What follows belongs to an exercise in optimizing a design on an open flow for small area; a production flow would make more cautious choices.
RTL that was checked went through simulation tests only; none was proved equivalent to the original.
The series may have gaps, and a smaller design here may also do less where the tests do not look.
For runs 3 to 5, only the layout was checked, not whether the RTL still works.
The clock cells of runs 8 to 12 come from the design's own scripts or RTL, not from TritonCTS.
The clock port is modelled as an ideal driver, which makes a skipped or thinned clock tree look cheaper than it is; a real chip needs a root buffer or a tree.

### Wiring by layer, run 1

Drawn at 4 px/um. Only two layers are drawn.
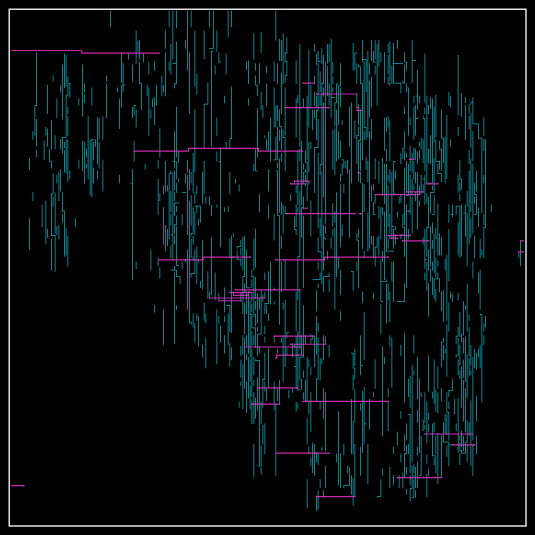
### Sizing map, run 1

Drawn at 4 px/um.
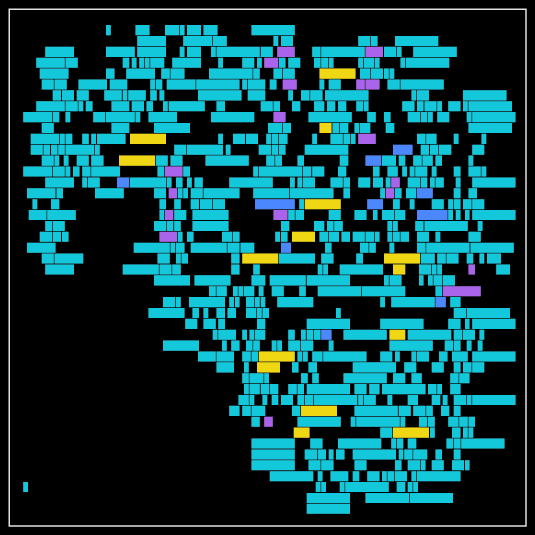
### Cells colored by class, run 1

Drawn at 3 px/um. Fill, decap, tap and diode cells in gray.
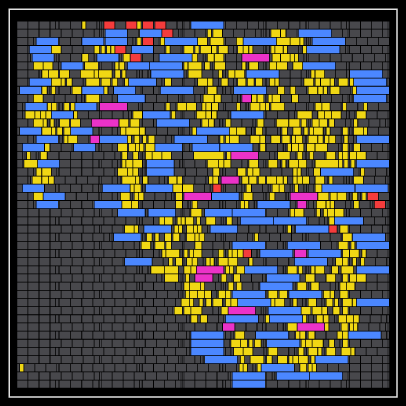
==> design.v <==
module musec(input clk, input rb, output buzzer, output [7:0] segs, output [3:0] bits);
	parameter init = 0;
	parameter play = 1;
	reg state;
	reg [32:0] beat_cnt;
	reg [16:0] tone_cnt;
	reg [16:0] tone_value;
	reg buzz;
	reg [16:0] cur;
	reg silence, short, stop;
	reg [7:0] s;
	reg [3:0] b;
	reg [32:0] ctr;
	reg [1:0] st;
	assign buzzer = buzz;
	assign segs = s;
	assign bits = b;
	always @(posedge clk) begin
		ctr = ctr + 1;
		st = ctr[18:17];
		if (st == 2'b00) begin
			s = 8'b00000011;
			b = 4'b0111;
		end
		else if (st == 2'b01) begin
			s = 8'b11100011;
			b = 4'b1011;
		end
		else if (st == 2'b10) begin
			s = 8'b01100001;
			b = 4'b1101;
		end
		else if (st == 2'b11) begin
			s = 8'b01000011;
			b = 4'b1110;
		end
	end
	always @(posedge clk or posedge rb) begin
	if(rb) begin
		state = init;
		buzz=1;
		cur = 0;
		stop = 0;
		end
	else
		case(state)
			init : begin
				silence = 0;
				short = 0;
				beat_cnt = 0;
				tone_cnt = 0;
				buzz = 0;
				state = play;
				if(cur == 0) begin 
					tone_value = 8450;  
				end
				if(cur == 1) begin 
					tone_value = 7595; 
					short = 1;  
				end
				if(cur == 2) begin 
					silence = 1;  
				end
				if(cur == 3) begin 
					tone_value = 7595; 
					short = 1; 
				end
				if(cur == 4) begin 
					tone_value = 8450; 
				end
				if(cur == 5) begin 
					tone_value = 7595; 
					short = 1;  
				end
				if(cur == 6) begin 
					silence = 1;  
				end
				if(cur == 7) begin 
					tone_value = 7595; 
					short = 1; 
				end
				if(cur == 8) begin 
					tone_value = 8450;  
				end
				if(cur == 9) begin 
					tone_value = 7160; 
					short = 1;  
				end
				if(cur == 10) begin 
					silence = 1;  
				end
				if(cur == 11) begin 
					tone_value = 7160; 
					short = 1; 
				end
				if(cur == 12) begin 
					tone_value = 8450;  
				end
				if(cur == 13) begin 
					tone_value = 7160; 
					short = 1;  
				end
				if(cur == 14) begin 
					silence = 1;  
				end
				if(cur == 15) begin 
					tone_value = 7160; 
					short = 1; 
				end
				if(cur == 16) begin 
					tone_value = 8450;  
				end
				if(cur == 17) begin 
					tone_value = 6375; 
					short = 1;  
				end
				if(cur == 18) begin 
					silence = 1;  
				end
				if(cur == 19) begin 
					tone_value = 6375; 
					short = 1; 
				end
				if(cur == 20) begin 
					tone_value = 8450;  
				end
				if(cur == 21) begin 
					tone_value = 6375; 
					short = 1;  
				end
				if(cur == 22) begin 
					silence = 1;  
				end
				if(cur == 23) begin 
					tone_value = 6375; 
					short = 1; 
				end
				if(cur == 24) begin 
					tone_value = 5680; 
					short = 1;  
				end
				if(cur == 25) begin 
					silence = 1;  
				end
				if(cur == 26) begin 
					tone_value = 6375; 
					short = 1;  
				end
				if(cur == 27) begin 
					silence = 1;  
				end
				if(cur == 28) begin 
					tone_value = 7160; 
					short = 1;  
				end
				if(cur == 29) begin 
					silence = 1;  
				end
				if(cur == 30) begin 
					tone_value = 7595; 
					short = 1;  
				end
				if(cur == 31) begin 
					silence = 1; 
					if (!stop) begin 
						cur = 0; 
						stop = 1; 
					end
				end
				if(cur == 32) begin 
					tone_value = 8450;  
				end
				if(cur > 32) begin
					silence = 1;
				end
			end
			play : begin
				if (silence) begin
					beat_cnt = beat_cnt + 1;
					if(beat_cnt == 100000) begin 
						state = init; 
						if (cur <= 32) cur = cur + 1; 
					end
					buzz = 1;
				end
				else if (short) begin
					beat_cnt = beat_cnt + 1;
					if(beat_cnt == 100000) begin 
						state = init; 
						cur = cur + 1; 
					end
					tone_cnt = tone_cnt + 1;
					if(tone_cnt == tone_value) begin
						buzz = ~buzz;
						tone_cnt = 0;
					end
				end
				else begin
					beat_cnt = beat_cnt + 1;
					if (beat_cnt == 400000) begin 
						state = init; 
						cur = cur + 1; 
					end
					tone_cnt = tone_cnt + 1;
					if (tone_cnt == tone_value) begin
						buzz = ~buzz;
						tone_cnt = 0;
					end
				end	
			end
			default : state = init;
		endcase
	end
endmodule
==> run.sh <==
#!/bin/bash
# synth_recipe.tcl (not shown) runs the flow's synth.tcl, then flattens the netlist and writes it again
# the make line also repeats each setting of config.mk as NAME=value (left out here)
make -C /OpenROAD-flow-scripts/flow DESIGN_CONFIG=/design/flow/config.mk WORK_HOME=/design/flow/orfs CLKGATE_MAP_FILE= SYNTH_SCRIPT=/design/flow/synth_recipe.tcl finish
==> config.mk <==
export PLATFORM = sky130hd
export DESIGN_NAME = musec
export DESIGN_NICKNAME = musec
export VERILOG_FILES = /design/flow/design.v
export SDC_FILE = /design/flow/constraint.sdc
export NUM_CORES = 4
export LEC_CHECK = 0
export CAP_MARGIN = 20
export CORE_MARGIN = 2
export CORE_UTILIZATION = 40
export SLEW_MARGIN = 20
==> constraint.sdc <==
create_clock -name core_clock -period 10.0 [get_ports {clk}]
set_input_delay 2.0000 -clock core_clock [delete_from_list [all_inputs] [get_ports {clk}]]
set_output_delay 2.0000 -clock core_clock [all_outputs]
set_load 0.01 [all_outputs]
==> results.json, run 1 <==
{
  "cts_resized": 0,
  "path_depth": 9,
  "die_w_um": 129,
  "drt_iter0_drc": 302,
  "period_needed_ns": 3.71,
  "final_cell_mix": "nor2_1, edfxtp_1, xnor2_1",
  "numCtsBuffers": 9,
  "synthTopCellsByCount": "nor2_1, edfxtp_1, xnor2_1",
  "via_per_inst": 5.51,
  "finalSetupTns_ns": 0,
  "synth_warnings": 1,
  "synth_top_family_by_area": "simple AND/OR/NAND/NOR gates",
  "holdPathEnd": "ctr[0]$_DFF_P_",
  "drc": 0,
  "min_path_cells": 1,
  "wl_met1_um": 5960,
  "synth_async_sr_flop_share_pct": 18.2,
  "path_buf_inv": 0,
  "fin_nets": 650,
  "grt_pass1_vias": 4225,
  "cp_cell_sequence": "ha_1 -> nand4_2 -> or2_2 -> nor3_1 -> nand4b_1 -> a22o_1 -> or4_4 -> nor4_1 -> xor2_1",
  "ff2ff_setup_slack_ns": 6.29,
  "die-height_um": 129,
  "synthDistinctLibCells": 67,
  "grt.total_usage_pct": 15.4,
  "cts_tree": "done",
  "synth-seq-cells": 110,
  "dp.cells": 812,
  "path_class": "flop to flop",
  "holdWs_ns": 0.411,
  "crit_fanout": 11,
  "start_util_pct": 41.0,
  "synth_fa_ha_area_share_pct": 2.61,
  "path_clk_slew_ns": 0.08,
  "yosys-top-cells-area": "edfxtp_1, dfxtp_1, dfrtp_1",
  "cp-end-kind": "flop",
  "drv_slew": 0,
  "synth-xor-area-share_pct": 12.1,
  "required_ns": 10.29,
  "yosysTopAreaCell": "edfxtp_1",
  "met2_usage_pct": 24.6,
  "gp_congestion": 0.876,
  "timing.critical_path.to": "cur[15]$_DFFE_PP0P_",
  "cap_violations": 0,
  "synthMuxAreaShare_pct": 0.804,
  "yosys.area_share.simple_pct": 25.9,
  "h-tree-depth": 3,
  "grt_util_met1_pct": 21.1,
  "finalCritPeriodShare_pct": 37.1,
  "syn_avg_cell_area_um2": 9.78,
  "grt_setup_unrepaired": "false",
  "post_cts_buffers": 0,
  "antenna_cells": 0,
  "arrival_ns": 3.99,
  "max_slew.worst_pin.slew_ns": 0.885,
  "r2r-end": "cur[15]$_DFFE_PP0P_",
  "setup_viol": 0,
  "yosysMostFrequentCell": "nor2_1",
  "first_pass_iters": 5,
  "wl_met2_um": 5810,
  "crit_path_start_kind": "flop",
  "cp_slowest_cell": "or4_4",
  "synth-edff-count": 63,
  "fin_cells": 828,
  "synth-compound-area-share_pct": 8.02,
  "cp_slowest_stage_delay_ns": 0.66,
  "fillers": 1439,
  "status": "no timing/DRC/antenna violations",
  "dp_hpwl_um": 8670,
  "drt-total-wl_um": 12400,
  "antenna_left": 0,
  "grt.overflow.total": 0,
  "slew_headroom_pct": 40.4,
  "cp_top_family": "simple AND/OR/NAND/NOR gates",
  "routed.top_layer": "met4",
  "cts.sinks": 110,
  "cts-root-buf": "clkbuf_16",
  "r2r-start": "beat_cnt[0]$_SDFFCE_PN0N_",
  "antenna_found_initial": 0,
  "synth_top_cell_area_share_pct": 30.4,
  "clk_latency_ns": 0.36,
  "grt_start_max_net_pins": 54,
  "drive_above_1_share_pct": 6.72,
  "cts_hold_buf": 0,
  "r2r_cells": 9,
  "finalHoldViolations": 0
}
-- 'Wiring by layer' (at the start) --
[magenta] met3 | wire length: 398 um
[cyan] met2 | wire length: 5810 um

-- 'Sizing map' (at the start) --
[yellow] drive 6 and up | cells: 15
[purple] drive 2 | cells: 18
[cyan] drive 1 or less | cells: 597
[blue] drive 3 to 4 | cells: 10
Non-clock buffers: 13
synth-to-layout area growth: 8.58%
final std cell area, no fill: 0.00676 mm2
worst setup margin: 6.29 ns

-- 'Cells colored by class' (at the start) --
[blue] flops | cells: 110 | share of their area: 45%
[red] other buffers and delay cells | cells: 13 | share of their area: 1.9%
[yellow] all other logic | cells: 501 | share of their area: 48%
[magenta] clock drivers and dummy loads | cells: 16 | share of their area: 4.7%
Row Count: 45
Seq/total area: 43.4%
final core occ: 44.5%
Core Area: 0.0152 mm2

run 1: layout make-up:
class | count | area [um2] | area share (%)
Clock inverter | 7 | 81.3 | 1.20
Clock buffer | 9 | 225 | 3.33
Inverter | 19 | 72.6 | 1.07
Multi-Input combinational cell | 482 | 3090 | 45.7
Timing Repair Buffer | 13 | 123 | 1.81
Tap cell | 188 | 235 | 3.48
Sequential cell | 110 | 2930 | 43.4
run 1: state kept, by name, summed over array words and instances, names as in the netlist:
register / count
tone_value: 11
beat_cnt: 33
silence: 1
tone_cnt: 17
cur: 17
s: 4
state: 1
ctr: 19
stop: 1
buzz: 1
short: 1
b: 4
run 1: stage by stage:
stage	cell area, um2
4_1_cts	6760
3_3_place_gp	6450
2_1_floorplan	6240
3_5_place_dp	6450
5_1_grt	6760
6_report	6760
### Cell density map, run 1

Drawn at 3 px/um. 13 x 13 tiles, from black (low) to pale yellow (high), 0 to 100% covered.
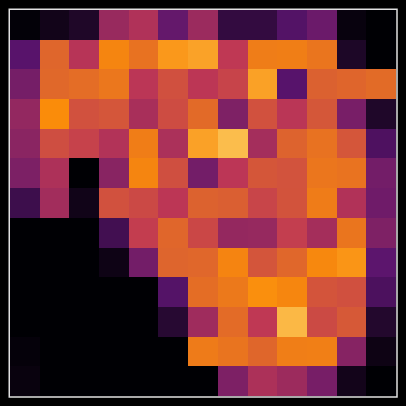

==> inputs of run 2 (changes only) <==
==> design.v (replaced) <==
module musec(input clk, input rb, output buzzer, output [7:0] segs, output [3:0] bits);
	reg [16:0] dc;
	reg [1:0] lt;
	wire dz = dc[15:0] == 16'd0;
	wire dtick = dz & ~dc[16];
	always @(posedge clk) begin
		dc <= {dc[15:0], dc[16] ^ dc[13] ^ dz};
		lt <= lt ^ {lt[0] & dtick, dtick};
	end
	assign segs = {~lt[1] & lt[0], lt[1] | lt[0], lt[1] ^ lt[0], 3'b000, ~lt[1] | lt[0], 1'b1};
	assign bits = {lt[1] | lt[0], lt[1] | ~lt[0], ~lt[1] | lt[0], ~lt[1] | ~lt[0]};
	reg st;             
	reg buzz;
	reg [5:0] cur;
	reg stop;
	reg [13:0] tc;      
	reg [5:0] hc;       
	assign buzzer = buzz;
	wire c_lo = ~cur[5] & ~(cur[4] & cur[3]);          
	wire c_hi = ~cur[5] & cur[4] & cur[3];             
	wire c32 = cur[5] & ~cur[0];                       
	wire tlong = c32 | (c_lo & ~cur[1] & ~cur[0]);
	wire tone_lo = c_lo & cur[0];
	wire tone_hi = c_hi & ~cur[0];
	wire t1 = (tone_lo & ~cur[4] & ~cur[3]) | (tone_hi & cur[2] & cur[1]);
	wire t2 = (tone_lo & ~cur[4] & cur[3]) | (tone_hi & cur[2] & ~cur[1]);
	wire t3 = (tone_lo & cur[4] & ~cur[3]) | (tone_hi & ~cur[2] & cur[1]);
	wire t4 = tone_hi & ~cur[2] & ~cur[1];
	wire rest = ~(tlong | tone_lo | tone_hi);
	wire [13:0] ltv = ({14{tlong}} & 14'd7290) | ({14{t1}} & 14'd7088) | ({14{t2}} & 14'd14106) | ({14{t3}} & 14'd12583) | ({14{t4}} & 14'd6708) | ({14{rest}} & 14'd7088);
	wire [13:0] lrm = ({14{tlong}} & 14'd4520) | ({14{t1}} & 14'd3903) | ({14{t2}} & 14'd4997) | ({14{t3}} & 14'd10633) | ({14{t4}} & 14'd2510) | ({14{rest}} & 14'd3903);
	wire [5:0] lh = ({6{tlong}} & 6'd39) | ({6{t1}} & 6'd42) | ({6{t2}} & 6'd42) | ({6{t3}} & 6'd26) | ({6{t4}} & 6'd38) | ({6{rest}} & 6'd42);
	wire ev = tc == 14'd1;
	wire pre = hc == 6'd1;
	wire fin = hc == 6'd2;
	always @(posedge clk) begin
		if (st) begin
			tc <= ltv;
			hc <= lh;
		end else begin
			tc <= ev ? (pre ? lrm : ltv) : {tc[12:0], tc[13] ^ tc[12]};
			if (ev) hc <= {hc[4:0], hc[5] ^ hc[4]};
		end
	end
	always @(posedge clk or posedge rb) begin
		if (rb) begin
			st <= 1'b1;
			buzz <= 1'b1;
			cur <= 6'd0;
			stop <= 1'b0;
		end else if (st) begin
			st <= 1'b0;
			buzz <= 1'b0;
		end else begin
			if (rest) buzz <= 1'b1;
			else if (ev && !fin) buzz <= ~buzz;
			if (ev && fin) begin
				st <= 1'b1;
				if (~cur[5] & (&cur[4:0]) & ~stop) begin
					cur <= 6'd1;
					stop <= 1'b1;
				end else if (~(cur[5] & cur[0]))
					cur <= cur ^ {&cur[4:0], &cur[3:0], &cur[2:0], &cur[1:0], cur[0], 1'b1};
			end
		end
	end
endmodule
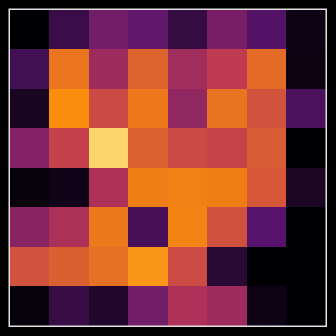
*Cell density map, run 2*
Drawn at 4 px/um. 8 x 8 tiles, from black (low) to pale yellow (high), 0 to 100% covered.
nearly empty tiles: 13%
mean over tiles: 38%
fullest tile: 91%
tiles over 75% full: 4.7%
densest ninth of the die: center
emptiest ninth of the die: lower right

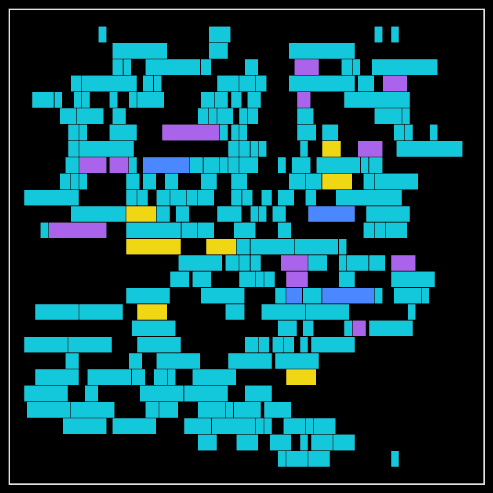
*Sizing map, run 2*
Drawn at 6 px/um.
[purple] drive 2 | cells: 12
[cyan] drive 1 or less | cells: 209
[yellow] drive 6 and up | cells: 7
[blue] drive 3 to 4 | cells: 4

==> results.json, run 2 <==
{
  "status": "no timing/DRC/antenna violations",
  "antenna_left": 0,
  "die_w_um": 78.9,
  "fin_ws_ns": 6.41,
  "drt_iter0_drc": 118,
  "die-height_um": 78.9,
  "die_area_mm2": 0.00622,
  "path_class": "flop to primary output",
  "wl_met1_um": 2150,
  "synthTopCellsByCount": "dfxtp_1, inv_1, nor2_1",
  "use_met3_pct": 3.07,
  "io-pin-count": 15,
  "seq_area_frac_synth_pct": 47.6,
  "holdWs_ns": 0.355,
  "required_ns": 8.00,
  "largest_reg_flops": 17,
  "ff_latch_area_mm2": 0.00107,
  "final_core_util_pct": 45.1,
  "synth_warnings": 1,
  "start_util_pct": 41.0,
  "drive_above_1_share_pct": 9.91,
  "drt-total-wl_um": 4140,
  "synth-seq-cells": 48,
  "slew_headroom_pct": 51.7,
  "grt.total_usage_pct": 14.5,
  "synth-xor-area-share_pct": 1.17,
  "synth-edff-count": 6,
  "cts.sinks": 48,
  "crit_path_start_kind": "flop",
  "yosysMostFrequentCell": "dfxtp_1",
  "clk_latency_ns": 0.31,
  "core-area_mm2": 0.00547,
  "pre_cts_ws_ns": 6.75,
  "numCtsBuffers": 5,
  "grt_util_met1_pct": 21.2,
  "antenna_cells": 0,
  "crit_fanout": 4,
  "route.met3.wl_um": 117,
  "synthMuxAreaShare_pct": 2.90,
  "rows": 27,
  "design_area_mm2": 0.00247,
  "via_per_inst": 5.08,
  "final_common_cell": "dfxtp_1",
  "path_clk_slew_ns": 0.10,
  "grt.overflow.total": 0,
  "vias": 1544,
  "max_slew.worst_pin.slew_ns": 0.719,
  "grt_pass1_wl_um": 7070,
  "cp_cell_sequence": "inv_1 -> ha_1 -> clkdlybuf4s50_1",
  "cp-end-kind": "primary output",
  "yosysTopAreaCell": "dfxtp_1",
  "cts_resized": 0,
  "synth_fa_ha_area_share_pct": 5.58,
  "area_growth_pct": 9.98,
  "wl_met2_um": 1800,
  "cp_top_family": "buffers and inverters",
  "grt_start_max_net_pins": 31,
  "dp.cells": 296,
  "final_cell_mix": "dfxtp_1, inv_1, nor2_1",
  "synth_top_cell_area_share_pct": 29.4,
  "cts_hold_buf": 0,
  "finalHoldViolations": 0,
  "netlist_instances": 227,
  "yosys.area_share.simple_pct": 19.6,
  "fillers": 538,
  "grt_pass1_vias": 1415,
  "drc": 0,
  "h-tree-depth": 2,
  "placed_area_mm2": 0.00236,
  "synth_top_family_by_area": "simple AND/OR/NAND/NOR gates",
  "gr-max-usage-layer": "met1",
  "period_needed_ns": 3.59,
  "syn_avg_cell_area_um2": 9.88,
  "min_path_type": "flop to flop",
  "fmax_ghz": 0.278,
  "grt_setup_unrepaired": "false",
  "arrival_ns": 1.59,
  "drv_slew": 0,
  "syn-cell-area_mm2": 0.00224,
  "synthFlopType": "dfxtp_1",
  "cp_slowest_stage_delay_ns": 0.53,
  "multi_input_area_mm2": 0.00103,
  "dp_hpwl_um": 2870,
  "cp_slowest_cell": "clkdlybuf4s50_1",
  "cap_violations": 0,
  "fin_nets": 243,
  "finalCritPeriodShare_pct": 35.9,
  "post_cts_buffers": 0,
  "routed.top_layer": "met4",
  "first_pass_iters": 4,
  "fin_cells": 304,
  "cts_buffer_depth": 2,
  "setup_viol": 0,
  "finalSetupTns_ns": 0,
  "antenna_found_initial": 0,
  "met2_usage_pct": 20.8,
  "cts-root-buf": "clkbuf_8",
  "synth_async_sr_flop_share_pct": 18.8,
  "yosys-top-cells-area": "dfxtp_1, edfxtp_1, dfrtp_1",
  "io_buffers": 10,
  "synthDistinctLibCells": 59,
  "path_buf_inv": 2,
  "skew_ns": 0.0101,
  "gp_congestion": 0.806,
  "cts_tree": "done",
  "wl_per_cell_um": 13.6,
  "synth-compound-area-share_pct": 16.2
}
[run 2: final timing paths]
path                            cells past startpoint  slack [ns]       startpoint                  to
worst min register to register                      0        0.35   dc[10]$_DFF_P_      dc[11]$_DFF_P_
max in group asynchronous                           2        7.75               rb        st$_DFF_PP1_
worst min-delay path                                0        0.35   dc[10]$_DFF_P_      dc[11]$_DFF_P_
worst max register to register                      7        7.96  hc[4]$_DFFE_PP_      tc[12]$_DFF_P_
min in group asynchronous                           2        1.95               rb  cur[4]$_DFFE_PP0P_
worst max-delay path                                3        6.41    lt[1]$_DFF_P_             segs[5]
[run 2: kinds of logic (layout without fill, tap and decap cells)]
kind of cell / Yosys count / after routing
AOI/OAI and AO/OA: 54 / 54
xor gates and xnor gates: 3 / 3
adders and majority gates: 10 / 10
buffers and inverters: 32 / 35
DFF: 48 / 48
muxes: 6 / 6
other: 2 / 4
and+or+nand+nor: 72 / 72
[run 2: layout make-up]
class                   count  area share (%)
flip-flops and latches     48            43.3
repair buffers             10            4.06
clock inverters             2           0.659
inverters                  17            2.59
multi-input cells         149            41.9
well taps                  72            3.65
clock buffers               6            3.80
==> run 3: a larger rewrite; changed files in full <==
removed: run.sh
==> design.v <==
module musec(input clk, input rb, output buzzer, output [7:0] segs, output [3:0] bits);
	reg [16:0] dc;
	reg [1:0] lt;
	wire dz = dc[15:0] == 16'd0;
	wire dtick = dz & ~dc[16];
	always @(posedge clk) begin
		dc <= {dc[15:0], dc[16] ^ dc[13] ^ dz};
		lt <= lt ^ {lt[0] & dtick, dtick};
	end
	assign segs = {~lt[1] & lt[0], lt[1] | lt[0], lt[1] ^ lt[0], 3'b000, ~lt[1] | lt[0], 1'b1};
	assign bits = {lt[1] | lt[0], lt[1] | ~lt[0], ~lt[1] | lt[0], ~lt[1] | ~lt[0]};
	reg st;             
	reg buzz;
	reg [5:0] cur;
	reg stop;
	reg [13:0] tc;      
	reg [4:0] hc;       
	assign buzzer = buzz;
	wire c_lo = ~cur[5] & ~(cur[4] & cur[3]);          
	wire c_hi = ~cur[5] & cur[4] & cur[3];             
	wire c32 = cur[5] & ~cur[0];                       
	wire tlong = c32 | (c_lo & ~cur[1] & ~cur[0]);
	wire tone_lo = c_lo & cur[0];
	wire tone_hi = c_hi & ~cur[0];
	wire t1 = (tone_lo & ~cur[4] & ~cur[3]) | (tone_hi & cur[2] & cur[1]);
	wire t2 = (tone_lo & ~cur[4] & cur[3]) | (tone_hi & cur[2] & ~cur[1]);
	wire t3 = (tone_lo & cur[4] & ~cur[3]) | (tone_hi & ~cur[2] & cur[1]);
	wire t4 = tone_hi & ~cur[2] & ~cur[1];
	wire rest = ~(tlong | tone_lo | tone_hi);
	wire [13:0] ltv = ({14{tlong}} & 14'd7290) | ({14{(t1 | rest)}} & 14'd7088) | ({14{t2}} & 14'd14106) | ({14{t3}} & 14'd12583) | ({14{t4}} & 14'd6708);
	wire [4:0] lh = ({5{tlong}} & 5'd12) | ({5{t1}} & 5'd26) | ({5{t2}} & 5'd26) | ({5{t3}} & 5'd29) | ({5{t4}} & 5'd14) | ({5{rest}} & 5'd3);
	wire ev = tc == 14'd1;
	wire fin = buzz & hc == 5'd1;
	wire done = fin & ((tlong & tc == 14'd740) | ((t1 | rest) & tc == 14'd15162) | (t2 & tc == 14'd2225) | (t3 & tc == 14'd7755) | (t4 & tc == 14'd2588));
	always @(posedge clk) begin
		if (st | ev) tc <= ltv;
		else tc <= {tc[12:0], tc[13] ^ tc[12]};
		if (st) hc <= lh;
		else if (ev & buzz) hc <= {hc[3:0], hc[4] ^ hc[2]};
	end
	always @(posedge clk or posedge rb) begin
		if (rb) begin
			st <= 1'b1;
			buzz <= 1'b1;
			cur <= 6'd0;
			stop <= 1'b0;
		end else if (st) begin
			st <= 1'b0;
			buzz <= 1'b0;
		end else begin
			if (rest) buzz <= 1'b1;
			else if (ev) buzz <= ~buzz;
			if (done) begin
				st <= 1'b1;
				if (~cur[5] & (&cur[4:0]) & ~stop) begin
					cur <= 6'd1;
					stop <= 1'b1;
				end else if (~(cur[5] & cur[0]))
					cur <= cur ^ {&cur[4:0], &cur[3:0], &cur[2:0], &cur[1:0], cur[0], 1'b1};
			end
		end
	end
endmodule
==> flow/run.sh <==
#!/bin/bash
# Standard synthesis, then an area-oriented re-mapping of its combinational logic
# (flip-flops untouched: same instances, names and cell types), then the standard flow's own
# standard layout steps from floorplan to finish.
set -euo pipefail
cd "$(dirname "$0")/.."
W=$PWD
R=$W/orfs/results/$FLOW_PLATFORM/musec/base
LIB=$FLOW_HOME/platforms/$FLOW_PLATFORM/lib/sky130_fd_sc_hd__tt_025C_1v80.lib

bash standard.sh synth > $W/1_standard_synth.log 2>&1

cp $R/1_2_yosys.v $W/1_2_yosys_standard.v
bash $W/flow/resyn.sh $W/1_2_yosys_standard.v $W/1_2_yosys_resyn.v $LIB > $W/2_resyn.log 2>&1
# keep the standard synthesis's registers: same instance names and cell types
grep -oE 'sky130_fd_sc_hd__(df|edf|sdf)[a-z]+_[0-9]+ +[^ ]+' $W/1_2_yosys_standard.v | awk '{sub(/_[0-9]+$/,"",$1); print $1, $2}' | sort > $W/regs_standard.txt
grep -oE 'sky130_fd_sc_hd__(df|edf|sdf)[a-z]+_[0-9]+ +[^ ]+' $W/1_2_yosys_resyn.v | awk '{sub(/_[0-9]+$/,"",$1); print $1, $2}' | sort > $W/regs_resyn.txt
if cmp -s $W/regs_standard.txt $W/regs_resyn.txt; then
  cp $W/1_2_yosys_resyn.v $R/1_2_yosys.v
  rm -f $R/1_synth.odb $R/1_synth.sdc
else
  echo "resyn changed the registers; keeping the standard netlist" >> $W/2_resyn.log
fi

bash standard.sh > $W/3_layout.log 2>&1
==> flow/resyn.sh <==
#!/bin/bash
# usage: resyn.sh in.v out.v liberty
# Re-maps the combinational logic of a mapped sky130hd netlist for area with ABC;
# flip-flop cells stay as they are (same instances, names and cell types).
set -euo pipefail
IN=$1; OUT=$2; LIB=$3
SCR="+strash;dc2;dch,-f;amap"
DU="-dont_use *probe* -dont_use *lpflow* -dont_use *clkbuf* -dont_use *dly* -dont_use *clkinv* -dont_use *_ha_* -dont_use *_fa_* -dont_use *_fah* -dont_use *conb* -dont_use *_df* -dont_use *_edf* -dont_use *_sdf* -dont_use *_dl* -dont_use *_sdl* -dont_use *ebuf* -dont_use *einv*"
yosys -p "
read_liberty -ignore_miss_func $LIB;
setattr -mod -unset blackbox;
setattr -mod -set blackbox 1 sky130_fd_sc_hd__df* sky130_fd_sc_hd__edf* sky130_fd_sc_hd__sdf* sky130_fd_sc_hd__conb_1;
read_verilog $IN;
hierarchy -top musec;
flatten;
opt -purge;
abc -liberty $LIB $DU -script $SCR;
opt_clean -purge;
hilomap -singleton -hicell sky130_fd_sc_hd__conb_1 HI -locell sky130_fd_sc_hd__conb_1 LO;
splitnets;
insbuf -buf sky130_fd_sc_hd__buf_4 A X;
opt_clean -purge;
stat -liberty $LIB;
write_verilog -noattr -nohex -nodec $OUT
"
==> standard.sh <==
#!/bin/bash
# synth_recipe.tcl (not shown) runs the flow's synth.tcl, then flattens the netlist and writes it again
# the make line also repeats each setting of config.mk as NAME=value (left out here)
make -C /OpenROAD-flow-scripts/flow DESIGN_CONFIG=/design/flow/config.mk WORK_HOME=/design/flow/orfs CLKGATE_MAP_FILE= SYNTH_SCRIPT=/design/flow/synth_recipe.tcl "${@:-finish}"
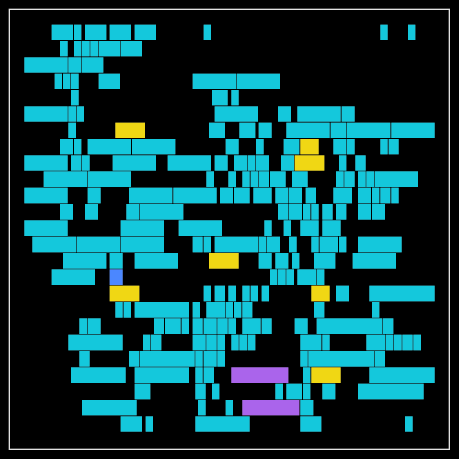
*Sizing map, run 3*
Drawn at 6 px/um.
[purple] drive 2 | cells: 2
[yellow] drive 6 and up | cells: 7
[blue] drive 3 to 4 | cells: 1
[cyan] drive 1 or less | cells: 219

==> results.json, run 3 <==
{
  "antenna_found_initial": 0,
  "cp_slowest_stage_delay_ns": 0.52,
  "crit_path_start_kind": "flop",
  "io_buffers": 10,
  "netlist_instances": 215,
  "fmax_ghz": 0.284,
  "cts.sinks": 47,
  "min_path_type": "flop to flop",
  "design_area_mm2": 0.00213,
  "finalCritPeriodShare_pct": 35.2,
  "path_clk_slew_ns": 0.09,
  "die_w_um": 73.1,
  "cts-root-buf": "clkbuf_8",
  "path_class": "flop to primary output",
  "post_cts_buffers": 0,
  "critPathMostFrequentCell": "inv_1",
  "grt.overflow.total": 0,
  "max_slew.worst_pin.slew_ns": 0.677,
  "drc": 0,
  "required_ns": 8.00,
  "synth_warnings": 1,
  "period_needed_ns": 3.52,
  "cap_violations": 0,
  "grt.total_usage_pct": 15.7,
  "antenna_cells": 0,
  "setup_viol": 0,
  "finalHoldViolations": 0,
  "final_cell_mix": "dfxtp_1, inv_1, nor2_1",
  "drt-total-wl_um": 3780,
  "io-pin-count": 15,
  "placed_area_mm2": 0.00204,
  "vias": 1494,
  "gp_congestion": 0.930,
  "cp_top_family": "buffers and inverters",
  "path_buf_inv": 3,
  "cp_cell_sequence": "inv_1 -> nor2_1 -> inv_1 -> nand2_1 -> clkdlybuf4s50_1",
  "rows": 25,
  "cts_resized": 0,
  "largest_reg_flops": 17,
  "cp_slowest_cell": "clkdlybuf4s50_1",
  "fin_cells": 283,
  "die-height_um": 73.1,
  "wl_per_cell_um": 13.3,
  "grt_setup_unrepaired": "false",
  "area_growth_pct": 11.7,
  "cp-end-kind": "primary output",
  "dp_hpwl_um": 2820,
  "holdWs_ns": 0.354,
  "arrival_ns": 1.52,
  "via_per_inst": 5.28,
  "fin_ws_ns": 6.48,
  "skew_ns": 0.00612,
  "crit_fanout": 4,
  "grt_start_max_net_pins": 18,
  "final_common_cell": "dfxtp_1",
  "clk_latency_ns": 0.31,
  "fin_nets": 230,
  "dp.cells": 275,
  "numCtsBuffers": 5,
  "antenna_left": 0,
  "cts_tree": "done",
  "h-tree-depth": 2,
  "grt_pass1_wl_um": 6320,
  "cts_hold_buf": 0,
  "grt_pass1_vias": 1389,
  "drt_iter0_drc": 210,
  "syn_avg_cell_area_um2": 8.88,
  "status": "no timing/DRC/antenna violations",
  "slew_headroom_pct": 54.3,
  "die_area_mm2": 0.00534,
  "drv_slew": 0,
  "cts_buffer_depth": 2,
  "finalSetupTns_ns": 0,
  "first_pass_iters": 4,
  "pre_cts_ws_ns": 6.81,
  "syn-cell-area_mm2": 0.00191,
  "drive_above_1_share_pct": 4.37
}
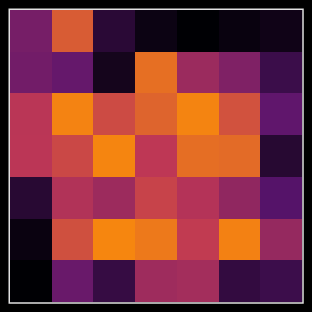
*Cell density map, run 3*
Drawn at 4 px/um. 7 x 7 tiles, from black (low) to pale yellow (high), 0 to 100% covered.
densest ninth of the die: center
emptiest ninth of the die: upper right
mean over tiles: 39%
nearly empty tiles: 4.1%
fullest tile: 73%
Initial Utilization: 41.0%
Core Area: 0.00466 mm2
final core occ: 45.7%

[run 3: final cells by class]
| cell class | count | area, um2 |
|---|---|---|
| Timing Repair Buffer | 10 | 100 |
| Tap cell | 54 | 67.6 |
| Fill cell | 454 | 2530 |
| Clock inverter | 3 | 23.8 |
| Inverter | 29 | 109 |
| Clock buffer | 5 | 68.8 |
| Sequential cell | 47 | 1040 |
| Multi-Input combinational cell | 135 | 724 |
[run 3: path summary, 6_finish.rpt]
path	startpoint	endpoint	slack [ns]	depth (start not counted)
max	lt[0]$_DFF_P_	segs[5]	6.48	5
min	dc[1]$_DFF_P_	dc[2]$_DFF_P_	0.35	0
max reg2reg	cur[3]$_DFFE_PP0P_	cur[0]$_DFFE_PP0P_	6.93	12
min reg2reg	dc[1]$_DFF_P_	dc[2]$_DFF_P_	0.35	0
max in group asynchronous	rb	st$_DFF_PP1_	7.77	2
min in group asynchronous	rb	cur[4]$_DFFE_PP0P_	1.94	2
[run 3: layer usage]
metal	GRT usage [%]	routed length (um)
met2	22.0	1670
met5	0	0
met3	5.94	194
met1	20.9	1850
met4	8.23	61
==> inputs of run 4 (changes only) <==
--- a/flow/run.sh
+++ b/flow/run.sh
@@ -22,4 +22,6 @@
   echo "resyn changed the registers; keeping the standard netlist" >> $W/2_resyn.log
 fi
 
-bash standard.sh > $W/3_layout.log 2>&1
+# extra make settings for the layout steps, one per line
+mapfile -t KNOBS < <(grep -v '^#' $W/flow/knobs.txt | grep .)
+bash standard.sh "${KNOBS[@]}" finish > $W/3_layout.log 2>&1
==> flow/knobs.txt (new file) <==
# port buffers: the smallest buffer
BUFFER_PORTS_ARGS=-buffer_cell sky130_fd_sc_hd__buf_1
# one level of clock buffers, no dummy loads
CTS_ARGS=-sink_clustering_enable -repair_clock_nets -buf_list sky130_fd_sc_hd__clkbuf_16 -root_buf sky130_fd_sc_hd__clkbuf_16 -sink_clustering_size 50 -sink_clustering_max_diameter 500 -dont_use_dummy_load
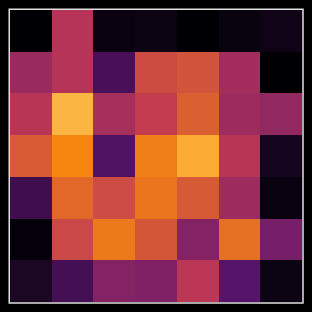
*Cell density map, run 4*
Drawn at 4 px/um. 7 x 7 tiles, from black (low) to pale yellow (high), 0 to 100% covered.
tiles over 75% full: 4.1%
emptiest ninth of the die: upper right
nearly empty tiles: 8.2%
final core occ: 45.1%

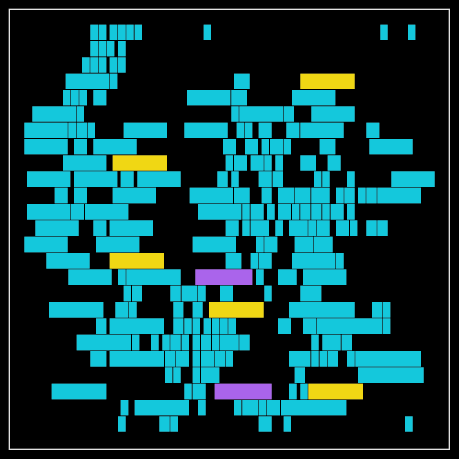
*Sizing map, run 4*
Drawn at 6 px/um.
[cyan] drive 1 or less | cells: 219
[yellow] drive 6 and up | cells: 5
[purple] drive 2 | cells: 2
synth-to-layout area growth: 10.1%
worst setup margin: 6.89 ns
final std cell area, no fill: 0.00210 mm2

==> results.json, run 4 <==
{
  "critPathMostFrequentCell": "inv_1",
  "holdWs_ns": 0.337,
  "ff2ff_setup_slack_ns": 7.10,
  "cts_tree": "done",
  "cts_buffer_depth": 2,
  "met2_usage_pct": 24.4,
  "wl_met2_um": 1770,
  "r2r-start": "cur[3]$_DFFE_PP0P_",
  "cts_hold_buf": 0,
  "fin_cells": 280,
  "gp_congestion": 0.970,
  "drive_above_1_share_pct": 3.10,
  "hold_start": "dc[9]$_DFF_P_",
  "path_class": "flop to primary output",
  "dp.cells": 275,
  "cp_slowest_cell": "dfxtp_1",
  "grt.overflow.total": 0,
  "fin_nets": 230,
  "cts_resized": 0,
  "io-pin-count": 15,
  "slew_headroom_pct": 48.0,
  "r2r-end": "cur[0]$_DFFE_PP0P_",
  "rows": 25,
  "min_path_type": "flop to flop",
  "arrival_ns": 1.11,
  "setup_viol": 0,
  "min_path_cells": 0,
  "route.met3.wl_um": 167,
  "clk_latency_ns": 0.29,
  "final_common_cell": "dfxtp_1",
  "antenna_left": 0,
  "first_pass_iters": 4,
  "via_per_inst": 5.41,
  "largest_reg_flops": 17,
  "cts.sinks": 47,
  "fmax_ghz": 0.321,
  "synth_warnings": 1,
  "multi_input_area_um2": 724,
  "die_area_mm2": 0.00534,
  "vias": 1515,
  "numCtsBuffers": 5,
  "finalHoldViolations": 0,
  "wl_per_cell_um": 13.5,
  "pre_cts_ws_ns": 7.17,
  "holdPathEnd": "dc[10]$_DFF_P_",
  "r2r_cells": 12,
  "use_met3_pct": 4.01,
  "grt_pass1_vias": 1433,
  "required_ns": 8.00,
  "syn_avg_cell_area_um2": 8.88,
  "drv_slew": 0,
  "period_needed_ns": 3.11,
  "finalSetupTns_ns": 0,
  "core-area_mm2": 0.00466,
  "antenna_found_initial": 0,
  "fillers": 432,
  "h-tree-depth": 2,
  "path_clk_slew_ns": 0.07,
  "status": "no timing/DRC/antenna violations",
  "io_buffers": 10,
  "syn-cell-area_mm2": 0.00191,
  "start_util_pct": 41.0,
  "ff_latch_area_mm2": 0.00104,
  "cp_top_family": "flip-flops",
  "grt.total_usage_pct": 16.1,
  "placed_area_mm2": 0.00198,
  "netlist_instances": 215,
  "wl_met1_um": 1730,
  "skew_ns": 0.0140,
  "crit_path_start_kind": "flop",
  "grt_util_met1_pct": 20.2,
  "die_w_um": 73.1,
  "antenna_cells": 0,
  "cp_cell_sequence": "inv_1 -> nor2_1 -> inv_1 -> nand2_1 -> buf_1",
  "cap_violations": 0,
  "drc": 0,
  "path_buf_inv": 3
}
-- run 4: final cells by class --
| cell class | instances | share of cell area [%] |
|---|---|---|
| Sequential cell | 47 | 49.4 |
| Multi-Input combinational cell | 135 | 34.5 |
| Inverter | 29 | 5.18 |
| Timing Repair Buffer | 10 | 1.79 |
| Tap cell | 54 | 3.21 |
| Clock buffer | 5 | 5.95 |
-- run 4: worst max path at each step --
stage | endpoint | from
after floorplan | segs[5] | lt[0]$_DFF_P_
after global placement | segs[5] | lt[0]$_DFF_P_
after detailed placement | cur[0]$_DFFE_PP0P_ | cur[3]$_DFFE_PP0P_
after CTS | segs[5] | lt[0]$_DFF_P_
after global routing | cur[0]$_DFFE_PP0P_ | cur[3]$_DFFE_PP0P_
final | segs[5] | lt[0]$_DFF_P_
==> inputs of run 5 (changes only) <==
==> flow/knobs.txt (replaced) <==
# port buffers: the smallest buffer
BUFFER_PORTS_ARGS=-buffer_cell sky130_fd_sc_hd__buf_1
# one level of clock buffers, no dummy loads
CTS_ARGS=-sink_clustering_enable -repair_clock_nets -buf_list sky130_fd_sc_hd__clkbuf_8 -root_buf sky130_fd_sc_hd__clkbuf_8 -sink_clustering_size 50 -sink_clustering_max_diameter 500 -dont_use_dummy_load
==> results.json, run 5 <==
{
  "cp_slowest_stage_delay_ns": 0.37,
  "status": "no timing/DRC/antenna violations",
  "placed_area_mm2": 0.00198,
  "drive_above_1_share_pct": 3.10,
  "setup_viol": 0,
  "clk_latency_ns": 0.31,
  "drc": 0,
  "met2_usage_pct": 24.7,
  "fin_cells": 280,
  "antenna_found_initial": 0,
  "final_common_cell": "dfxtp_1",
  "path_class": "flop to primary output",
  "finalCritPeriodShare_pct": 31.4,
  "drt_iter0_drc": 120,
  "skew_ns": 0.0265,
  "cts-root-buf": "clkbuf_8",
  "wl_met2_um": 1730,
  "cts_tree": "done",
  "required_ns": 8.00,
  "routed.top_layer": "met4",
  "grt_start_max_net_pins": 18,
  "cp-end-kind": "primary output",
  "min_path_type": "flop to flop",
  "drv_slew": 0,
  "slew_headroom_pct": 47.1,
  "wl_met1_um": 1730,
  "cp_cell_sequence": "inv_1 -> nor2_1 -> inv_1 -> nand2_1 -> buf_1",
  "h-tree-depth": 2,
  "period_needed_ns": 3.14,
  "cts_resized": 0,
  "post_cts_buffers": 0,
  "cap_violations": 0,
  "start_util_pct": 41.0,
  "cts_hold_buf": 0,
  "pre_cts_ws_ns": 7.17,
  "cts_buffer_depth": 2,
  "crit_path_start_kind": "flop",
  "fillers": 439,
  "largest_reg_flops": 17,
  "rows": 25,
  "core-area_mm2": 0.00466,
  "grt.overflow.total": 0,
  "antenna_cells": 0,
  "critPathMostFrequentCell": "inv_1",
  "dp.cells": 275,
  "die_w_um": 73.1,
  "design_area_mm2": 0.00205,
  "fin_nets": 230,
  "ff2ff_setup_slack_ns": 7.08,
  "grt_util_met1_pct": 20.1,
  "gr-max-usage-layer": "met2",
  "cp_top_family": "flip-flops",
  "holdWs_ns": 0.329,
  "path_buf_inv": 3,
  "crit_fanout": 4,
  "max_slew.worst_pin.slew_ns": 0.783,
  "grt_pass1_vias": 1418,
  "first_pass_iters": 6,
  "grt_pass1_wl_um": 6360,
  "area_growth_pct": 7.14,
  "final_cell_mix": "dfxtp_1, inv_1, nor2_1",
  "syn-cell-area_mm2": 0.00191,
  "synth_warnings": 1,
  "numCtsBuffers": 5,
  "cp_slowest_cell": "dfxtp_1",
  "syn_avg_cell_area_um2": 8.88,
  "finalSetupTns_ns": 0,
  "via_per_inst": 5.40,
  "arrival_ns": 1.14,
  "gp_congestion": 0.970,
  "finalHoldViolations": 0,
  "path_clk_slew_ns": 0.10,
  "dp_hpwl_um": 2820,
  "io_buffers": 10,
  "antenna_left": 0,
  "cts.sinks": 47,
  "fin_ws_ns": 6.86,
  "route.met3.wl_um": 221,
  "fmax_ghz": 0.318,
  "grt_setup_unrepaired": "false",
  "netlist_instances": 215,
  "use_met3_pct": 4.28
}
run 5: cell type report:
type | count | area [um2] | share of cell area [%]
timing repair buffer | 10 | 37.5 | 1.83
inverter | 29 | 109 | 5.32
multi-input combinational | 135 | 724 | 35.4
clock buffer | 5 | 68.8 | 3.36
tap | 54 | 67.6 | 3.30
sequential | 47 | 1040 | 50.8
run 5: worst register-to-register path, stage by stage, from the launching register on:
cell and delay (ns):
dfrtp_1 0.35, inv_1 0.08, nor2_1 0.13, inv_1 0.07, nor2_1 0.16, inv_1 0.07, o21ai_0 0.38, nor4b_1 0.44
a31oi_1 0.09, a311oi_1 0.50, nor3b_1 0.37, inv_1 0.07, o21ai_0 0.14
run 5: worst paths after layout:
kind	startpoint	endpoint	cells after the start
worst max-delay path	lt[0]$_DFF_P_	segs[5]	5
max in group asynchronous	rb	st$_DFF_PP1_	2
worst max register to register	cur[3]$_DFFE_PP0P_	cur[0]$_DFFE_PP0P_	12
worst min register to register	dc[9]$_DFF_P_	dc[10]$_DFF_P_	0
worst min-delay path	dc[9]$_DFF_P_	dc[10]$_DFF_P_	0
min in group asynchronous	rb	cur[4]$_DFFE_PP0P_	2
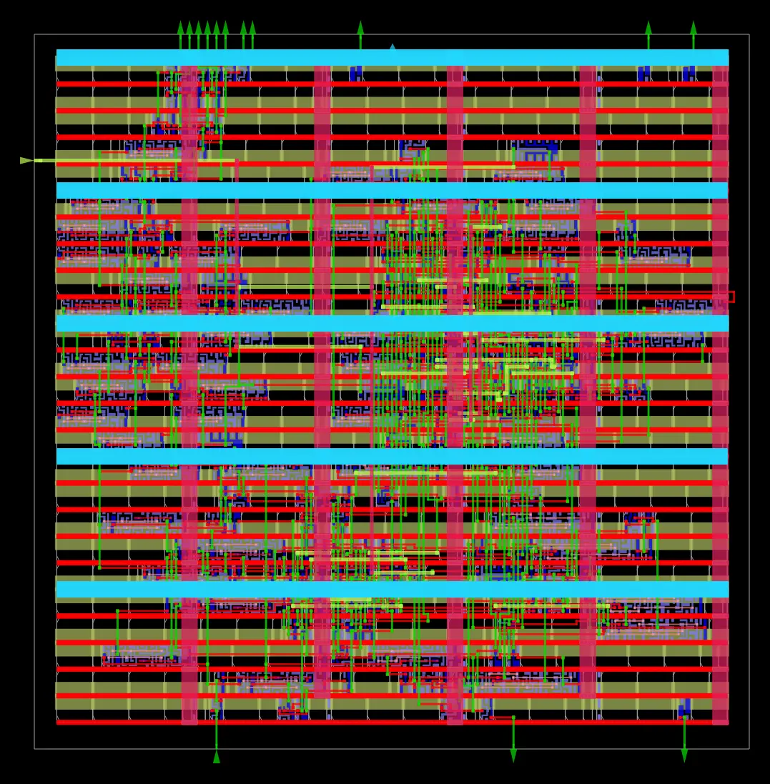
*Finished layout with every layer on, run 5*
final core occ: 43.9%
WL final: 3770 um
die area: 0.00534 mm2
IO Count: 15
Die Span Y: 73.1 um

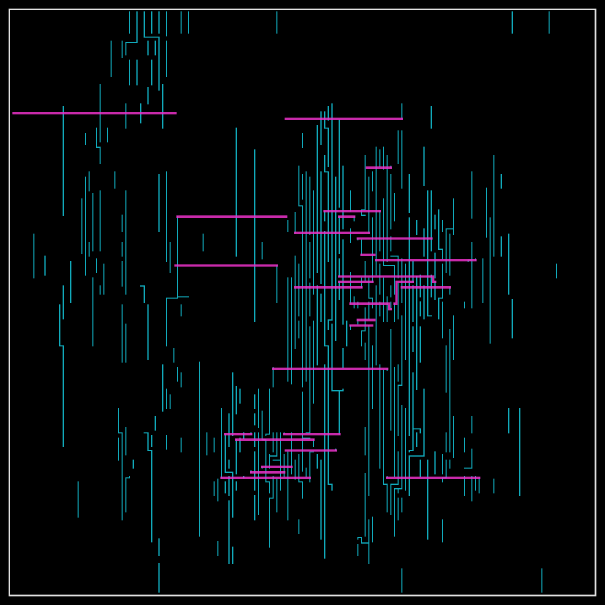
*Wiring by layer, run 5*
Drawn at 8 px/um. Only two layers are drawn.
[cyan] met2 | wire length: 1730 um
[magenta] met3 | wire length: 222 um
gr usage total: 15.8%
via count: 1511
WL/cell: 13.5 um

==> inputs of run 6 (changes only) <==
--- a/design.v
+++ b/design.v
@@ -27,11 +27,11 @@
 	wire t3 = (tone_lo & cur[4] & ~cur[3]) | (tone_hi & ~cur[2] & cur[1]);
 	wire t4 = tone_hi & ~cur[2] & ~cur[1];
 	wire rest = ~(tlong | tone_lo | tone_hi);
-	wire [13:0] ltv = ({14{tlong}} & 14'd7290) | ({14{(t1 | rest)}} & 14'd7088) | ({14{t2}} & 14'd14106) | ({14{t3}} & 14'd12583) | ({14{t4}} & 14'd6708);
+	wire [13:0] ltv = ({14{tlong}} & 14'd9318) | ({14{(t1 | rest)}} & 14'd887) | ({14{t2}} & 14'd12669) | ({14{t3}} & 14'd9237) | ({14{t4}} & 14'd2874);
 	wire [4:0] lh = ({5{tlong}} & 5'd12) | ({5{t1}} & 5'd26) | ({5{t2}} & 5'd26) | ({5{t3}} & 5'd29) | ({5{t4}} & 5'd14) | ({5{rest}} & 5'd3);
-	wire ev = tc == 14'd1;
+	wire ev = tc == 14'd10676;
 	wire fin = buzz & hc == 5'd1;
-	wire done = fin & ((tlong & tc == 14'd740) | ((t1 | rest) & tc == 14'd15162) | (t2 & tc == 14'd2225) | (t3 & tc == 14'd7755) | (t4 & tc == 14'd2588));
+	wire done = fin & ((tlong & tc == 14'd3799) | ((t1 | rest) & tc == 14'd13078) | (t2 & tc == 14'd14665) | (t3 & tc == 14'd2519) | (t4 & tc == 14'd16055));
 	always @(posedge clk) begin
 		if (st | ev) tc <= ltv;
 		else tc <= {tc[12:0], tc[13] ^ tc[12]};
==> results.json, run 6 <==
{
  "grt_pass1_wl_um": 5890,
  "cp_cell_sequence": "inv_1 -> nor2_1 -> inv_1 -> nand2_1 -> buf_1",
  "cp_slowest_stage_delay_ns": 0.33,
  "vias": 1368,
  "pre_cts_ws_ns": 7.13,
  "fillers": 417,
  "first_pass_iters": 4,
  "drv_slew": 0,
  "gp_congestion": 0.917,
  "via_per_inst": 5.22,
  "min_path_type": "flop to flop",
  "route.met3.wl_um": 120,
  "dp_hpwl_um": 2590,
  "dp.cells": 257,
  "die_area_mm2": 0.00512,
  "finalCritPeriodShare_pct": 31.4,
  "use_met3_pct": 4.22,
  "syn_avg_cell_area_um2": 9.17,
  "h-tree-depth": 2,
  "path_clk_slew_ns": 0.09,
  "crit_path_start_kind": "flop",
  "grt.total_usage_pct": 14.8,
  "drt-total-wl_um": 3430,
  "start_util_pct": 41.6,
  "multi_input_area_um2": 652,
  "grt_start_max_net_pins": 17,
  "final_common_cell": "dfxtp_1",
  "skew_ns": 0.0195,
  "max_slew.worst_pin.slew_ns": 0.537,
  "io-pin-count": 15,
  "cts_buffer_depth": 2,
  "status": "no timing/DRC/antenna violations",
  "grt_setup_unrepaired": "false",
  "grt_pass1_vias": 1307,
  "cp-end-kind": "primary output",
  "ff_latch_area_mm2": 0.00104,
  "core-area_mm2": 0.00438,
  "critPathMostFrequentCell": "inv_1",
  "wl_met2_um": 1530,
  "post_cts_buffers": 0,
  "final_cell_mix": "dfxtp_1, inv_1, nor2_1",
  "grt.overflow.total": 0,
  "met2_usage_pct": 22.5,
  "cts.sinks": 47,
  "path_class": "flop to primary output",
  "final_core_util_pct": 44.7,
  "synth_warnings": 1,
  "fin_nets": 214,
  "antenna_found_initial": 0,
  "arrival_ns": 1.14,
  "largest_reg_flops": 17,
  "finalHoldViolations": 0,
  "required_ns": 8.00,
  "cts_hold_buf": 0,
  "io_buffers": 10,
  "clk_latency_ns": 0.30
}
-- run 6: cell type report --
| cell class | instances | share of cell area (%) |
|---|---|---|
| sequential | 47 | 53.0 |
| multi-input combinational | 122 | 33.3 |
| inverter | 26 | 4.98 |
| timing repair buffer | 10 | 1.92 |
| tap | 52 | 3.32 |
| clock buffer | 5 | 3.51 |
-- run 6: worst paths after layout --
| kind | from | to | cells past startpoint |
|---|---|---|---|
| max | lt[0]$_DFF_P_ | segs[5] | 5 |
| min | dc[8]$_DFF_P_ | dc[9]$_DFF_P_ | 0 |
| max reg2reg | cur[3]$_DFFE_PP0P_ | cur[4]$_DFFE_PP0P_ | 16 |
| min reg2reg | dc[8]$_DFF_P_ | dc[9]$_DFF_P_ | 0 |
| max in group asynchronous | rb | st$_DFF_PP1_ | 2 |
| min in group asynchronous | rb | cur[5]$_DFFE_PP0P_ | 2 |
-- run 6: critical path: cells and delay by family, from the launching register on --
family / cells / cell delay [ns]
and+or+nand+nor: 2 / 0.21
DFF: 1 / 0.33
buffers and inverters: 3 / 0.31
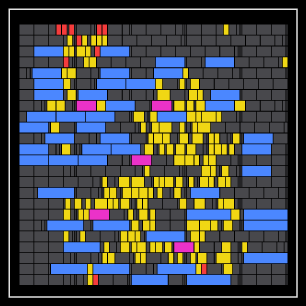
*Cells colored by class, run 6*
Drawn at 4 px/um. Fill, decap, tap and diode cells in gray.
[yellow] all other logic | cells: 148 | share of their area: 40%
[red] other buffers and delay cells | cells: 10 | share of their area: 2.0%
[blue] flops | cells: 47 | share of their area: 55%
[magenta] cells driving clock nets | cells: 5 | share of their area: 3.6%

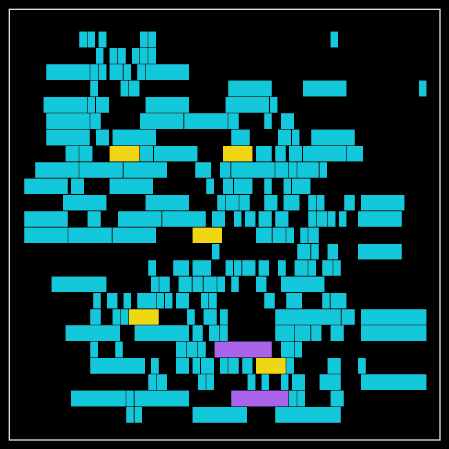
*Sizing map, run 6*
Drawn at 6 px/um.
[yellow] drive 6 and up | cells: 5
[cyan] drive 1 or less | cells: 203
[purple] drive 2 | cells: 2
worst setup margin: 6.86 ns
final std cell area, no fill: 0.00196 mm2
Non-clock buffers: 10

==> inputs of run 7 (changes only) <==
--- a/flow/run.sh
+++ b/flow/run.sh
@@ -22,6 +22,22 @@
   echo "resyn changed the registers; keeping the standard netlist" >> $W/2_resyn.log
 fi
 
+# CTS: a single clock buffer between the clock port and all flip-flops, in place of
+# TritonCTS's tree (the design has under 50 flip-flops). The rest of ORFS's cts step
+# (placement legalisation, timing repair) is unchanged.
+CLKBUF=$(grep -v '^#' $W/flow/clkbuf.txt | head -1)
+rm -rf $W/scripts
+cp -r $FLOW_HOME/scripts $W/scripts
+python3 - $W/scripts/cts.tcl "$CLKBUF" <<'PY'
+import sys
+p, buf = sys.argv[1], sys.argv[2]
+s = open(p).read()
+old = 'log_cmd clock_tree_synthesis {*}$cts_args'
+assert old in s
+s = s.replace(old, f"""log_cmd insert_buffer -buffer_cell {buf} -net [get_full_name [get_nets -of_objects [get_ports clk]]] -buffer_name clkbuf_root -net_name clk_root
+set_propagated_clock [all_clocks]""")
+open(p, 'w').write(s)
+PY
 # extra make settings for the layout steps, one per line
 mapfile -t KNOBS < <(grep -v '^#' $W/flow/knobs.txt | grep .)
-bash standard.sh "${KNOBS[@]}" finish > $W/3_layout.log 2>&1
+bash standard.sh "${KNOBS[@]}" SCRIPTS_DIR=$W/scripts finish > $W/3_layout.log 2>&1
==> flow/clkbuf.txt (new file) <==
sky130_fd_sc_hd__clkbuf_16
==> flow/knobs.txt (replaced) <==
# port buffers: the smallest buffer
BUFFER_PORTS_ARGS=-buffer_cell sky130_fd_sc_hd__buf_1
# one level of clock buffers, no dummy loads
==> results.json, run 7 <==
{
  "stop_stage": "4_1_cts",
  "io-pin-count": 15,
  "placed_area_mm2": 0.00189,
  "error": "[ERROR STA-0100] unsupported object type Port.",
  "die-height_um": 71.6,
  "die_w_um": 71.6,
  "gp_congestion": 0.917,
  "dp.cells": 257,
  "io_buffers": 10,
  "synth_warnings": 1,
  "rows": 24,
  "syn-cell-area_mm2": 0.00183,
  "dp_hpwl_um": 2590,
  "start_util_pct": 41.6,
  "netlist_instances": 199,
  "status": "aborted with a tool error",
  "syn_avg_cell_area_um2": 9.17
}
[run 7: through the flow]
stage                     hold WS (ns)  worst slack, ns  util, %
after floorplan                  0.331             7.15        -
after global placement           0.338             7.20     43.1
after detailed placement         0.340             7.13     43.1
[run 7: how the worst min path moves through the flow]
stage                endpoint  slack [ns]
2_1_floorplan  dc[16]$_DFF_P_        0.33
3_3_place_gp   dc[15]$_DFF_P_        0.34
3_5_place_dp   dc[15]$_DFF_P_        0.34
## Run 8: files that changed since run 7, shown whole
==> flow/run.sh <==
#!/bin/bash
# Standard synthesis, then an area-oriented re-mapping of its combinational logic
# (flip-flops untouched: same instances, names and cell types), then the standard flow's own
# standard layout steps from floorplan to finish.
set -euo pipefail
cd "$(dirname "$0")/.."
W=$PWD
R=$W/orfs/results/$FLOW_PLATFORM/musec/base
LIB=$FLOW_HOME/platforms/$FLOW_PLATFORM/lib/sky130_fd_sc_hd__tt_025C_1v80.lib

bash standard.sh synth > $W/1_standard_synth.log 2>&1

cp $R/1_2_yosys.v $W/1_2_yosys_standard.v
bash $W/flow/resyn.sh $W/1_2_yosys_standard.v $W/1_2_yosys_resyn.v $LIB > $W/2_resyn.log 2>&1
# keep the standard synthesis's registers: same instance names and cell types
grep -oE 'sky130_fd_sc_hd__(df|edf|sdf)[a-z]+_[0-9]+ +[^ ]+' $W/1_2_yosys_standard.v | awk '{sub(/_[0-9]+$/,"",$1); print $1, $2}' | sort > $W/regs_standard.txt
grep -oE 'sky130_fd_sc_hd__(df|edf|sdf)[a-z]+_[0-9]+ +[^ ]+' $W/1_2_yosys_resyn.v | awk '{sub(/_[0-9]+$/,"",$1); print $1, $2}' | sort > $W/regs_resyn.txt
if cmp -s $W/regs_standard.txt $W/regs_resyn.txt; then
  cp $W/1_2_yosys_resyn.v $R/1_2_yosys.v
  rm -f $R/1_synth.odb $R/1_synth.sdc
else
  echo "resyn changed the registers; keeping the standard netlist" >> $W/2_resyn.log
fi

# CTS: the flip-flops (under 50) are split by position into a few groups, each driven
# by one clock buffer from the clock port (flow/mycts.tcl), in place of TritonCTS's
# tree. The rest of ORFS's cts step (legalisation, timing repair) is unchanged.
read CLKBUF NGROUPS < <(grep -v '^#' $W/flow/clkbuf.txt | head -1)
rm -rf $W/scripts
cp -r $FLOW_HOME/scripts $W/scripts
python3 - $W/scripts/cts.tcl "$W/flow/mycts.tcl" "$CLKBUF" "$NGROUPS" <<'PY'
import sys
p, tcl, buf, n = sys.argv[1:5]
s = open(p).read()
old = 'log_cmd clock_tree_synthesis {*}$cts_args'
assert old in s
s = s.replace(old, f"source {tcl}\nlog_cmd my_small_cts {buf} {n}")
open(p, 'w').write(s)
PY
# extra make settings for the layout steps, one per line
mapfile -t KNOBS < <(grep -v '^#' $W/flow/knobs.txt | grep .)
bash standard.sh "${KNOBS[@]}" SCRIPTS_DIR=$W/scripts finish > $W/3_layout.log 2>&1
==> flow/clkbuf.txt <==
sky130_fd_sc_hd__clkbuf_4 4
==> flow/cutff.py <==
#!/usr/bin/env python3
# usage: cutff.py in.v out.v
# Turns each flip-flop instance of a flat sky130hd netlist into ports, so two netlists with
# the same flip-flops can be compared as combinational logic: its Q (or Q_N) becomes an
# input port q_<n>, every other pin but CLK becomes an output port <pin>_<n>.
import re, sys
src = re.sub(r'\(\*.*?\*\)', '', open(sys.argv[1]).read(), flags=re.S)
m = re.search(r'module\s+(\w+)\s*\((.*?)\);', src, re.S)
ports = [p.strip() for p in m.group(2).split(',') if p.strip()]
newports, decls, assigns = [], [], []
idx = 0
def repl(mm):
    global idx
    typ, name, body = mm.group(1), mm.group(2), mm.group(3)
    if not re.match(r'sky130_fd_sc_hd__(df|edf|sdf)', typ):
        return mm.group(0)
    pins = re.findall(r'\.(\w+)\(([^()]*)\)', body)
    key = re.sub(r'\W', '_', name)
    for p, n in pins:
        n = n.strip()
        if p == 'CLK' or not n:
            continue
        pn = f'{p.lower()}_{key}'
        newports.append(pn)
        if p in ('Q', 'Q_N'):
            decls.append(f'  input {pn};')
            assigns.append(f'  assign {n} = {pn} ;')
        else:
            decls.append(f'  output {pn};')
            assigns.append(f'  assign {pn} = {n} ;')
    return ''
body = re.sub(r'\n\s*(sky130_fd_sc_hd__\w+)\s+(\S+)\s*\((.*?)\);', repl, src, flags=re.S)
body = body.replace(m.group(0), f'module {m.group(1)}({", ".join(ports + newports)});' + '\n' + '\n'.join(decls), 1)
body = body.replace('endmodule', '\n'.join(assigns) + '\nendmodule')
open(sys.argv[2], 'w').write(body)
==> flow/eqcheck.sh <==
#!/bin/bash
# usage: eqcheck.sh a.v b.v liberty  -> exit 0 if the combinational logic between the
# flip-flops (paired by instance name) is equivalent
set -euo pipefail
A=$1; B=$2; LIB=$3; T=$(mktemp -d)
D=$(dirname "$0")
python3 $D/cutff.py $A $T/a.v; python3 $D/cutff.py $B $T/b.v
sed -i 's/^module musec(/module gold(/' $T/a.v; sed -i 's/^module musec(/module gate(/' $T/b.v
yosys -q -p "
read_liberty -ignore_miss_func $LIB;
setattr -mod -unset blackbox;
read_verilog $T/a.v; read_verilog $T/b.v;
hierarchy; flatten; opt_clean; check -assert;
miter -equiv -flatten -make_outputs gold gate miter;
hierarchy -top miter;
sat -verify -prove trigger 0 -show-ports -set-def-inputs miter
" > $T/log 2>&1 && { rm -rf $T; exit 0; }
tail -30 $T/log; exit 1
==> flow/mycts.tcl <==
# Clock buffering in place of TritonCTS: the flip-flops are split into groups by
# position, and each group gets one clock buffer, placed at its centroid, driven
# straight from the clock port.
proc my_small_cts { buf ngroups } {
  set block [ord::get_db_block]
  set sinks {}
  foreach p [get_pins -of_objects [get_nets clk]] {
    if { [get_property $p direction] != "input" } { continue }
    set inst [sta::sta_to_db_inst [get_cells -of_objects $p]]
    set box [$inst getBBox]
    set x [expr { ([$box xMin] + [$box xMax]) / 2 }]
    set y [expr { ([$box yMin] + [$box yMax]) / 2 }]
    lappend sinks [list $x $y $p]
  }
  set n [llength $sinks]
  # split along the longer side of the sinks' bounding box, recursively
  set groups [list $sinks]
  while { [llength $groups] < $ngroups } {
    set big [lindex [lsort -command {apply {{a b} {expr {[llength $b] - [llength $a]}}}} $groups] 0]
    set i [lsearch -exact $groups $big]
    set xs {}; set ys {}
    foreach s $big { lappend xs [lindex $s 0]; lappend ys [lindex $s 1] }
    set xs [lsort -integer $xs]; set ys [lsort -integer $ys]
    set k [expr { ([lindex $xs end] - [lindex $xs 0]) >= ([lindex $ys end] - [lindex $ys 0]) ? 0 : 1 }]
    set sorted [lsort -integer -index $k $big]
    set h [expr { [llength $sorted] / 2 }]
    set groups [lreplace $groups $i $i [lrange $sorted 0 [expr {$h - 1}]] [lrange $sorted $h end]]
  }
  set dbu [$block getDbUnitsPerMicron]
  set g 0
  foreach grp $groups {
    set sx 0; set sy 0; set pins {}
    foreach s $grp { incr sx [lindex $s 0]; incr sy [lindex $s 1]; lappend pins [lindex $s 2] }
    set cx [expr { double($sx) / [llength $grp] / $dbu }]
    set cy [expr { double($sy) / [llength $grp] / $dbu }]
    puts "clock buffer $g: [llength $grp] sinks at ($cx, $cy)"
    insert_buffer -buffer_cell $buf -net [get_nets clk] -load_pins $pins \
      -location [list $cx $cy] -buffer_name clkbuf_$g -net_name clk_$g
    incr g
  }
  set_propagated_clock [all_clocks]
}
==> flow/resyn.sh <==
#!/bin/bash
# usage: resyn.sh in.v out.v liberty
# Re-maps the combinational logic of the standard synthesis's sky130hd netlist for area with
# a few ABC scripts; flip-flop cells stay as they are (same instances, names and cell types).
# Each result is checked against the input (eqcheck.sh: the logic between the flip-flops,
# paired by instance name, must be equivalent); the smallest that passes is kept, or the
# input itself if none does.
set -uo pipefail
IN=$1; OUT=$2; LIB=$3
D=$(cd "$(dirname "$0")" && pwd)
T=$(dirname "$OUT")/resyn_tmp; rm -rf $T; mkdir -p $T
R="strash;dc2;dch,-f;amap"
SCRIPTS=(
  "+$R"
  "+$R;$R"
  "+$R;$R;$R"
  "+$R;$R;$R;$R"
  "+strash;dc2;dch,-f;map,-a;$R"
  "+strash;dch,-f;amap;$R"
  "+strash;&get,-n;&dch,-f;&nf,-a;&put;$R"
  "+$R;strash;&get,-n;&dch,-f;&nf,-a;&put"
  "+strash;dc2;dch,-f;map,-a"
  "+strash;&get,-n;&dch,-f;&nf,-a;&put"
)
DU="-dont_use *probe* -dont_use *lpflow* -dont_use *clkbuf* -dont_use *dly* -dont_use *clkinv* -dont_use *_ha_* -dont_use *_fa_* -dont_use *_fah* -dont_use *conb* -dont_use *_df* -dont_use *_edf* -dont_use *_sdf* -dont_use *_dl* -dont_use *_sdl* -dont_use *ebuf* -dont_use *einv*"
best=""; besta=""
i=0
for s in "${SCRIPTS[@]}"; do
  i=$((i+1))
  yosys -l $T/y$i.log -q -p "
read_liberty -ignore_miss_func $LIB;
setattr -mod -unset blackbox;
setattr -mod -set blackbox 1 sky130_fd_sc_hd__df* sky130_fd_sc_hd__edf* sky130_fd_sc_hd__sdf* sky130_fd_sc_hd__conb_1;
read_verilog $IN;
hierarchy -top musec;
flatten;
opt -purge;
abc -liberty $LIB $DU -script $s;
opt_clean -purge;
hilomap -singleton -hicell sky130_fd_sc_hd__conb_1 HI -locell sky130_fd_sc_hd__conb_1 LO;
splitnets;
insbuf -buf sky130_fd_sc_hd__buf_4 A X;
opt_clean -purge;
tee -o $T/s$i.txt stat -liberty $LIB;
write_verilog -noattr -nohex -nodec $T/o$i.v
" > /dev/null 2>&1 || { echo "script $i ($s): yosys failed"; continue; }
  a=$(grep "Chip area" $T/s$i.txt | awk '{print $NF}')
  if grep -q "assign" $T/o$i.v; then echo "script $i ($s): area $a, not fully mapped"; continue; fi
  if ! bash $D/eqcheck.sh $IN $T/o$i.v $LIB > $T/e$i.log 2>&1; then echo "script $i ($s): area $a, NOT equivalent"; continue; fi
  echo "script $i ($s): area $a, equivalent"
  if [[ -z "$besta" ]] || python3 -c "import sys; sys.exit(0 if $a < $besta else 1)"; then best=$T/o$i.v; besta=$a; fi
done
if [[ -n "$best" ]]; then
  echo "kept $best: area $besta"; cp $best $OUT
else
  echo "no script passed; keeping the input"; cp $IN $OUT
fi
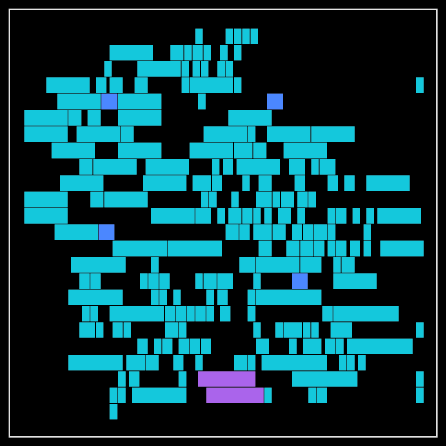
*Sizing map, run 8*
Drawn at 6 px/um.
[purple] drive 2 | cells: 2
[blue] drive 3 to 4 | cells: 4
[cyan] drive 1 or less | cells: 200

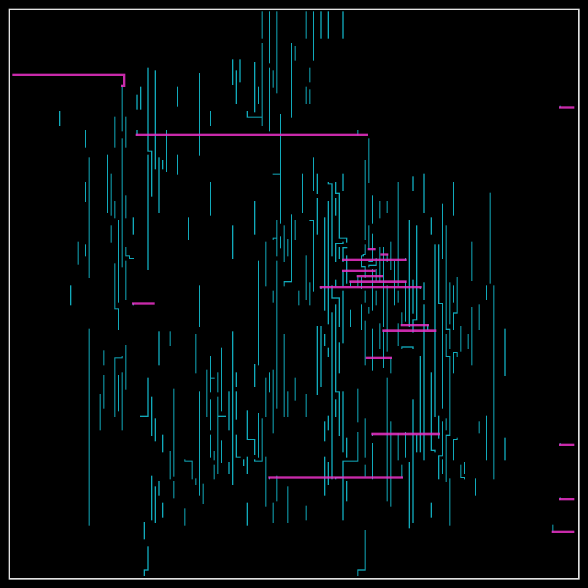
*Wiring by layer, run 8*
Drawn at 8 px/um. Only two layers are drawn.
[magenta] met3 | wire length: 127 um
[cyan] met2 | wire length: 1390 um
WL/cell: 12.2 um
WL final: 3160 um
gr usage total: 13.0%
via count: 1339

==> results.json, run 8 <==
{
  "path_buf_inv": 3,
  "synth_warnings": 1,
  "gr-max-usage-layer": "met2",
  "skew_ns": 0.0135,
  "final_common_cell": "dfxtp_1",
  "drt_iter0_drc": 78,
  "cp_cell_sequence": "inv_1 -> nor2_1 -> inv_1 -> nand2_1 -> buf_1",
  "io_buffers": 10,
  "grt_start_max_net_pins": 14,
  "multi_input_area_um2": 631,
  "path_depth": 5,
  "rows": 24,
  "cts_hold_buf": 0,
  "pre_cts_ws_ns": 7.00,
  "timing.critical_path.to": "segs[5]",
  "fillers": 427,
  "multiInputCombCellCount": 121,
  "grt_util_met1_pct": 19.3,
  "r2r-end": "cur[4]$_DFFE_PP0P_",
  "period_needed_ns": 3.04,
  "dp_hpwl_um": 2410,
  "critPathMostFrequentCell": "inv_1",
  "setup_viol": 0,
  "seq_cell_count": 47,
  "fin_nets": 210,
  "cp_slowest_stage_delay_ns": 0.34,
  "path_clk_slew_ns": 0.12,
  "r2r_cells": 17,
  "cp_top_family": "flip-flops",
  "top_area_cell_class": "registers",
  "cp-end-kind": "primary output",
  "syn_avg_cell_area_um2": 9.17,
  "die_area_mm2": 0.00504,
  "met2_usage_pct": 21.4,
  "num_tap_cells": 52,
  "use_met3_pct": 1.42,
  "antenna_found_initial": 0,
  "drive_above_1_share_pct": 2.91,
  "wl_met1_um": 1590,
  "dp.cells": 254,
  "grt_setup_unrepaired": "false",
  "crit_path_start_kind": "flop",
  "area_growth_pct": 5.29,
  "crit_fanout": 5,
  "first_pass_iters": 4,
  "antenna_left": 0,
  "antenna_cells": 0,
  "grt_pass1_vias": 1257,
  "grt.overflow.total": 0,
  "cts_resized": 0,
  "design_area_mm2": 0.00189,
  "drv_slew": 0,
  "r2r-start": "cur[4]$_DFFE_PP0P_",
  "io-pin-count": 15,
  "cp_slowest_cell": "dfxtp_1",
  "min_path_type": "flop to flop",
  "route.met3.wl_um": 126,
  "required_ns": 8.00,
  "finalCritPeriodShare_pct": 30.4,
  "max_slew.worst_pin.slew_ns": 0.608,
  "gp_congestion": 0.913,
  "start_util_pct": 41.3,
  "nNonClkInverters": 24,
  "largest_reg_flops": 17,
  "grt_pass1_wl_um": 5600,
  "ff2ff_setup_slack_ns": 6.98,
  "ff_latch_area_mm2": 0.00104,
  "die-height_um": 71.0,
  "placed_area_mm2": 0.00186,
  "wl_met2_um": 1390,
  "path_class": "flop to primary output",
  "multi_input_area_share_pct": 33.3,
  "slew_headroom_pct": 59.3,
  "netlist_instances": 196,
  "seq_share_pct": 54.9,
  "drc": 0,
  "final_core_util_pct": 43.4,
  "via_per_inst": 5.19,
  "final_cell_mix": "dfxtp_1, nor2_1, inv_1",
  "status": "no timing/DRC/antenna violations",
  "syn-cell-area_mm2": 0.00180,
  "finalHoldViolations": 0,
  "cap_violations": 0,
  "holdWs_ns": 0.354,
  "setup.worst_path.start": "lt[0]$_DFF_P_",
  "post_cts_buffers": 0,
  "die_w_um": 71.0,
  "clk_latency_ns": 0.18,
  "fmax_ghz": 0.329,
  "finalSetupTns_ns": 0,
  "fin_cells": 258,
  "routed.top_layer": "met4",
  "core-area_mm2": 0.00435,
  "arrival_ns": 1.04,
  "fin_ws_ns": 6.96
}
-- run 8: how the worst min path moves through the flow --
stage                               from        endpoint  slack [ns]  cells past startpoint
after floorplan           dc[15]$_DFF_P_  dc[16]$_DFF_P_        0.33                      0
after global placement     dc[4]$_DFF_P_   dc[5]$_DFF_P_        0.34                      0
after detailed placement   dc[1]$_DFF_P_   dc[2]$_DFF_P_        0.34                      0
after CTS                  dc[6]$_DFF_P_   dc[7]$_DFF_P_        0.35                      0
after global routing       dc[4]$_DFF_P_   dc[5]$_DFF_P_        0.37                      0
final                      dc[4]$_DFF_P_   dc[5]$_DFF_P_        0.35                      0
-- run 8: worst reg2reg max path: cells and delay by family, from the launching register on --
kind,cells,cell delay (ns)
and+or+nand+nor,9,1.49
AOI/OAI and AO/OA,4,0.53
buffers and inverters,4,0.51
DFF,1,0.42
### Cells colored by class, run 8

Drawn at 6 px/um. Fill, decap, tap and diode cells in gray.
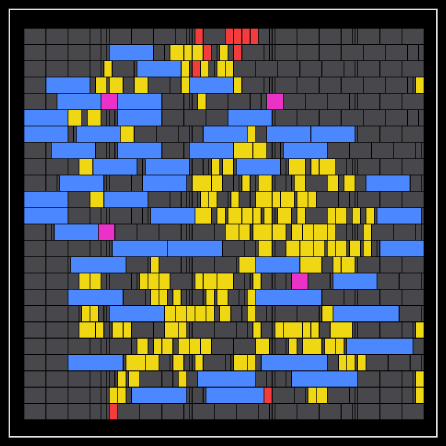

==> inputs of run 9 (changes only) <==
--- a/config.mk
+++ b/config.mk
@@ -7,5 +7,5 @@
 export LEC_CHECK = 0
 export CAP_MARGIN = 20
 export CORE_MARGIN = 2
-export CORE_UTILIZATION = 40
+export CORE_UTILIZATION = 65
 export SLEW_MARGIN = 20
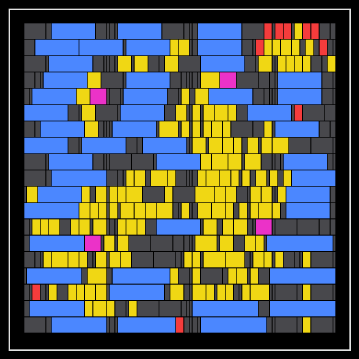
*Cells colored by class, run 9*
Drawn at 6 px/um. Fill, decap, tap and diode cells in gray.
[red] other buffers and delay cells | cells: 10 | share of their area: 2.1%
[magenta] cells driving clock nets | cells: 4 | share of their area: 1.6%
[yellow] all other logic | cells: 145 | share of their area: 39%
[blue] flops | cells: 47 | share of their area: 57%

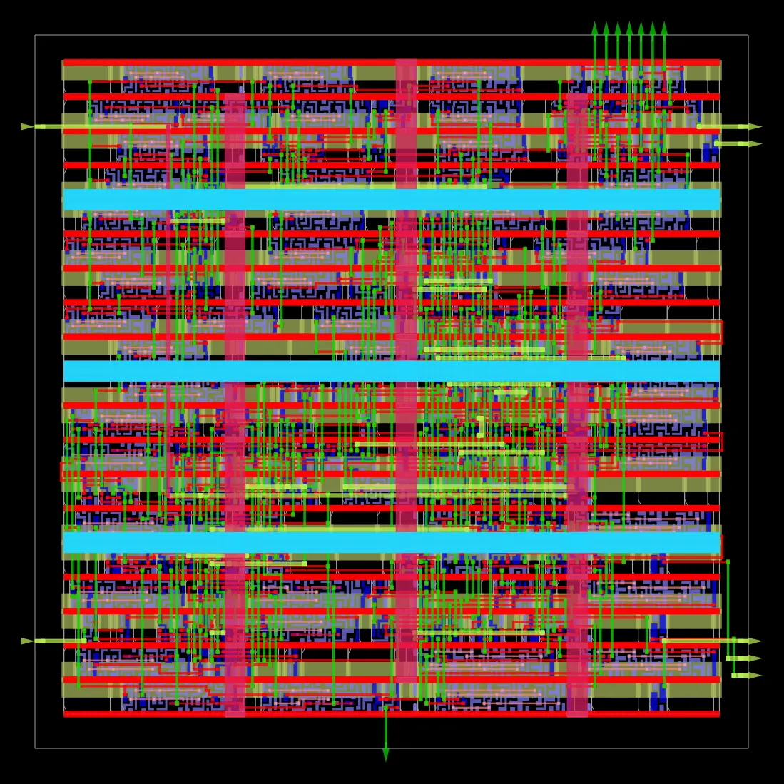
*Finished layout with every layer on, run 9*
die area: 0.00320 mm2
WL final: 3280 um

==> results.json, run 9 <==
{
  "setup_viol": 0,
  "largest_reg_flops": 17,
  "cts_hold_buf": 0,
  "finalSetupTns_ns": 0,
  "max_slew.worst_pin.slew_ns": 0.590,
  "r2r-start": "cur[4]$_DFFE_PP0P_",
  "grt.overflow.total": 0,
  "skew_ns": 0.0127,
  "cp_cell_sequence": "inv_1 -> nor2_1 -> inv_1 -> nor3_1 -> nand3_1 -> inv_1 -> a21oi_1 -> nor4_1 -> o211a_1 -> o2111ai_1 -> inv_1 -> nand3_1 -> nor2_1 -> nand2_1 -> nor2_1 -> nor2_1 -> a21oi_1",
  "fillers": 231,
  "ff_latch_area_mm2": 0.00104,
  "setup.worst_path.start": "cur[4]$_DFFE_PP0P_",
  "final_cell_mix": "dfxtp_1, nor2_1, inv_1",
  "period_needed_ns": 3.07,
  "seq_cell_count": 47,
  "grt_pass1_wl_um": 5680,
  "num_tap_cells": 31,
  "multi_input_area_share_pct": 33.8,
  "placed_area_mm2": 0.00184,
  "gp_congestion": 0.925,
  "syn-cell-area_mm2": 0.00180,
  "drv_slew": 0,
  "grt_start_max_net_pins": 14,
  "post_cts_buffers": 0,
  "rows": 19,
  "dp_hpwl_um": 2520,
  "drt_iter0_drc": 75,
  "start_util_pct": 66.9,
  "cp_slowest_stage_delay_ns": 0.42,
  "first_pass_iters": 4,
  "design_area_mm2": 0.00187,
  "antenna_found_initial": 0,
  "syn_avg_cell_area_um2": 9.17,
  "cp_slowest_cell": "dfrtp_1",
  "dp.cells": 233,
  "fin_ws_ns": 6.93,
  "fin_cells": 237,
  "wl_per_cell_um": 13.8,
  "crit_fanout": 5,
  "arrival_ns": 3.16,
  "grt.total_usage_pct": 21.7,
  "io-pin-count": 15,
  "pre_cts_ws_ns": 7.00,
  "slew_headroom_pct": 60.5,
  "finalHoldViolations": 0,
  "cts_resized": 0,
  "cp_top_family": "simple AND/OR/NAND/NOR gates",
  "multi_input_area_um2": 631,
  "die-height_um": 56.6,
  "core-area_mm2": 0.00269,
  "grt_pass1_vias": 1317,
  "nNonClkInverters": 24,
  "path_buf_inv": 4,
  "seq_share_pct": 55.7,
  "r2r-end": "cur[4]$_DFFE_PP0P_",
  "clk_latency_ns": 0.18,
  "drc": 0,
  "area_growth_pct": 3.83,
  "io_buffers": 10,
  "die_w_um": 56.6,
  "grt_setup_unrepaired": "false",
  "cp-end-kind": "flop",
  "path_clk_slew_ns": 0.11,
  "required_ns": 10.09,
  "antenna_cells": 0,
  "top_area_cell_class": "registers",
  "min_path_type": "flop to flop",
  "netlist_instances": 196,
  "final_common_cell": "dfxtp_1",
  "path_depth": 17,
  "fmax_ghz": 0.326,
  "fin_nets": 210,
  "status": "no timing/DRC/antenna violations",
  "synth_warnings": 1,
  "r2r_cells": 17,
  "drive_above_1_share_pct": 2.91,
  "multiInputCombCellCount": 121,
  "timing.critical_path.to": "cur[4]$_DFFE_PP0P_",
  "finalCritPeriodShare_pct": 30.7,
  "holdWs_ns": 0.357,
  "vias": 1373,
  "antenna_left": 0,
  "cap_violations": 0,
  "path_class": "flop to flop",
  "crit_path_start_kind": "flop",
  "ff2ff_setup_slack_ns": 6.93,
  "via_per_inst": 5.79
}
==> run 9: how the worst min path moves through the flow <==
stage	startpoint	endpoint	depth (start not counted)
final	dc[6]$_DFF_P_	dc[7]$_DFF_P_	0
after CTS	dc[12]$_DFF_P_	dc[13]$_DFF_P_	0
after global routing	dc[12]$_DFF_P_	dc[13]$_DFF_P_	0
after floorplan	dc[15]$_DFF_P_	dc[16]$_DFF_P_	0
after detailed placement	dc[15]$_DFF_P_	dc[16]$_DFF_P_	0
after global placement	dc[6]$_DFF_P_	dc[7]$_DFF_P_	0
==> run 9: through the flow <==
stage,util (%)
after floorplan,-
after detailed placement,68.3
after global placement,68.3
after global routing,69.4
after CTS,69.4
final,69.4
==> run 9: per-layer routing <==
| metal | part of all wire (%) | global-route usage [%] |
|---|---|---|
| met1 | 46 | 30.8 |
| met2 | 47 | 37.0 |
| met3 | 6.5 | 1.38 |
| met4 | 0.88 | 4.42 |
| met5 | 0 | 0 |
==> inputs of run 10 (changes only) <==
==> flow/clkbuf.txt (replaced) <==
sky130_fd_sc_hd__clkbuf_8 3
--- a/config.mk
+++ b/config.mk
@@ -7,5 +7,5 @@
 export LEC_CHECK = 0
 export CAP_MARGIN = 20
 export CORE_MARGIN = 2
-export CORE_UTILIZATION = 65
+export CORE_UTILIZATION = 40
 export SLEW_MARGIN = 20
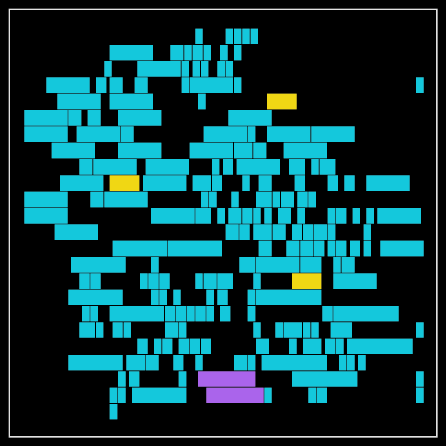
*Sizing map, run 10*
Drawn at 6 px/um.
[purple] drive 2 | cells: 2
[cyan] drive 1 or less | cells: 200
[yellow] drive 6 and up | cells: 3

==> results.json, run 10 <==
{
  "status": "no timing/DRC/antenna violations",
  "finalCritPeriodShare_pct": 30.3,
  "antenna_cells": 0,
  "finalSetupTns_ns": 0,
  "fin_ws_ns": 6.97,
  "dp_hpwl_um": 2410,
  "cp_slowest_stage_delay_ns": 0.43,
  "core-area_mm2": 0.00435,
  "holdPathEnd": "dc[8]$_DFF_P_",
  "drc": 0,
  "path_buf_inv": 4,
  "max_slew.worst_pin.slew_ns": 0.602,
  "crit_path_start_kind": "flop",
  "required_ns": 10.11,
  "ff2ff_setup_slack_ns": 6.97,
  "grt_setup_unrepaired": "false",
  "synth_warnings": 1,
  "cts_resized": 0,
  "grt.total_usage_pct": 13.0,
  "final_cell_mix": "dfxtp_1, nor2_1, inv_1",
  "setup_viol": 0,
  "clk_latency_ns": 0.17,
  "antenna_found_initial": 0,
  "grt_pass1_vias": 1244,
  "r2r-end": "cur[4]$_DFFE_PP0P_",
  "fin_nets": 209,
  "pre_cts_ws_ns": 7.00,
  "cp_slowest_cell": "dfrtp_1",
  "gp_congestion": 0.913,
  "wl_met1_um": 1560,
  "area_growth_pct": 5.92,
  "antenna_left": 0,
  "post_cts_buffers": 0,
  "start_util_pct": 41.3,
  "route.met3.wl_um": 145,
  "cp_top_family": "simple AND/OR/NAND/NOR gates",
  "drv_slew": 0,
  "cp_cell_sequence": "inv_1 -> nor2_1 -> inv_1 -> nor3_1 -> nand3_1 -> inv_1 -> a21oi_1 -> nor4_1 -> o211a_1 -> o2111ai_1 -> inv_1 -> nand3_1 -> nor2_1 -> nand2_1 -> nor2_1 -> nor2_1 -> a21oi_1",
  "skew_ns": 0.0367,
  "grt.overflow.total": 0,
  "first_pass_iters": 4,
  "cp-end-kind": "flop",
  "cts_hold_buf": 0,
  "path_clk_slew_ns": 0.12,
  "drive_above_1_share_pct": 2.44,
  "grt_pass1_wl_um": 5600,
  "grt_start_max_net_pins": 24,
  "hold_start": "dc[7]$_DFF_P_",
  "holdWs_ns": 0.321,
  "die_area_mm2": 0.00504,
  "min_path_type": "flop to flop",
  "syn-cell-area_mm2": 0.00180,
  "syn_avg_cell_area_um2": 9.17,
  "drt_iter0_drc": 81,
  "finalHoldViolations": 0,
  "rows": 24,
  "slew_headroom_pct": 59.7,
  "io-pin-count": 15,
  "period_needed_ns": 3.03,
  "vias": 1345,
  "dp.cells": 254,
  "via_per_inst": 5.23,
  "placed_area_mm2": 0.00186,
  "cap_violations": 0,
  "wl_per_cell_um": 12.3,
  "final_common_cell": "dfxtp_1",
  "r2r-start": "cur[4]$_DFFE_PP0P_",
  "arrival_ns": 3.14,
  "r2r_cells": 17,
  "min_path_cells": 0,
  "fmax_ghz": 0.330,
  "wl_met2_um": 1390,
  "path_class": "flop to flop",
  "largest_reg_flops": 17,
  "routed.top_layer": "met4",
  "netlist_instances": 196,
  "crit_fanout": 5,
  "io_buffers": 10,
  "fillers": 428
}
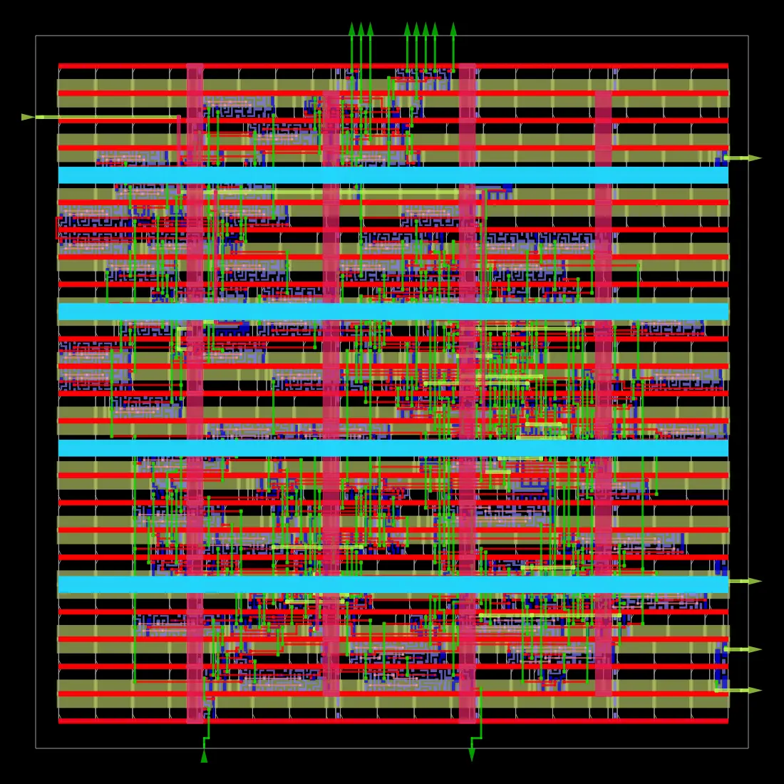
*Finished layout with every layer on, run 10*
WL final: 3150 um
final core occ: 43.7%
Die Wd: 71.0 um
final std cell area, no fill: 0.00190 mm2
final std cells w/o fill: 257

==> run 10: worst max path at each step <==
stage,to,slack [ns],start,depth (start not counted)
after CTS,cur[4]$_DFFE_PP0P_,6.96,cur[4]$_DFFE_PP0P_,17
after global placement,cur[4]$_DFFE_PP0P_,7.00,cur[4]$_DFFE_PP0P_,17
after detailed placement,cur[4]$_DFFE_PP0P_,7.00,cur[4]$_DFFE_PP0P_,17
final,cur[4]$_DFFE_PP0P_,6.97,cur[4]$_DFFE_PP0P_,17
after floorplan,segs[5],7.15,lt[0]$_DFF_P_,4
after global routing,cur[4]$_DFFE_PP0P_,6.47,cur[4]$_DFFE_PP0P_,17
==> run 10: layout make-up, clock buffers not listed <==
type,count,area (um2),area share [%]
tap,52,65.1,3.42
inverter,24,90.1,4.73
sequential,47,1040,54.6
timing repair buffer,10,37.5,1.97
multi-input combinational,121,631,33.1
==> run 10: per-layer routing <==
metal / GRT usage (%) / vias up
met2: 21.4 / 39
met4: 1.68 / 0
met5: 0 / -
met3: 0.855 / 8
li1: - / 689
met1: 19.5 / 609
==> inputs of run 11 (changes only) <==
--- a/flow/run.sh
+++ b/flow/run.sh
@@ -11,7 +11,7 @@
 bash standard.sh synth > $W/1_standard_synth.log 2>&1
 
 cp $R/1_2_yosys.v $W/1_2_yosys_standard.v
-bash $W/flow/resyn.sh $W/1_2_yosys_standard.v $W/1_2_yosys_resyn.v $LIB > $W/2_resyn.log 2>&1
+bash $W/flow/resyn.sh $W/1_2_yosys_standard.v $W/1_2_yosys_resyn.v $LIB ${NUM_CORES:-4} > $W/2_resyn.log 2>&1
 # keep the standard synthesis's registers: same instance names and cell types
 grep -oE 'sky130_fd_sc_hd__(df|edf|sdf)[a-z]+_[0-9]+ +[^ ]+' $W/1_2_yosys_standard.v | awk '{sub(/_[0-9]+$/,"",$1); print $1, $2}' | sort > $W/regs_standard.txt
 grep -oE 'sky130_fd_sc_hd__(df|edf|sdf)[a-z]+_[0-9]+ +[^ ]+' $W/1_2_yosys_resyn.v | awk '{sub(/_[0-9]+$/,"",$1); print $1, $2}' | sort > $W/regs_resyn.txt
==> flow/clkbuf.txt (replaced) <==
sky130_fd_sc_hd__clkbuf_4 4
==> flow/resyn.sh (replaced) <==
#!/bin/bash
# usage: resyn.sh in.v out.v liberty [jobs]
# Re-maps the combinational logic of the standard synthesis's sky130hd netlist for area with
# several ABC scripts (some with ABC's randomised &deepsyn, each with a fixed seed); flip-flop
# cells stay as they are (same instances, names and cell types). Each result is checked
# against the input (eqcheck.sh: the logic between the flip-flops, paired by instance name,
# must be equivalent); the smallest that passes is kept, or the input itself if none does.
set -uo pipefail
IN=$1; OUT=$2; LIB=$3; JOBS=${4:-4}
D=$(cd "$(dirname "$0")" && pwd)
T=$(dirname "$OUT")/resyn_tmp; rm -rf $T; mkdir -p $T
R="strash;dc2;dch,-f;amap"
SCRIPTS=(
  "+$R"
  "+$R;$R"
  "+$R;$R;$R"
  "+strash;dc2;dch,-f;map,-a;$R"
  "+strash;&get,-n;&dch,-f;&nf,-a;&put;$R"
)
for seed in 1 2 3 4 5 6 7 8 9 10 11 12; do
  SCRIPTS+=("+strash;&get,-n;&deepsyn,-T,40,-S,$seed;&put;dch,-f;amap;$R")
done
DU="-dont_use *probe* -dont_use *lpflow* -dont_use *clkbuf* -dont_use *dly* -dont_use *clkinv* -dont_use *_ha_* -dont_use *_fa_* -dont_use *_fah* -dont_use *conb* -dont_use *_df* -dont_use *_edf* -dont_use *_sdf* -dont_use *_dl* -dont_use *_sdl* -dont_use *ebuf* -dont_use *einv*"
one() {
  local i=$1 s=$2
  yosys -l $T/y$i.log -q -p "
read_liberty -ignore_miss_func $LIB;
setattr -mod -unset blackbox;
setattr -mod -set blackbox 1 sky130_fd_sc_hd__df* sky130_fd_sc_hd__edf* sky130_fd_sc_hd__sdf* sky130_fd_sc_hd__conb_1;
read_verilog $IN;
hierarchy -top musec;
flatten;
opt -purge;
abc -liberty $LIB $DU -script $s;
opt_clean -purge;
hilomap -singleton -hicell sky130_fd_sc_hd__conb_1 HI -locell sky130_fd_sc_hd__conb_1 LO;
splitnets;
insbuf -buf sky130_fd_sc_hd__buf_4 A X;
opt_clean -purge;
tee -o $T/s$i.txt stat -liberty $LIB;
write_verilog -noattr -nohex -nodec $T/o$i.v
" > /dev/null 2>&1 || { echo "script $i ($s): yosys failed" > $T/r$i.txt; return; }
  local a=$(grep "Chip area" $T/s$i.txt | awk '{print $NF}')
  if grep -q "assign" $T/o$i.v; then echo "script $i ($s): area $a, not fully mapped" > $T/r$i.txt; return; fi
  if ! bash $D/eqcheck.sh $IN $T/o$i.v $LIB > $T/e$i.log 2>&1; then echo "script $i ($s): area $a, NOT equivalent" > $T/r$i.txt; return; fi
  echo "script $i ($s): area $a, equivalent" > $T/r$i.txt
  echo "$a $T/o$i.v" > $T/ok$i.txt
}
export -f one; export T IN LIB DU D
for i in "${!SCRIPTS[@]}"; do printf '%s\t%s\n' "$i" "${SCRIPTS[$i]}"; done | xargs -P $JOBS -d '\n' -I{} bash -c 'IFS=$'"'"'\t'"'"' read -r i s <<< "{}"; one "$i" "$s"'
cat $T/r*.txt
best=$(cat $T/ok*.txt 2>/dev/null | sort -g | head -1)
if [[ -n "$best" ]]; then
  echo "kept ${best#* }: area ${best%% *}"; cp ${best#* } $OUT
else
  echo "no script passed; keeping the input"; cp $IN $OUT
fi
--- a/config.mk
+++ b/config.mk
@@ -7,5 +7,5 @@
 export LEC_CHECK = 0
 export CAP_MARGIN = 20
 export CORE_MARGIN = 2
-export CORE_UTILIZATION = 40
+export CORE_UTILIZATION = 65
 export SLEW_MARGIN = 20
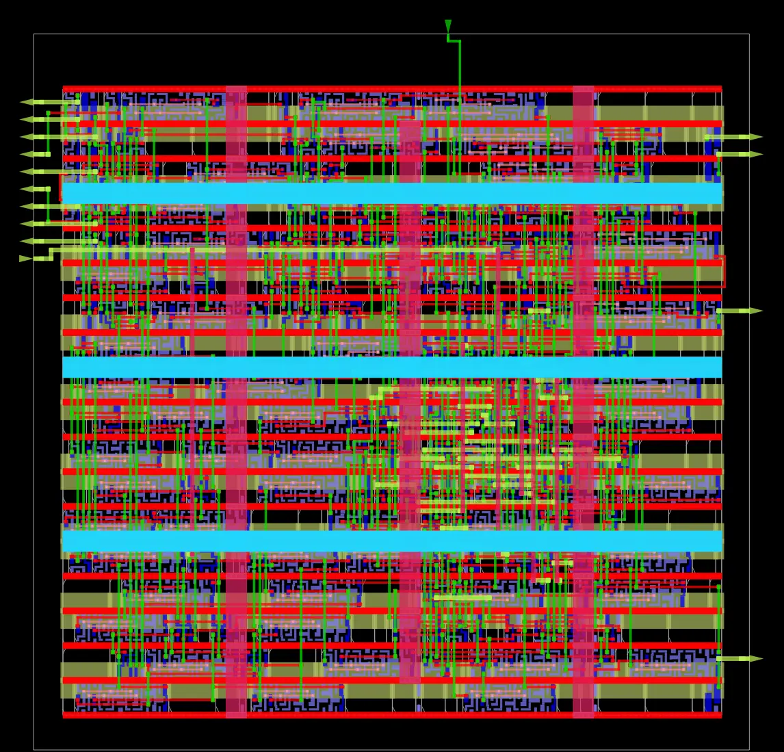
*Finished layout with every layer on, run 11*
final core occ: 72.3%
final std cell area, no fill: 0.00182 mm2
Die Wd: 56.0 um
WL final: 3170 um

==> results.json, run 11 <==
{
  "status": "no timing/DRC/antenna violations",
  "clk_latency_ns": 0.17,
  "cp-end-kind": "flop",
  "crit_path_start_kind": "flop",
  "met2_usage_pct": 39.0,
  "min_path_type": "flop to flop",
  "routed.top_layer": "met4",
  "skew_ns": 0.0103,
  "grt_setup_unrepaired": "false",
  "start_util_pct": 69.6,
  "grt_pass1_wl_um": 5800,
  "cts_resized": 0,
  "max_slew.worst_pin.slew_ns": 0.592,
  "grt_util_met1_pct": 30.6,
  "route.met3.wl_um": 196,
  "via_per_inst": 5.91,
  "grt_pass1_vias": 1306,
  "cap_violations": 0,
  "finalSetupTns_ns": 0,
  "largest_reg_flops": 17,
  "critPathMostFrequentCell": "nor2_1",
  "grt_start_max_net_pins": 14,
  "wl_met1_um": 1350,
  "antenna_found_initial": 0,
  "die_area_mm2": 0.00313,
  "fillers": 191,
  "syn-cell-area_mm2": 0.00176,
  "fin_cells": 230,
  "finalCritPeriodShare_pct": 31.5,
  "path_class": "flop to flop",
  "slew_headroom_pct": 60.1,
  "cts_hold_buf": 0,
  "arrival_ns": 3.25,
  "final_common_cell": "dfxtp_1",
  "required_ns": 10.10,
  "drt_iter0_drc": 46,
  "cp_top_family": "simple AND/OR/NAND/NOR gates",
  "gp_congestion": 0.976,
  "fmax_ghz": 0.318,
  "setup_viol": 0,
  "dp.cells": 226,
  "fin_ws_ns": 6.85,
  "multi_input_area_um2": 579,
  "rows": 18,
  "path_clk_slew_ns": 0.12,
  "io_buffers": 10,
  "drive_above_1_share_pct": 3.00,
  "fin_nets": 204,
  "antenna_left": 0,
  "ff_latch_area_mm2": 0.00104,
  "holdWs_ns": 0.354,
  "drv_slew": 0,
  "pre_cts_ws_ns": 6.93,
  "finalHoldViolations": 0,
  "placed_area_mm2": 0.00179,
  "cp_cell_sequence": "nand2_1 -> a31oi_1 -> o21ai_0 -> inv_1 -> or2_0 -> nand2b_1 -> nor4_1 -> nor2_1 -> nor3_1 -> nand3_1 -> nor2_1 -> nand2_1 -> nor2_1 -> inv_1 -> o21ai_0",
  "post_cts_buffers": 0,
  "core-area_mm2": 0.00252,
  "first_pass_iters": 4,
  "drc": 0,
  "syn_avg_cell_area_um2": 9.25,
  "cp_slowest_stage_delay_ns": 0.43,
  "area_growth_pct": 3.85,
  "final_cell_mix": "dfxtp_1, inv_1, nor2_1",
  "antenna_cells": 0,
  "cp_slowest_cell": "dfrtp_1",
  "period_needed_ns": 3.15,
  "path_buf_inv": 2,
  "io-pin-count": 15,
  "grt.overflow.total": 0,
  "use_met3_pct": 1.16,
  "gr-max-usage-layer": "met2",
  "crit_fanout": 5,
  "synth_warnings": 1,
  "dp_hpwl_um": 2420,
  "netlist_instances": 190,
  "ff2ff_setup_slack_ns": 6.85,
  "wl_met2_um": 1520
}
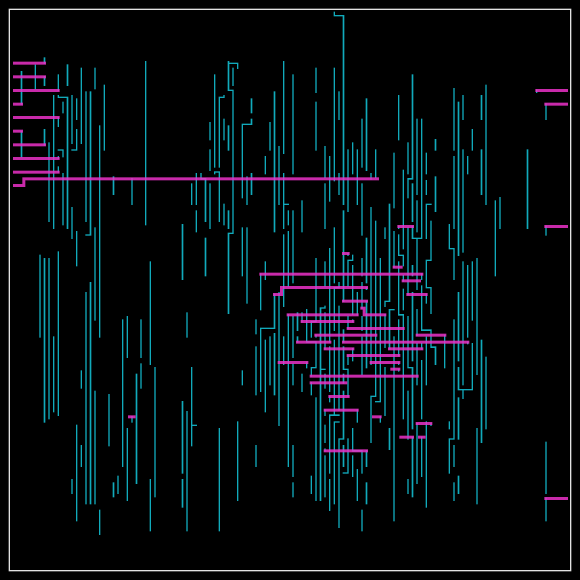
*Wiring by layer, run 11*
Drawn at 10 px/um. Only two layers are drawn.
[cyan] met2 | wire length: 1520 um
[magenta] met3 | wire length: 197 um
gr usage total: 22.2%
via count: 1359
WL/cell: 13.8 um

==> run 11: final timing paths <==
kind / start / cells past startpoint / to
max in group asynchronous: rb / 2 / st$_DFF_PP1_
setup reg to reg: cur[3]$_DFFE_PP0P_ / 15 / cur[5]$_DFFE_PP0P_
min in group asynchronous: rb / 2 / cur[3]$_DFFE_PP0P_
setup / recovery: cur[3]$_DFFE_PP0P_ / 15 / cur[5]$_DFFE_PP0P_
hold / removal: dc[4]$_DFF_P_ / 0 / dc[5]$_DFF_P_
hold reg to reg: dc[4]$_DFF_P_ / 0 / dc[5]$_DFF_P_
==> run 11: cell type report, clock buffers not listed <==
cell class	instances	area share (%)
multi-input cells	112	31.8
well taps	30	2.06
inverters	27	5.56
repair buffers	10	2.06
flip-flops and latches	47	56.9
==> inputs of run 12 (changes only) <==
--- a/design.v
+++ b/design.v
@@ -27,16 +27,15 @@
 	wire t3 = (tone_lo & cur[4] & ~cur[3]) | (tone_hi & ~cur[2] & cur[1]);
 	wire t4 = tone_hi & ~cur[2] & ~cur[1];
 	wire rest = ~(tlong | tone_lo | tone_hi);
-	wire [13:0] ltv = ({14{tlong}} & 14'd9318) | ({14{(t1 | rest)}} & 14'd887) | ({14{t2}} & 14'd12669) | ({14{t3}} & 14'd9237) | ({14{t4}} & 14'd2874);
+	wire [13:0] ltv = ({14{tlong}} & 14'd13793) | ({14{(t1 | rest)}} & 14'd5625) | ({14{t2}} & 14'd10223) | ({14{t3}} & 14'd13271) | ({14{t4}} & 14'd971);
 	wire [4:0] lh = ({5{tlong}} & 5'd12) | ({5{t1}} & 5'd26) | ({5{t2}} & 5'd26) | ({5{t3}} & 5'd29) | ({5{t4}} & 5'd14) | ({5{rest}} & 5'd3);
-	wire ev = tc == 14'd10676;
+	wire ev = tc == 14'd11713;
 	wire fin = buzz & hc == 5'd1;
-	wire done = fin & ((tlong & tc == 14'd3799) | ((t1 | rest) & tc == 14'd13078) | (t2 & tc == 14'd14665) | (t3 & tc == 14'd2519) | (t4 & tc == 14'd16055));
+	wire done = fin & ((tlong & tc == 14'd7188) | ((t1 | rest) & tc == 14'd5752) | (t2 & tc == 14'd10179) | (t3 & tc == 14'd16308) | (t4 & tc == 14'd2158));
 	always @(posedge clk) begin
 		if (st | ev) tc <= ltv;
 		else tc <= {tc[12:0], tc[13] ^ tc[12]};
-		if (st) hc <= lh;
-		else if (ev & buzz) hc <= {hc[3:0], hc[4] ^ hc[2]};
+		hc <= ({5{st}} & lh) | ({5{~st & ev & buzz}} & {hc[3:0], hc[4] ^ hc[2]}) | ({5{~st & ~(ev & buzz)}} & hc);
 	end
 	always @(posedge clk or posedge rb) begin
 		if (rb) begin
--- a/flow/run.sh
+++ b/flow/run.sh
@@ -11,7 +11,14 @@
 bash standard.sh synth > $W/1_standard_synth.log 2>&1
 
 cp $R/1_2_yosys.v $W/1_2_yosys_standard.v
-bash $W/flow/resyn.sh $W/1_2_yosys_standard.v $W/1_2_yosys_resyn.v $LIB ${NUM_CORES:-4} > $W/2_resyn.log 2>&1
+bash $W/flow/resyn.sh $W/1_2_yosys_standard.v $W/1_2_yosys_resyn0.v $LIB ${NUM_CORES:-4} > $W/2_resyn.log 2>&1
+# one tie cell for all constants
+python3 $W/flow/merge_conb.py $W/1_2_yosys_resyn0.v $W/1_2_yosys_resyn1.v
+if bash $W/flow/eqcheck.sh $W/1_2_yosys_standard.v $W/1_2_yosys_resyn1.v $LIB >> $W/2_resyn.log 2>&1; then
+  cp $W/1_2_yosys_resyn1.v $W/1_2_yosys_resyn.v
+else
+  cp $W/1_2_yosys_resyn0.v $W/1_2_yosys_resyn.v
+fi
 # keep the standard synthesis's registers: same instance names and cell types
 grep -oE 'sky130_fd_sc_hd__(df|edf|sdf)[a-z]+_[0-9]+ +[^ ]+' $W/1_2_yosys_standard.v | awk '{sub(/_[0-9]+$/,"",$1); print $1, $2}' | sort > $W/regs_standard.txt
 grep -oE 'sky130_fd_sc_hd__(df|edf|sdf)[a-z]+_[0-9]+ +[^ ]+' $W/1_2_yosys_resyn.v | awk '{sub(/_[0-9]+$/,"",$1); print $1, $2}' | sort > $W/regs_resyn.txt
==> flow/clkbuf.txt (replaced) <==
sky130_fd_sc_hd__clkbuf_8 3
==> flow/knobs.txt (replaced) <==
# port buffers: the smallest buffer
BUFFER_PORTS_ARGS=-buffer_cell sky130_fd_sc_hd__buf_1
# keep the single tie cell (constant outputs are not buffered either way)
SKIP_REPAIR_TIE_FANOUT=1
==> flow/merge_conb.py (new file) <==
#!/usr/bin/env python3
# usage: merge_conb.py in.v out.v
# Drives every constant of the netlist from a single sky130hd conb_1 cell (its HI and LO
# outputs), in place of one cell per constant.
import re, sys
v = open(sys.argv[1]).read()
cells = list(re.finditer(r'\n(\s*)sky130_fd_sc_hd__conb_1\s+(\S+)\s*\((.*?)\);', v, re.S))
hi, lo = [], []
for m in cells:
    for p, n in re.findall(r'\.(\w+)\(([^()]*)\)', m.group(3)):
        if n.strip():
            (hi if p == 'HI' else lo).append(n.strip())
if len(cells) > 1 and len(hi) <= 1 and len(lo) <= 1:
    first = cells[0]
    pins = []
    if hi: pins.append(f'.HI({hi[0]} )')
    if lo: pins.append(f'.LO({lo[0]} )')
    new = f'\n{first.group(1)}sky130_fd_sc_hd__conb_1 {first.group(2)} (' + ', '.join(pins) + ');'
    out = []
    last = 0
    for i, m in enumerate(cells):
        out.append(v[last:m.start()])
        if i == 0: out.append(new)
        last = m.end()
    out.append(v[last:])
    v = ''.join(out)
open(sys.argv[2], 'w').write(v)
--- a/flow/mycts.tcl
+++ b/flow/mycts.tcl
@@ -1,3 +1,16 @@
+proc my_split { sinks k } {
+  if { $k <= 1 } { return [list $sinks] }
+  set xs {}; set ys {}
+  foreach s $sinks { lappend xs [lindex $s 0]; lappend ys [lindex $s 1] }
+  set xs [lsort -integer $xs]; set ys [lsort -integer $ys]
+  set axis [expr { ([lindex $xs end] - [lindex $xs 0]) >= ([lindex $ys end] - [lindex $ys 0]) ? 0 : 1 }]
+  set sorted [lsort -integer -index $axis $sinks]
+  set k1 [expr { $k / 2 }]
+  set cut [expr { ([llength $sorted] * $k1 + $k / 2) / $k }]
+  return [concat [my_split [lrange $sorted 0 [expr {$cut - 1}]] $k1] \
+    [my_split [lrange $sorted $cut end] [expr {$k - $k1}]]]
+}
+
 # Clock buffering in place of TritonCTS: the flip-flops are split into groups by
 # position, and each group gets one clock buffer, placed at its centroid, driven
 # straight from the clock port.
@@ -13,19 +26,9 @@
     lappend sinks [list $x $y $p]
   }
   set n [llength $sinks]
-  # split along the longer side of the sinks' bounding box, recursively
-  set groups [list $sinks]
-  while { [llength $groups] < $ngroups } {
-    set big [lindex [lsort -command {apply {{a b} {expr {[llength $b] - [llength $a]}}}} $groups] 0]
-    set i [lsearch -exact $groups $big]
-    set xs {}; set ys {}
-    foreach s $big { lappend xs [lindex $s 0]; lappend ys [lindex $s 1] }
-    set xs [lsort -integer $xs]; set ys [lsort -integer $ys]
-    set k [expr { ([lindex $xs end] - [lindex $xs 0]) >= ([lindex $ys end] - [lindex $ys 0]) ? 0 : 1 }]
-    set sorted [lsort -integer -index $k $big]
-    set h [expr { [llength $sorted] / 2 }]
-    set groups [lreplace $groups $i $i [lrange $sorted 0 [expr {$h - 1}]] [lrange $sorted $h end]]
-  }
+  # recursive bisection along the longer side of each part's bounding box, into parts of
+  # near-equal size
+  set groups [my_split $sinks $ngroups]
   set dbu [$block getDbUnitsPerMicron]
   set g 0
   foreach grp $groups {
--- a/config.mk
+++ b/config.mk
@@ -7,5 +7,5 @@
 export LEC_CHECK = 0
 export CAP_MARGIN = 20
 export CORE_MARGIN = 2
-export CORE_UTILIZATION = 65
+export CORE_UTILIZATION = 40
 export SLEW_MARGIN = 20
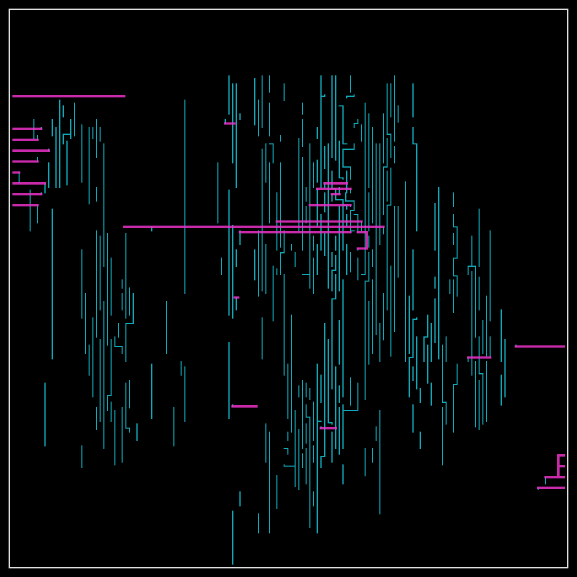
*Wiring by layer, run 12*
Drawn at 8 px/um. Only two layers are drawn.
[magenta] met3 | wire length: 137 um
[cyan] met2 | wire length: 1580 um

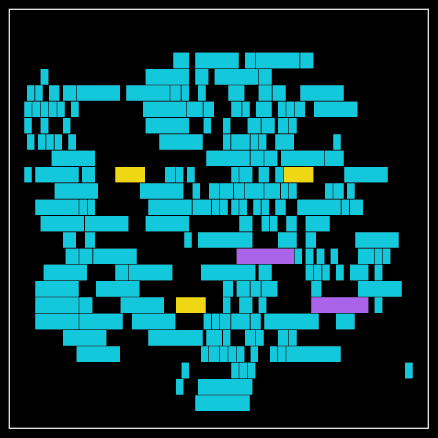
*Sizing map, run 12*
Drawn at 6 px/um.
[purple] drive 2 | cells: 2
[yellow] drive 6 and up | cells: 3
[cyan] drive 1 or less | cells: 193
synth-to-layout area growth: 5.60%
final std cell area, no fill: 0.00182 mm2
worst setup margin: 6.89 ns

==> results.json, run 12 <==
{
  "period_needed_ns": 3.11,
  "fillers": 406,
  "cp_slowest_stage_delay_ns": 0.41,
  "fin_cells": 248,
  "crit_path_start_kind": "flop",
  "grt_start_max_net_pins": 17,
  "path_class": "flop to flop",
  "cp_slowest_cell": "dfrtp_1",
  "route.met3.wl_um": 137,
  "start_util_pct": 42.4,
  "dp.cells": 245,
  "gp_congestion": 0.826,
  "die-height_um": 69.6,
  "die_area_mm2": 0.00484,
  "post_cts_buffers": 0,
  "ff2ff_setup_slack_ns": 6.89,
  "holdWs_ns": 0.353,
  "grt.total_usage_pct": 13.8,
  "dp_hpwl_um": 2500,
  "drc": 0,
  "io_buffers": 10,
  "critPathMostFrequentCell": "nor2_1",
  "gr-max-usage-layer": "met2",
  "cp-end-kind": "flop",
  "drt-total-wl_um": 3230,
  "cts_resized": 0,
  "rows": 23,
  "fin_nets": 203,
  "required_ns": 10.10,
  "arrival_ns": 3.21,
  "crit_fanout": 4,
  "via_per_inst": 5.23,
  "skew_ns": 0.0120,
  "placed_area_mm2": 0.00178,
  "vias": 1298,
  "grt_setup_unrepaired": "false",
  "final_cell_mix": "dfxtp_1, inv_1, nor2_1",
  "first_pass_iters": 4,
  "path_clk_slew_ns": 0.10,
  "status": "no timing/DRC/antenna violations",
  "netlist_instances": 191,
  "cap_violations": 0,
  "routed.top_layer": "met4",
  "final_common_cell": "dfxtp_1",
  "wl_per_cell_um": 13.0,
  "cp_cell_sequence": "nand2_1 -> nor2_1 -> nand2_1 -> o22ai_1 -> nor2_1 -> a32oi_1 -> or3_1 -> a21oi_1 -> a31oi_1 -> nor4_1 -> nand3_1 -> nor2_1 -> nand2_1 -> nor2_1 -> inv_1 -> nor2_1 -> o22a_1",
  "syn-cell-area_mm2": 0.00172,
  "grt_pass1_vias": 1372,
  "finalHoldViolations": 0,
  "grt.overflow.total": 0,
  "use_met3_pct": 1.02,
  "max_slew.worst_pin.slew_ns": 0.642,
  "cts_hold_buf": 0,
  "die_w_um": 69.6,
  "final_core_util_pct": 44.8,
  "wl_met2_um": 1580,
  "setup_viol": 0,
  "io-pin-count": 15,
  "antenna_found_initial": 0,
  "drive_above_1_share_pct": 2.53,
  "drv_slew": 0,
  "clk_latency_ns": 0.16,
  "met2_usage_pct": 24.9,
  "pre_cts_ws_ns": 6.97,
  "grt_util_met1_pct": 17.9,
  "min_path_type": "flop to flop",
  "drt_iter0_drc": 70,
  "slew_headroom_pct": 56.6,
  "core-area_mm2": 0.00406,
  "finalSetupTns_ns": 0,
  "grt_pass1_wl_um": 5890,
  "antenna_cells": 0,
  "synth_warnings": 1,
  "wl_met1_um": 1460,
  "finalCritPeriodShare_pct": 31.1,
  "fmax_ghz": 0.322,
  "syn_avg_cell_area_um2": 9.01,
  "antenna_left": 0,
  "largest_reg_flops": 17
}
[run 12: critical path, delay by kind of cell, from the launching register on]
kind	cells	cell delay, ns
DFF	1	0.41
buffers and inverters	1	0.09
AOI/OAI and AO/OA	5	0.61
and+or+nand+nor	11	1.94
[run 12: worst paths after layout]
path                                    start                  to  cells past startpoint
max                        cur[4]$_DFFE_PP0P_  cur[0]$_DFFE_PP0P_                     17
min                            dc[12]$_DFF_P_      dc[13]$_DFF_P_                      0
max reg2reg                cur[4]$_DFFE_PP0P_  cur[0]$_DFFE_PP0P_                     17
min reg2reg                    dc[12]$_DFF_P_      dc[13]$_DFF_P_                      0
max in group asynchronous                  rb    buzz$_DFFE_PP1P_                      2
min in group asynchronous                  rb  cur[0]$_DFFE_PP0P_                      2
[run 12: layout make-up, clock buffers not listed]
class	count	area, um2	area share (%)
sequential	47	988	54.4
multi-input combinational	111	587	32.3
inverter	27	101	5.57
tap	50	62.6	3.44
timing repair buffer	10	37.5	2.06

==> screenshots <==
Cells colored by class.
picture 1
Drawn at 4 px/um. Fill, decap, tap and diode cells in gray.
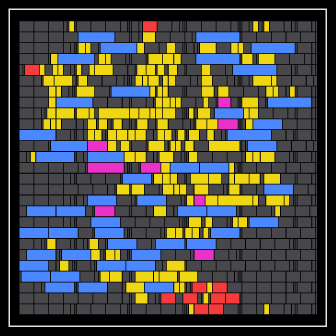
picture 2
Drawn at 6 px/um. Fill, decap, tap and diode cells in gray.
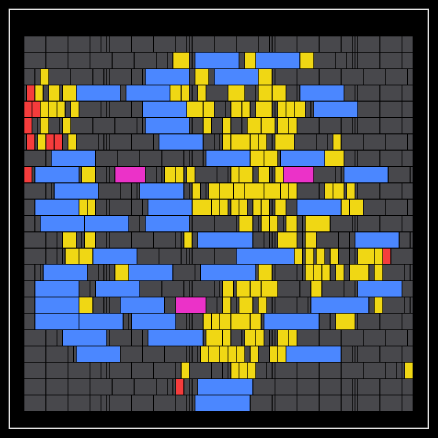
picture 3
Drawn at 6 px/um. Fill, decap, tap and diode cells in gray.
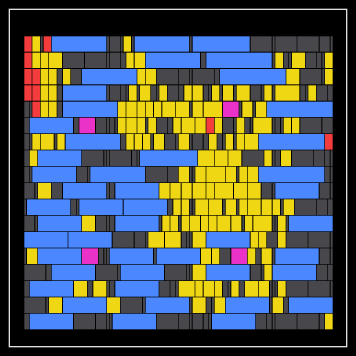
picture 4
Drawn at 4 px/um. Fill, decap, tap and diode cells in gray.
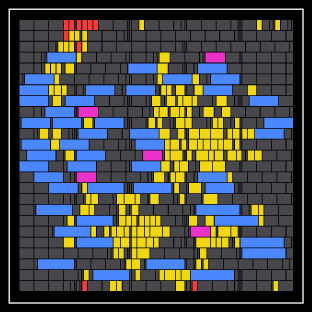
picture 2: run 12
picture 1: run 2
picture 4: run 5
picture 3: run 11
The one with the smallest die is picture 3.
The one with the largest die is picture 1.

## port drivers added, routing unchanged
How much do the figures lean on ideal ports? The routed layouts below were timed once more, with nothing changed but the port constraints.
Step 1: set_driving_cell puts a clkbuf_16 on clk and a buf_2 on each other input, an assumption about the parent block.
Step 2 times the ports against the registers' clock, not the clock port: input delays grow and output delays shrink by t, the midpoint of the rising clock arrivals with the driver on.
Slacks: ideal / step 1 / step 2; pairs: ideal / step 1.
run	t, ns	slack for setup (ns)	worst setup path after step 2	worst register clock-pin slew, ns
run 1	0.396	6.295 / 6.295 / 6.186	input to register	0.09 / 0.09
run 2	0.329	6.407 / 6.379 / 6.708	register to output	0.10 / 0.10
run 3	0.334	6.477 / 6.450 / 6.784	register to output	0.09 / 0.09
run 4	0.318	6.889 / 6.856 / 7.099	register to register	0.07 / 0.07
run 5	0.327	6.857 / 6.831 / 7.076	register to register	0.10 / 0.10
run 6	0.315	6.858 / 6.831 / 7.092	register to register	0.09 / 0.09
run 8	0.213	6.963 / 6.921 / 6.977	register to register	0.12 / 0.12
run 9	0.213	6.929 / 6.923 / 6.929	register to register	0.12 / 0.12
run 10	0.201	6.974 / 6.966 / 6.974	register to register	0.12 / 0.12
run 11	0.209	6.853 / 6.853 / 6.853	register to register	0.12 / 0.12
run 12	0.197	6.892 / 6.892 / 6.892	register to register	0.10 / 0.10
After both steps setup and hold are still met in every run listed. The setup slack of run 1, which loses most, moves by 0.000 ns with the drivers and by -0.109 ns with both steps.
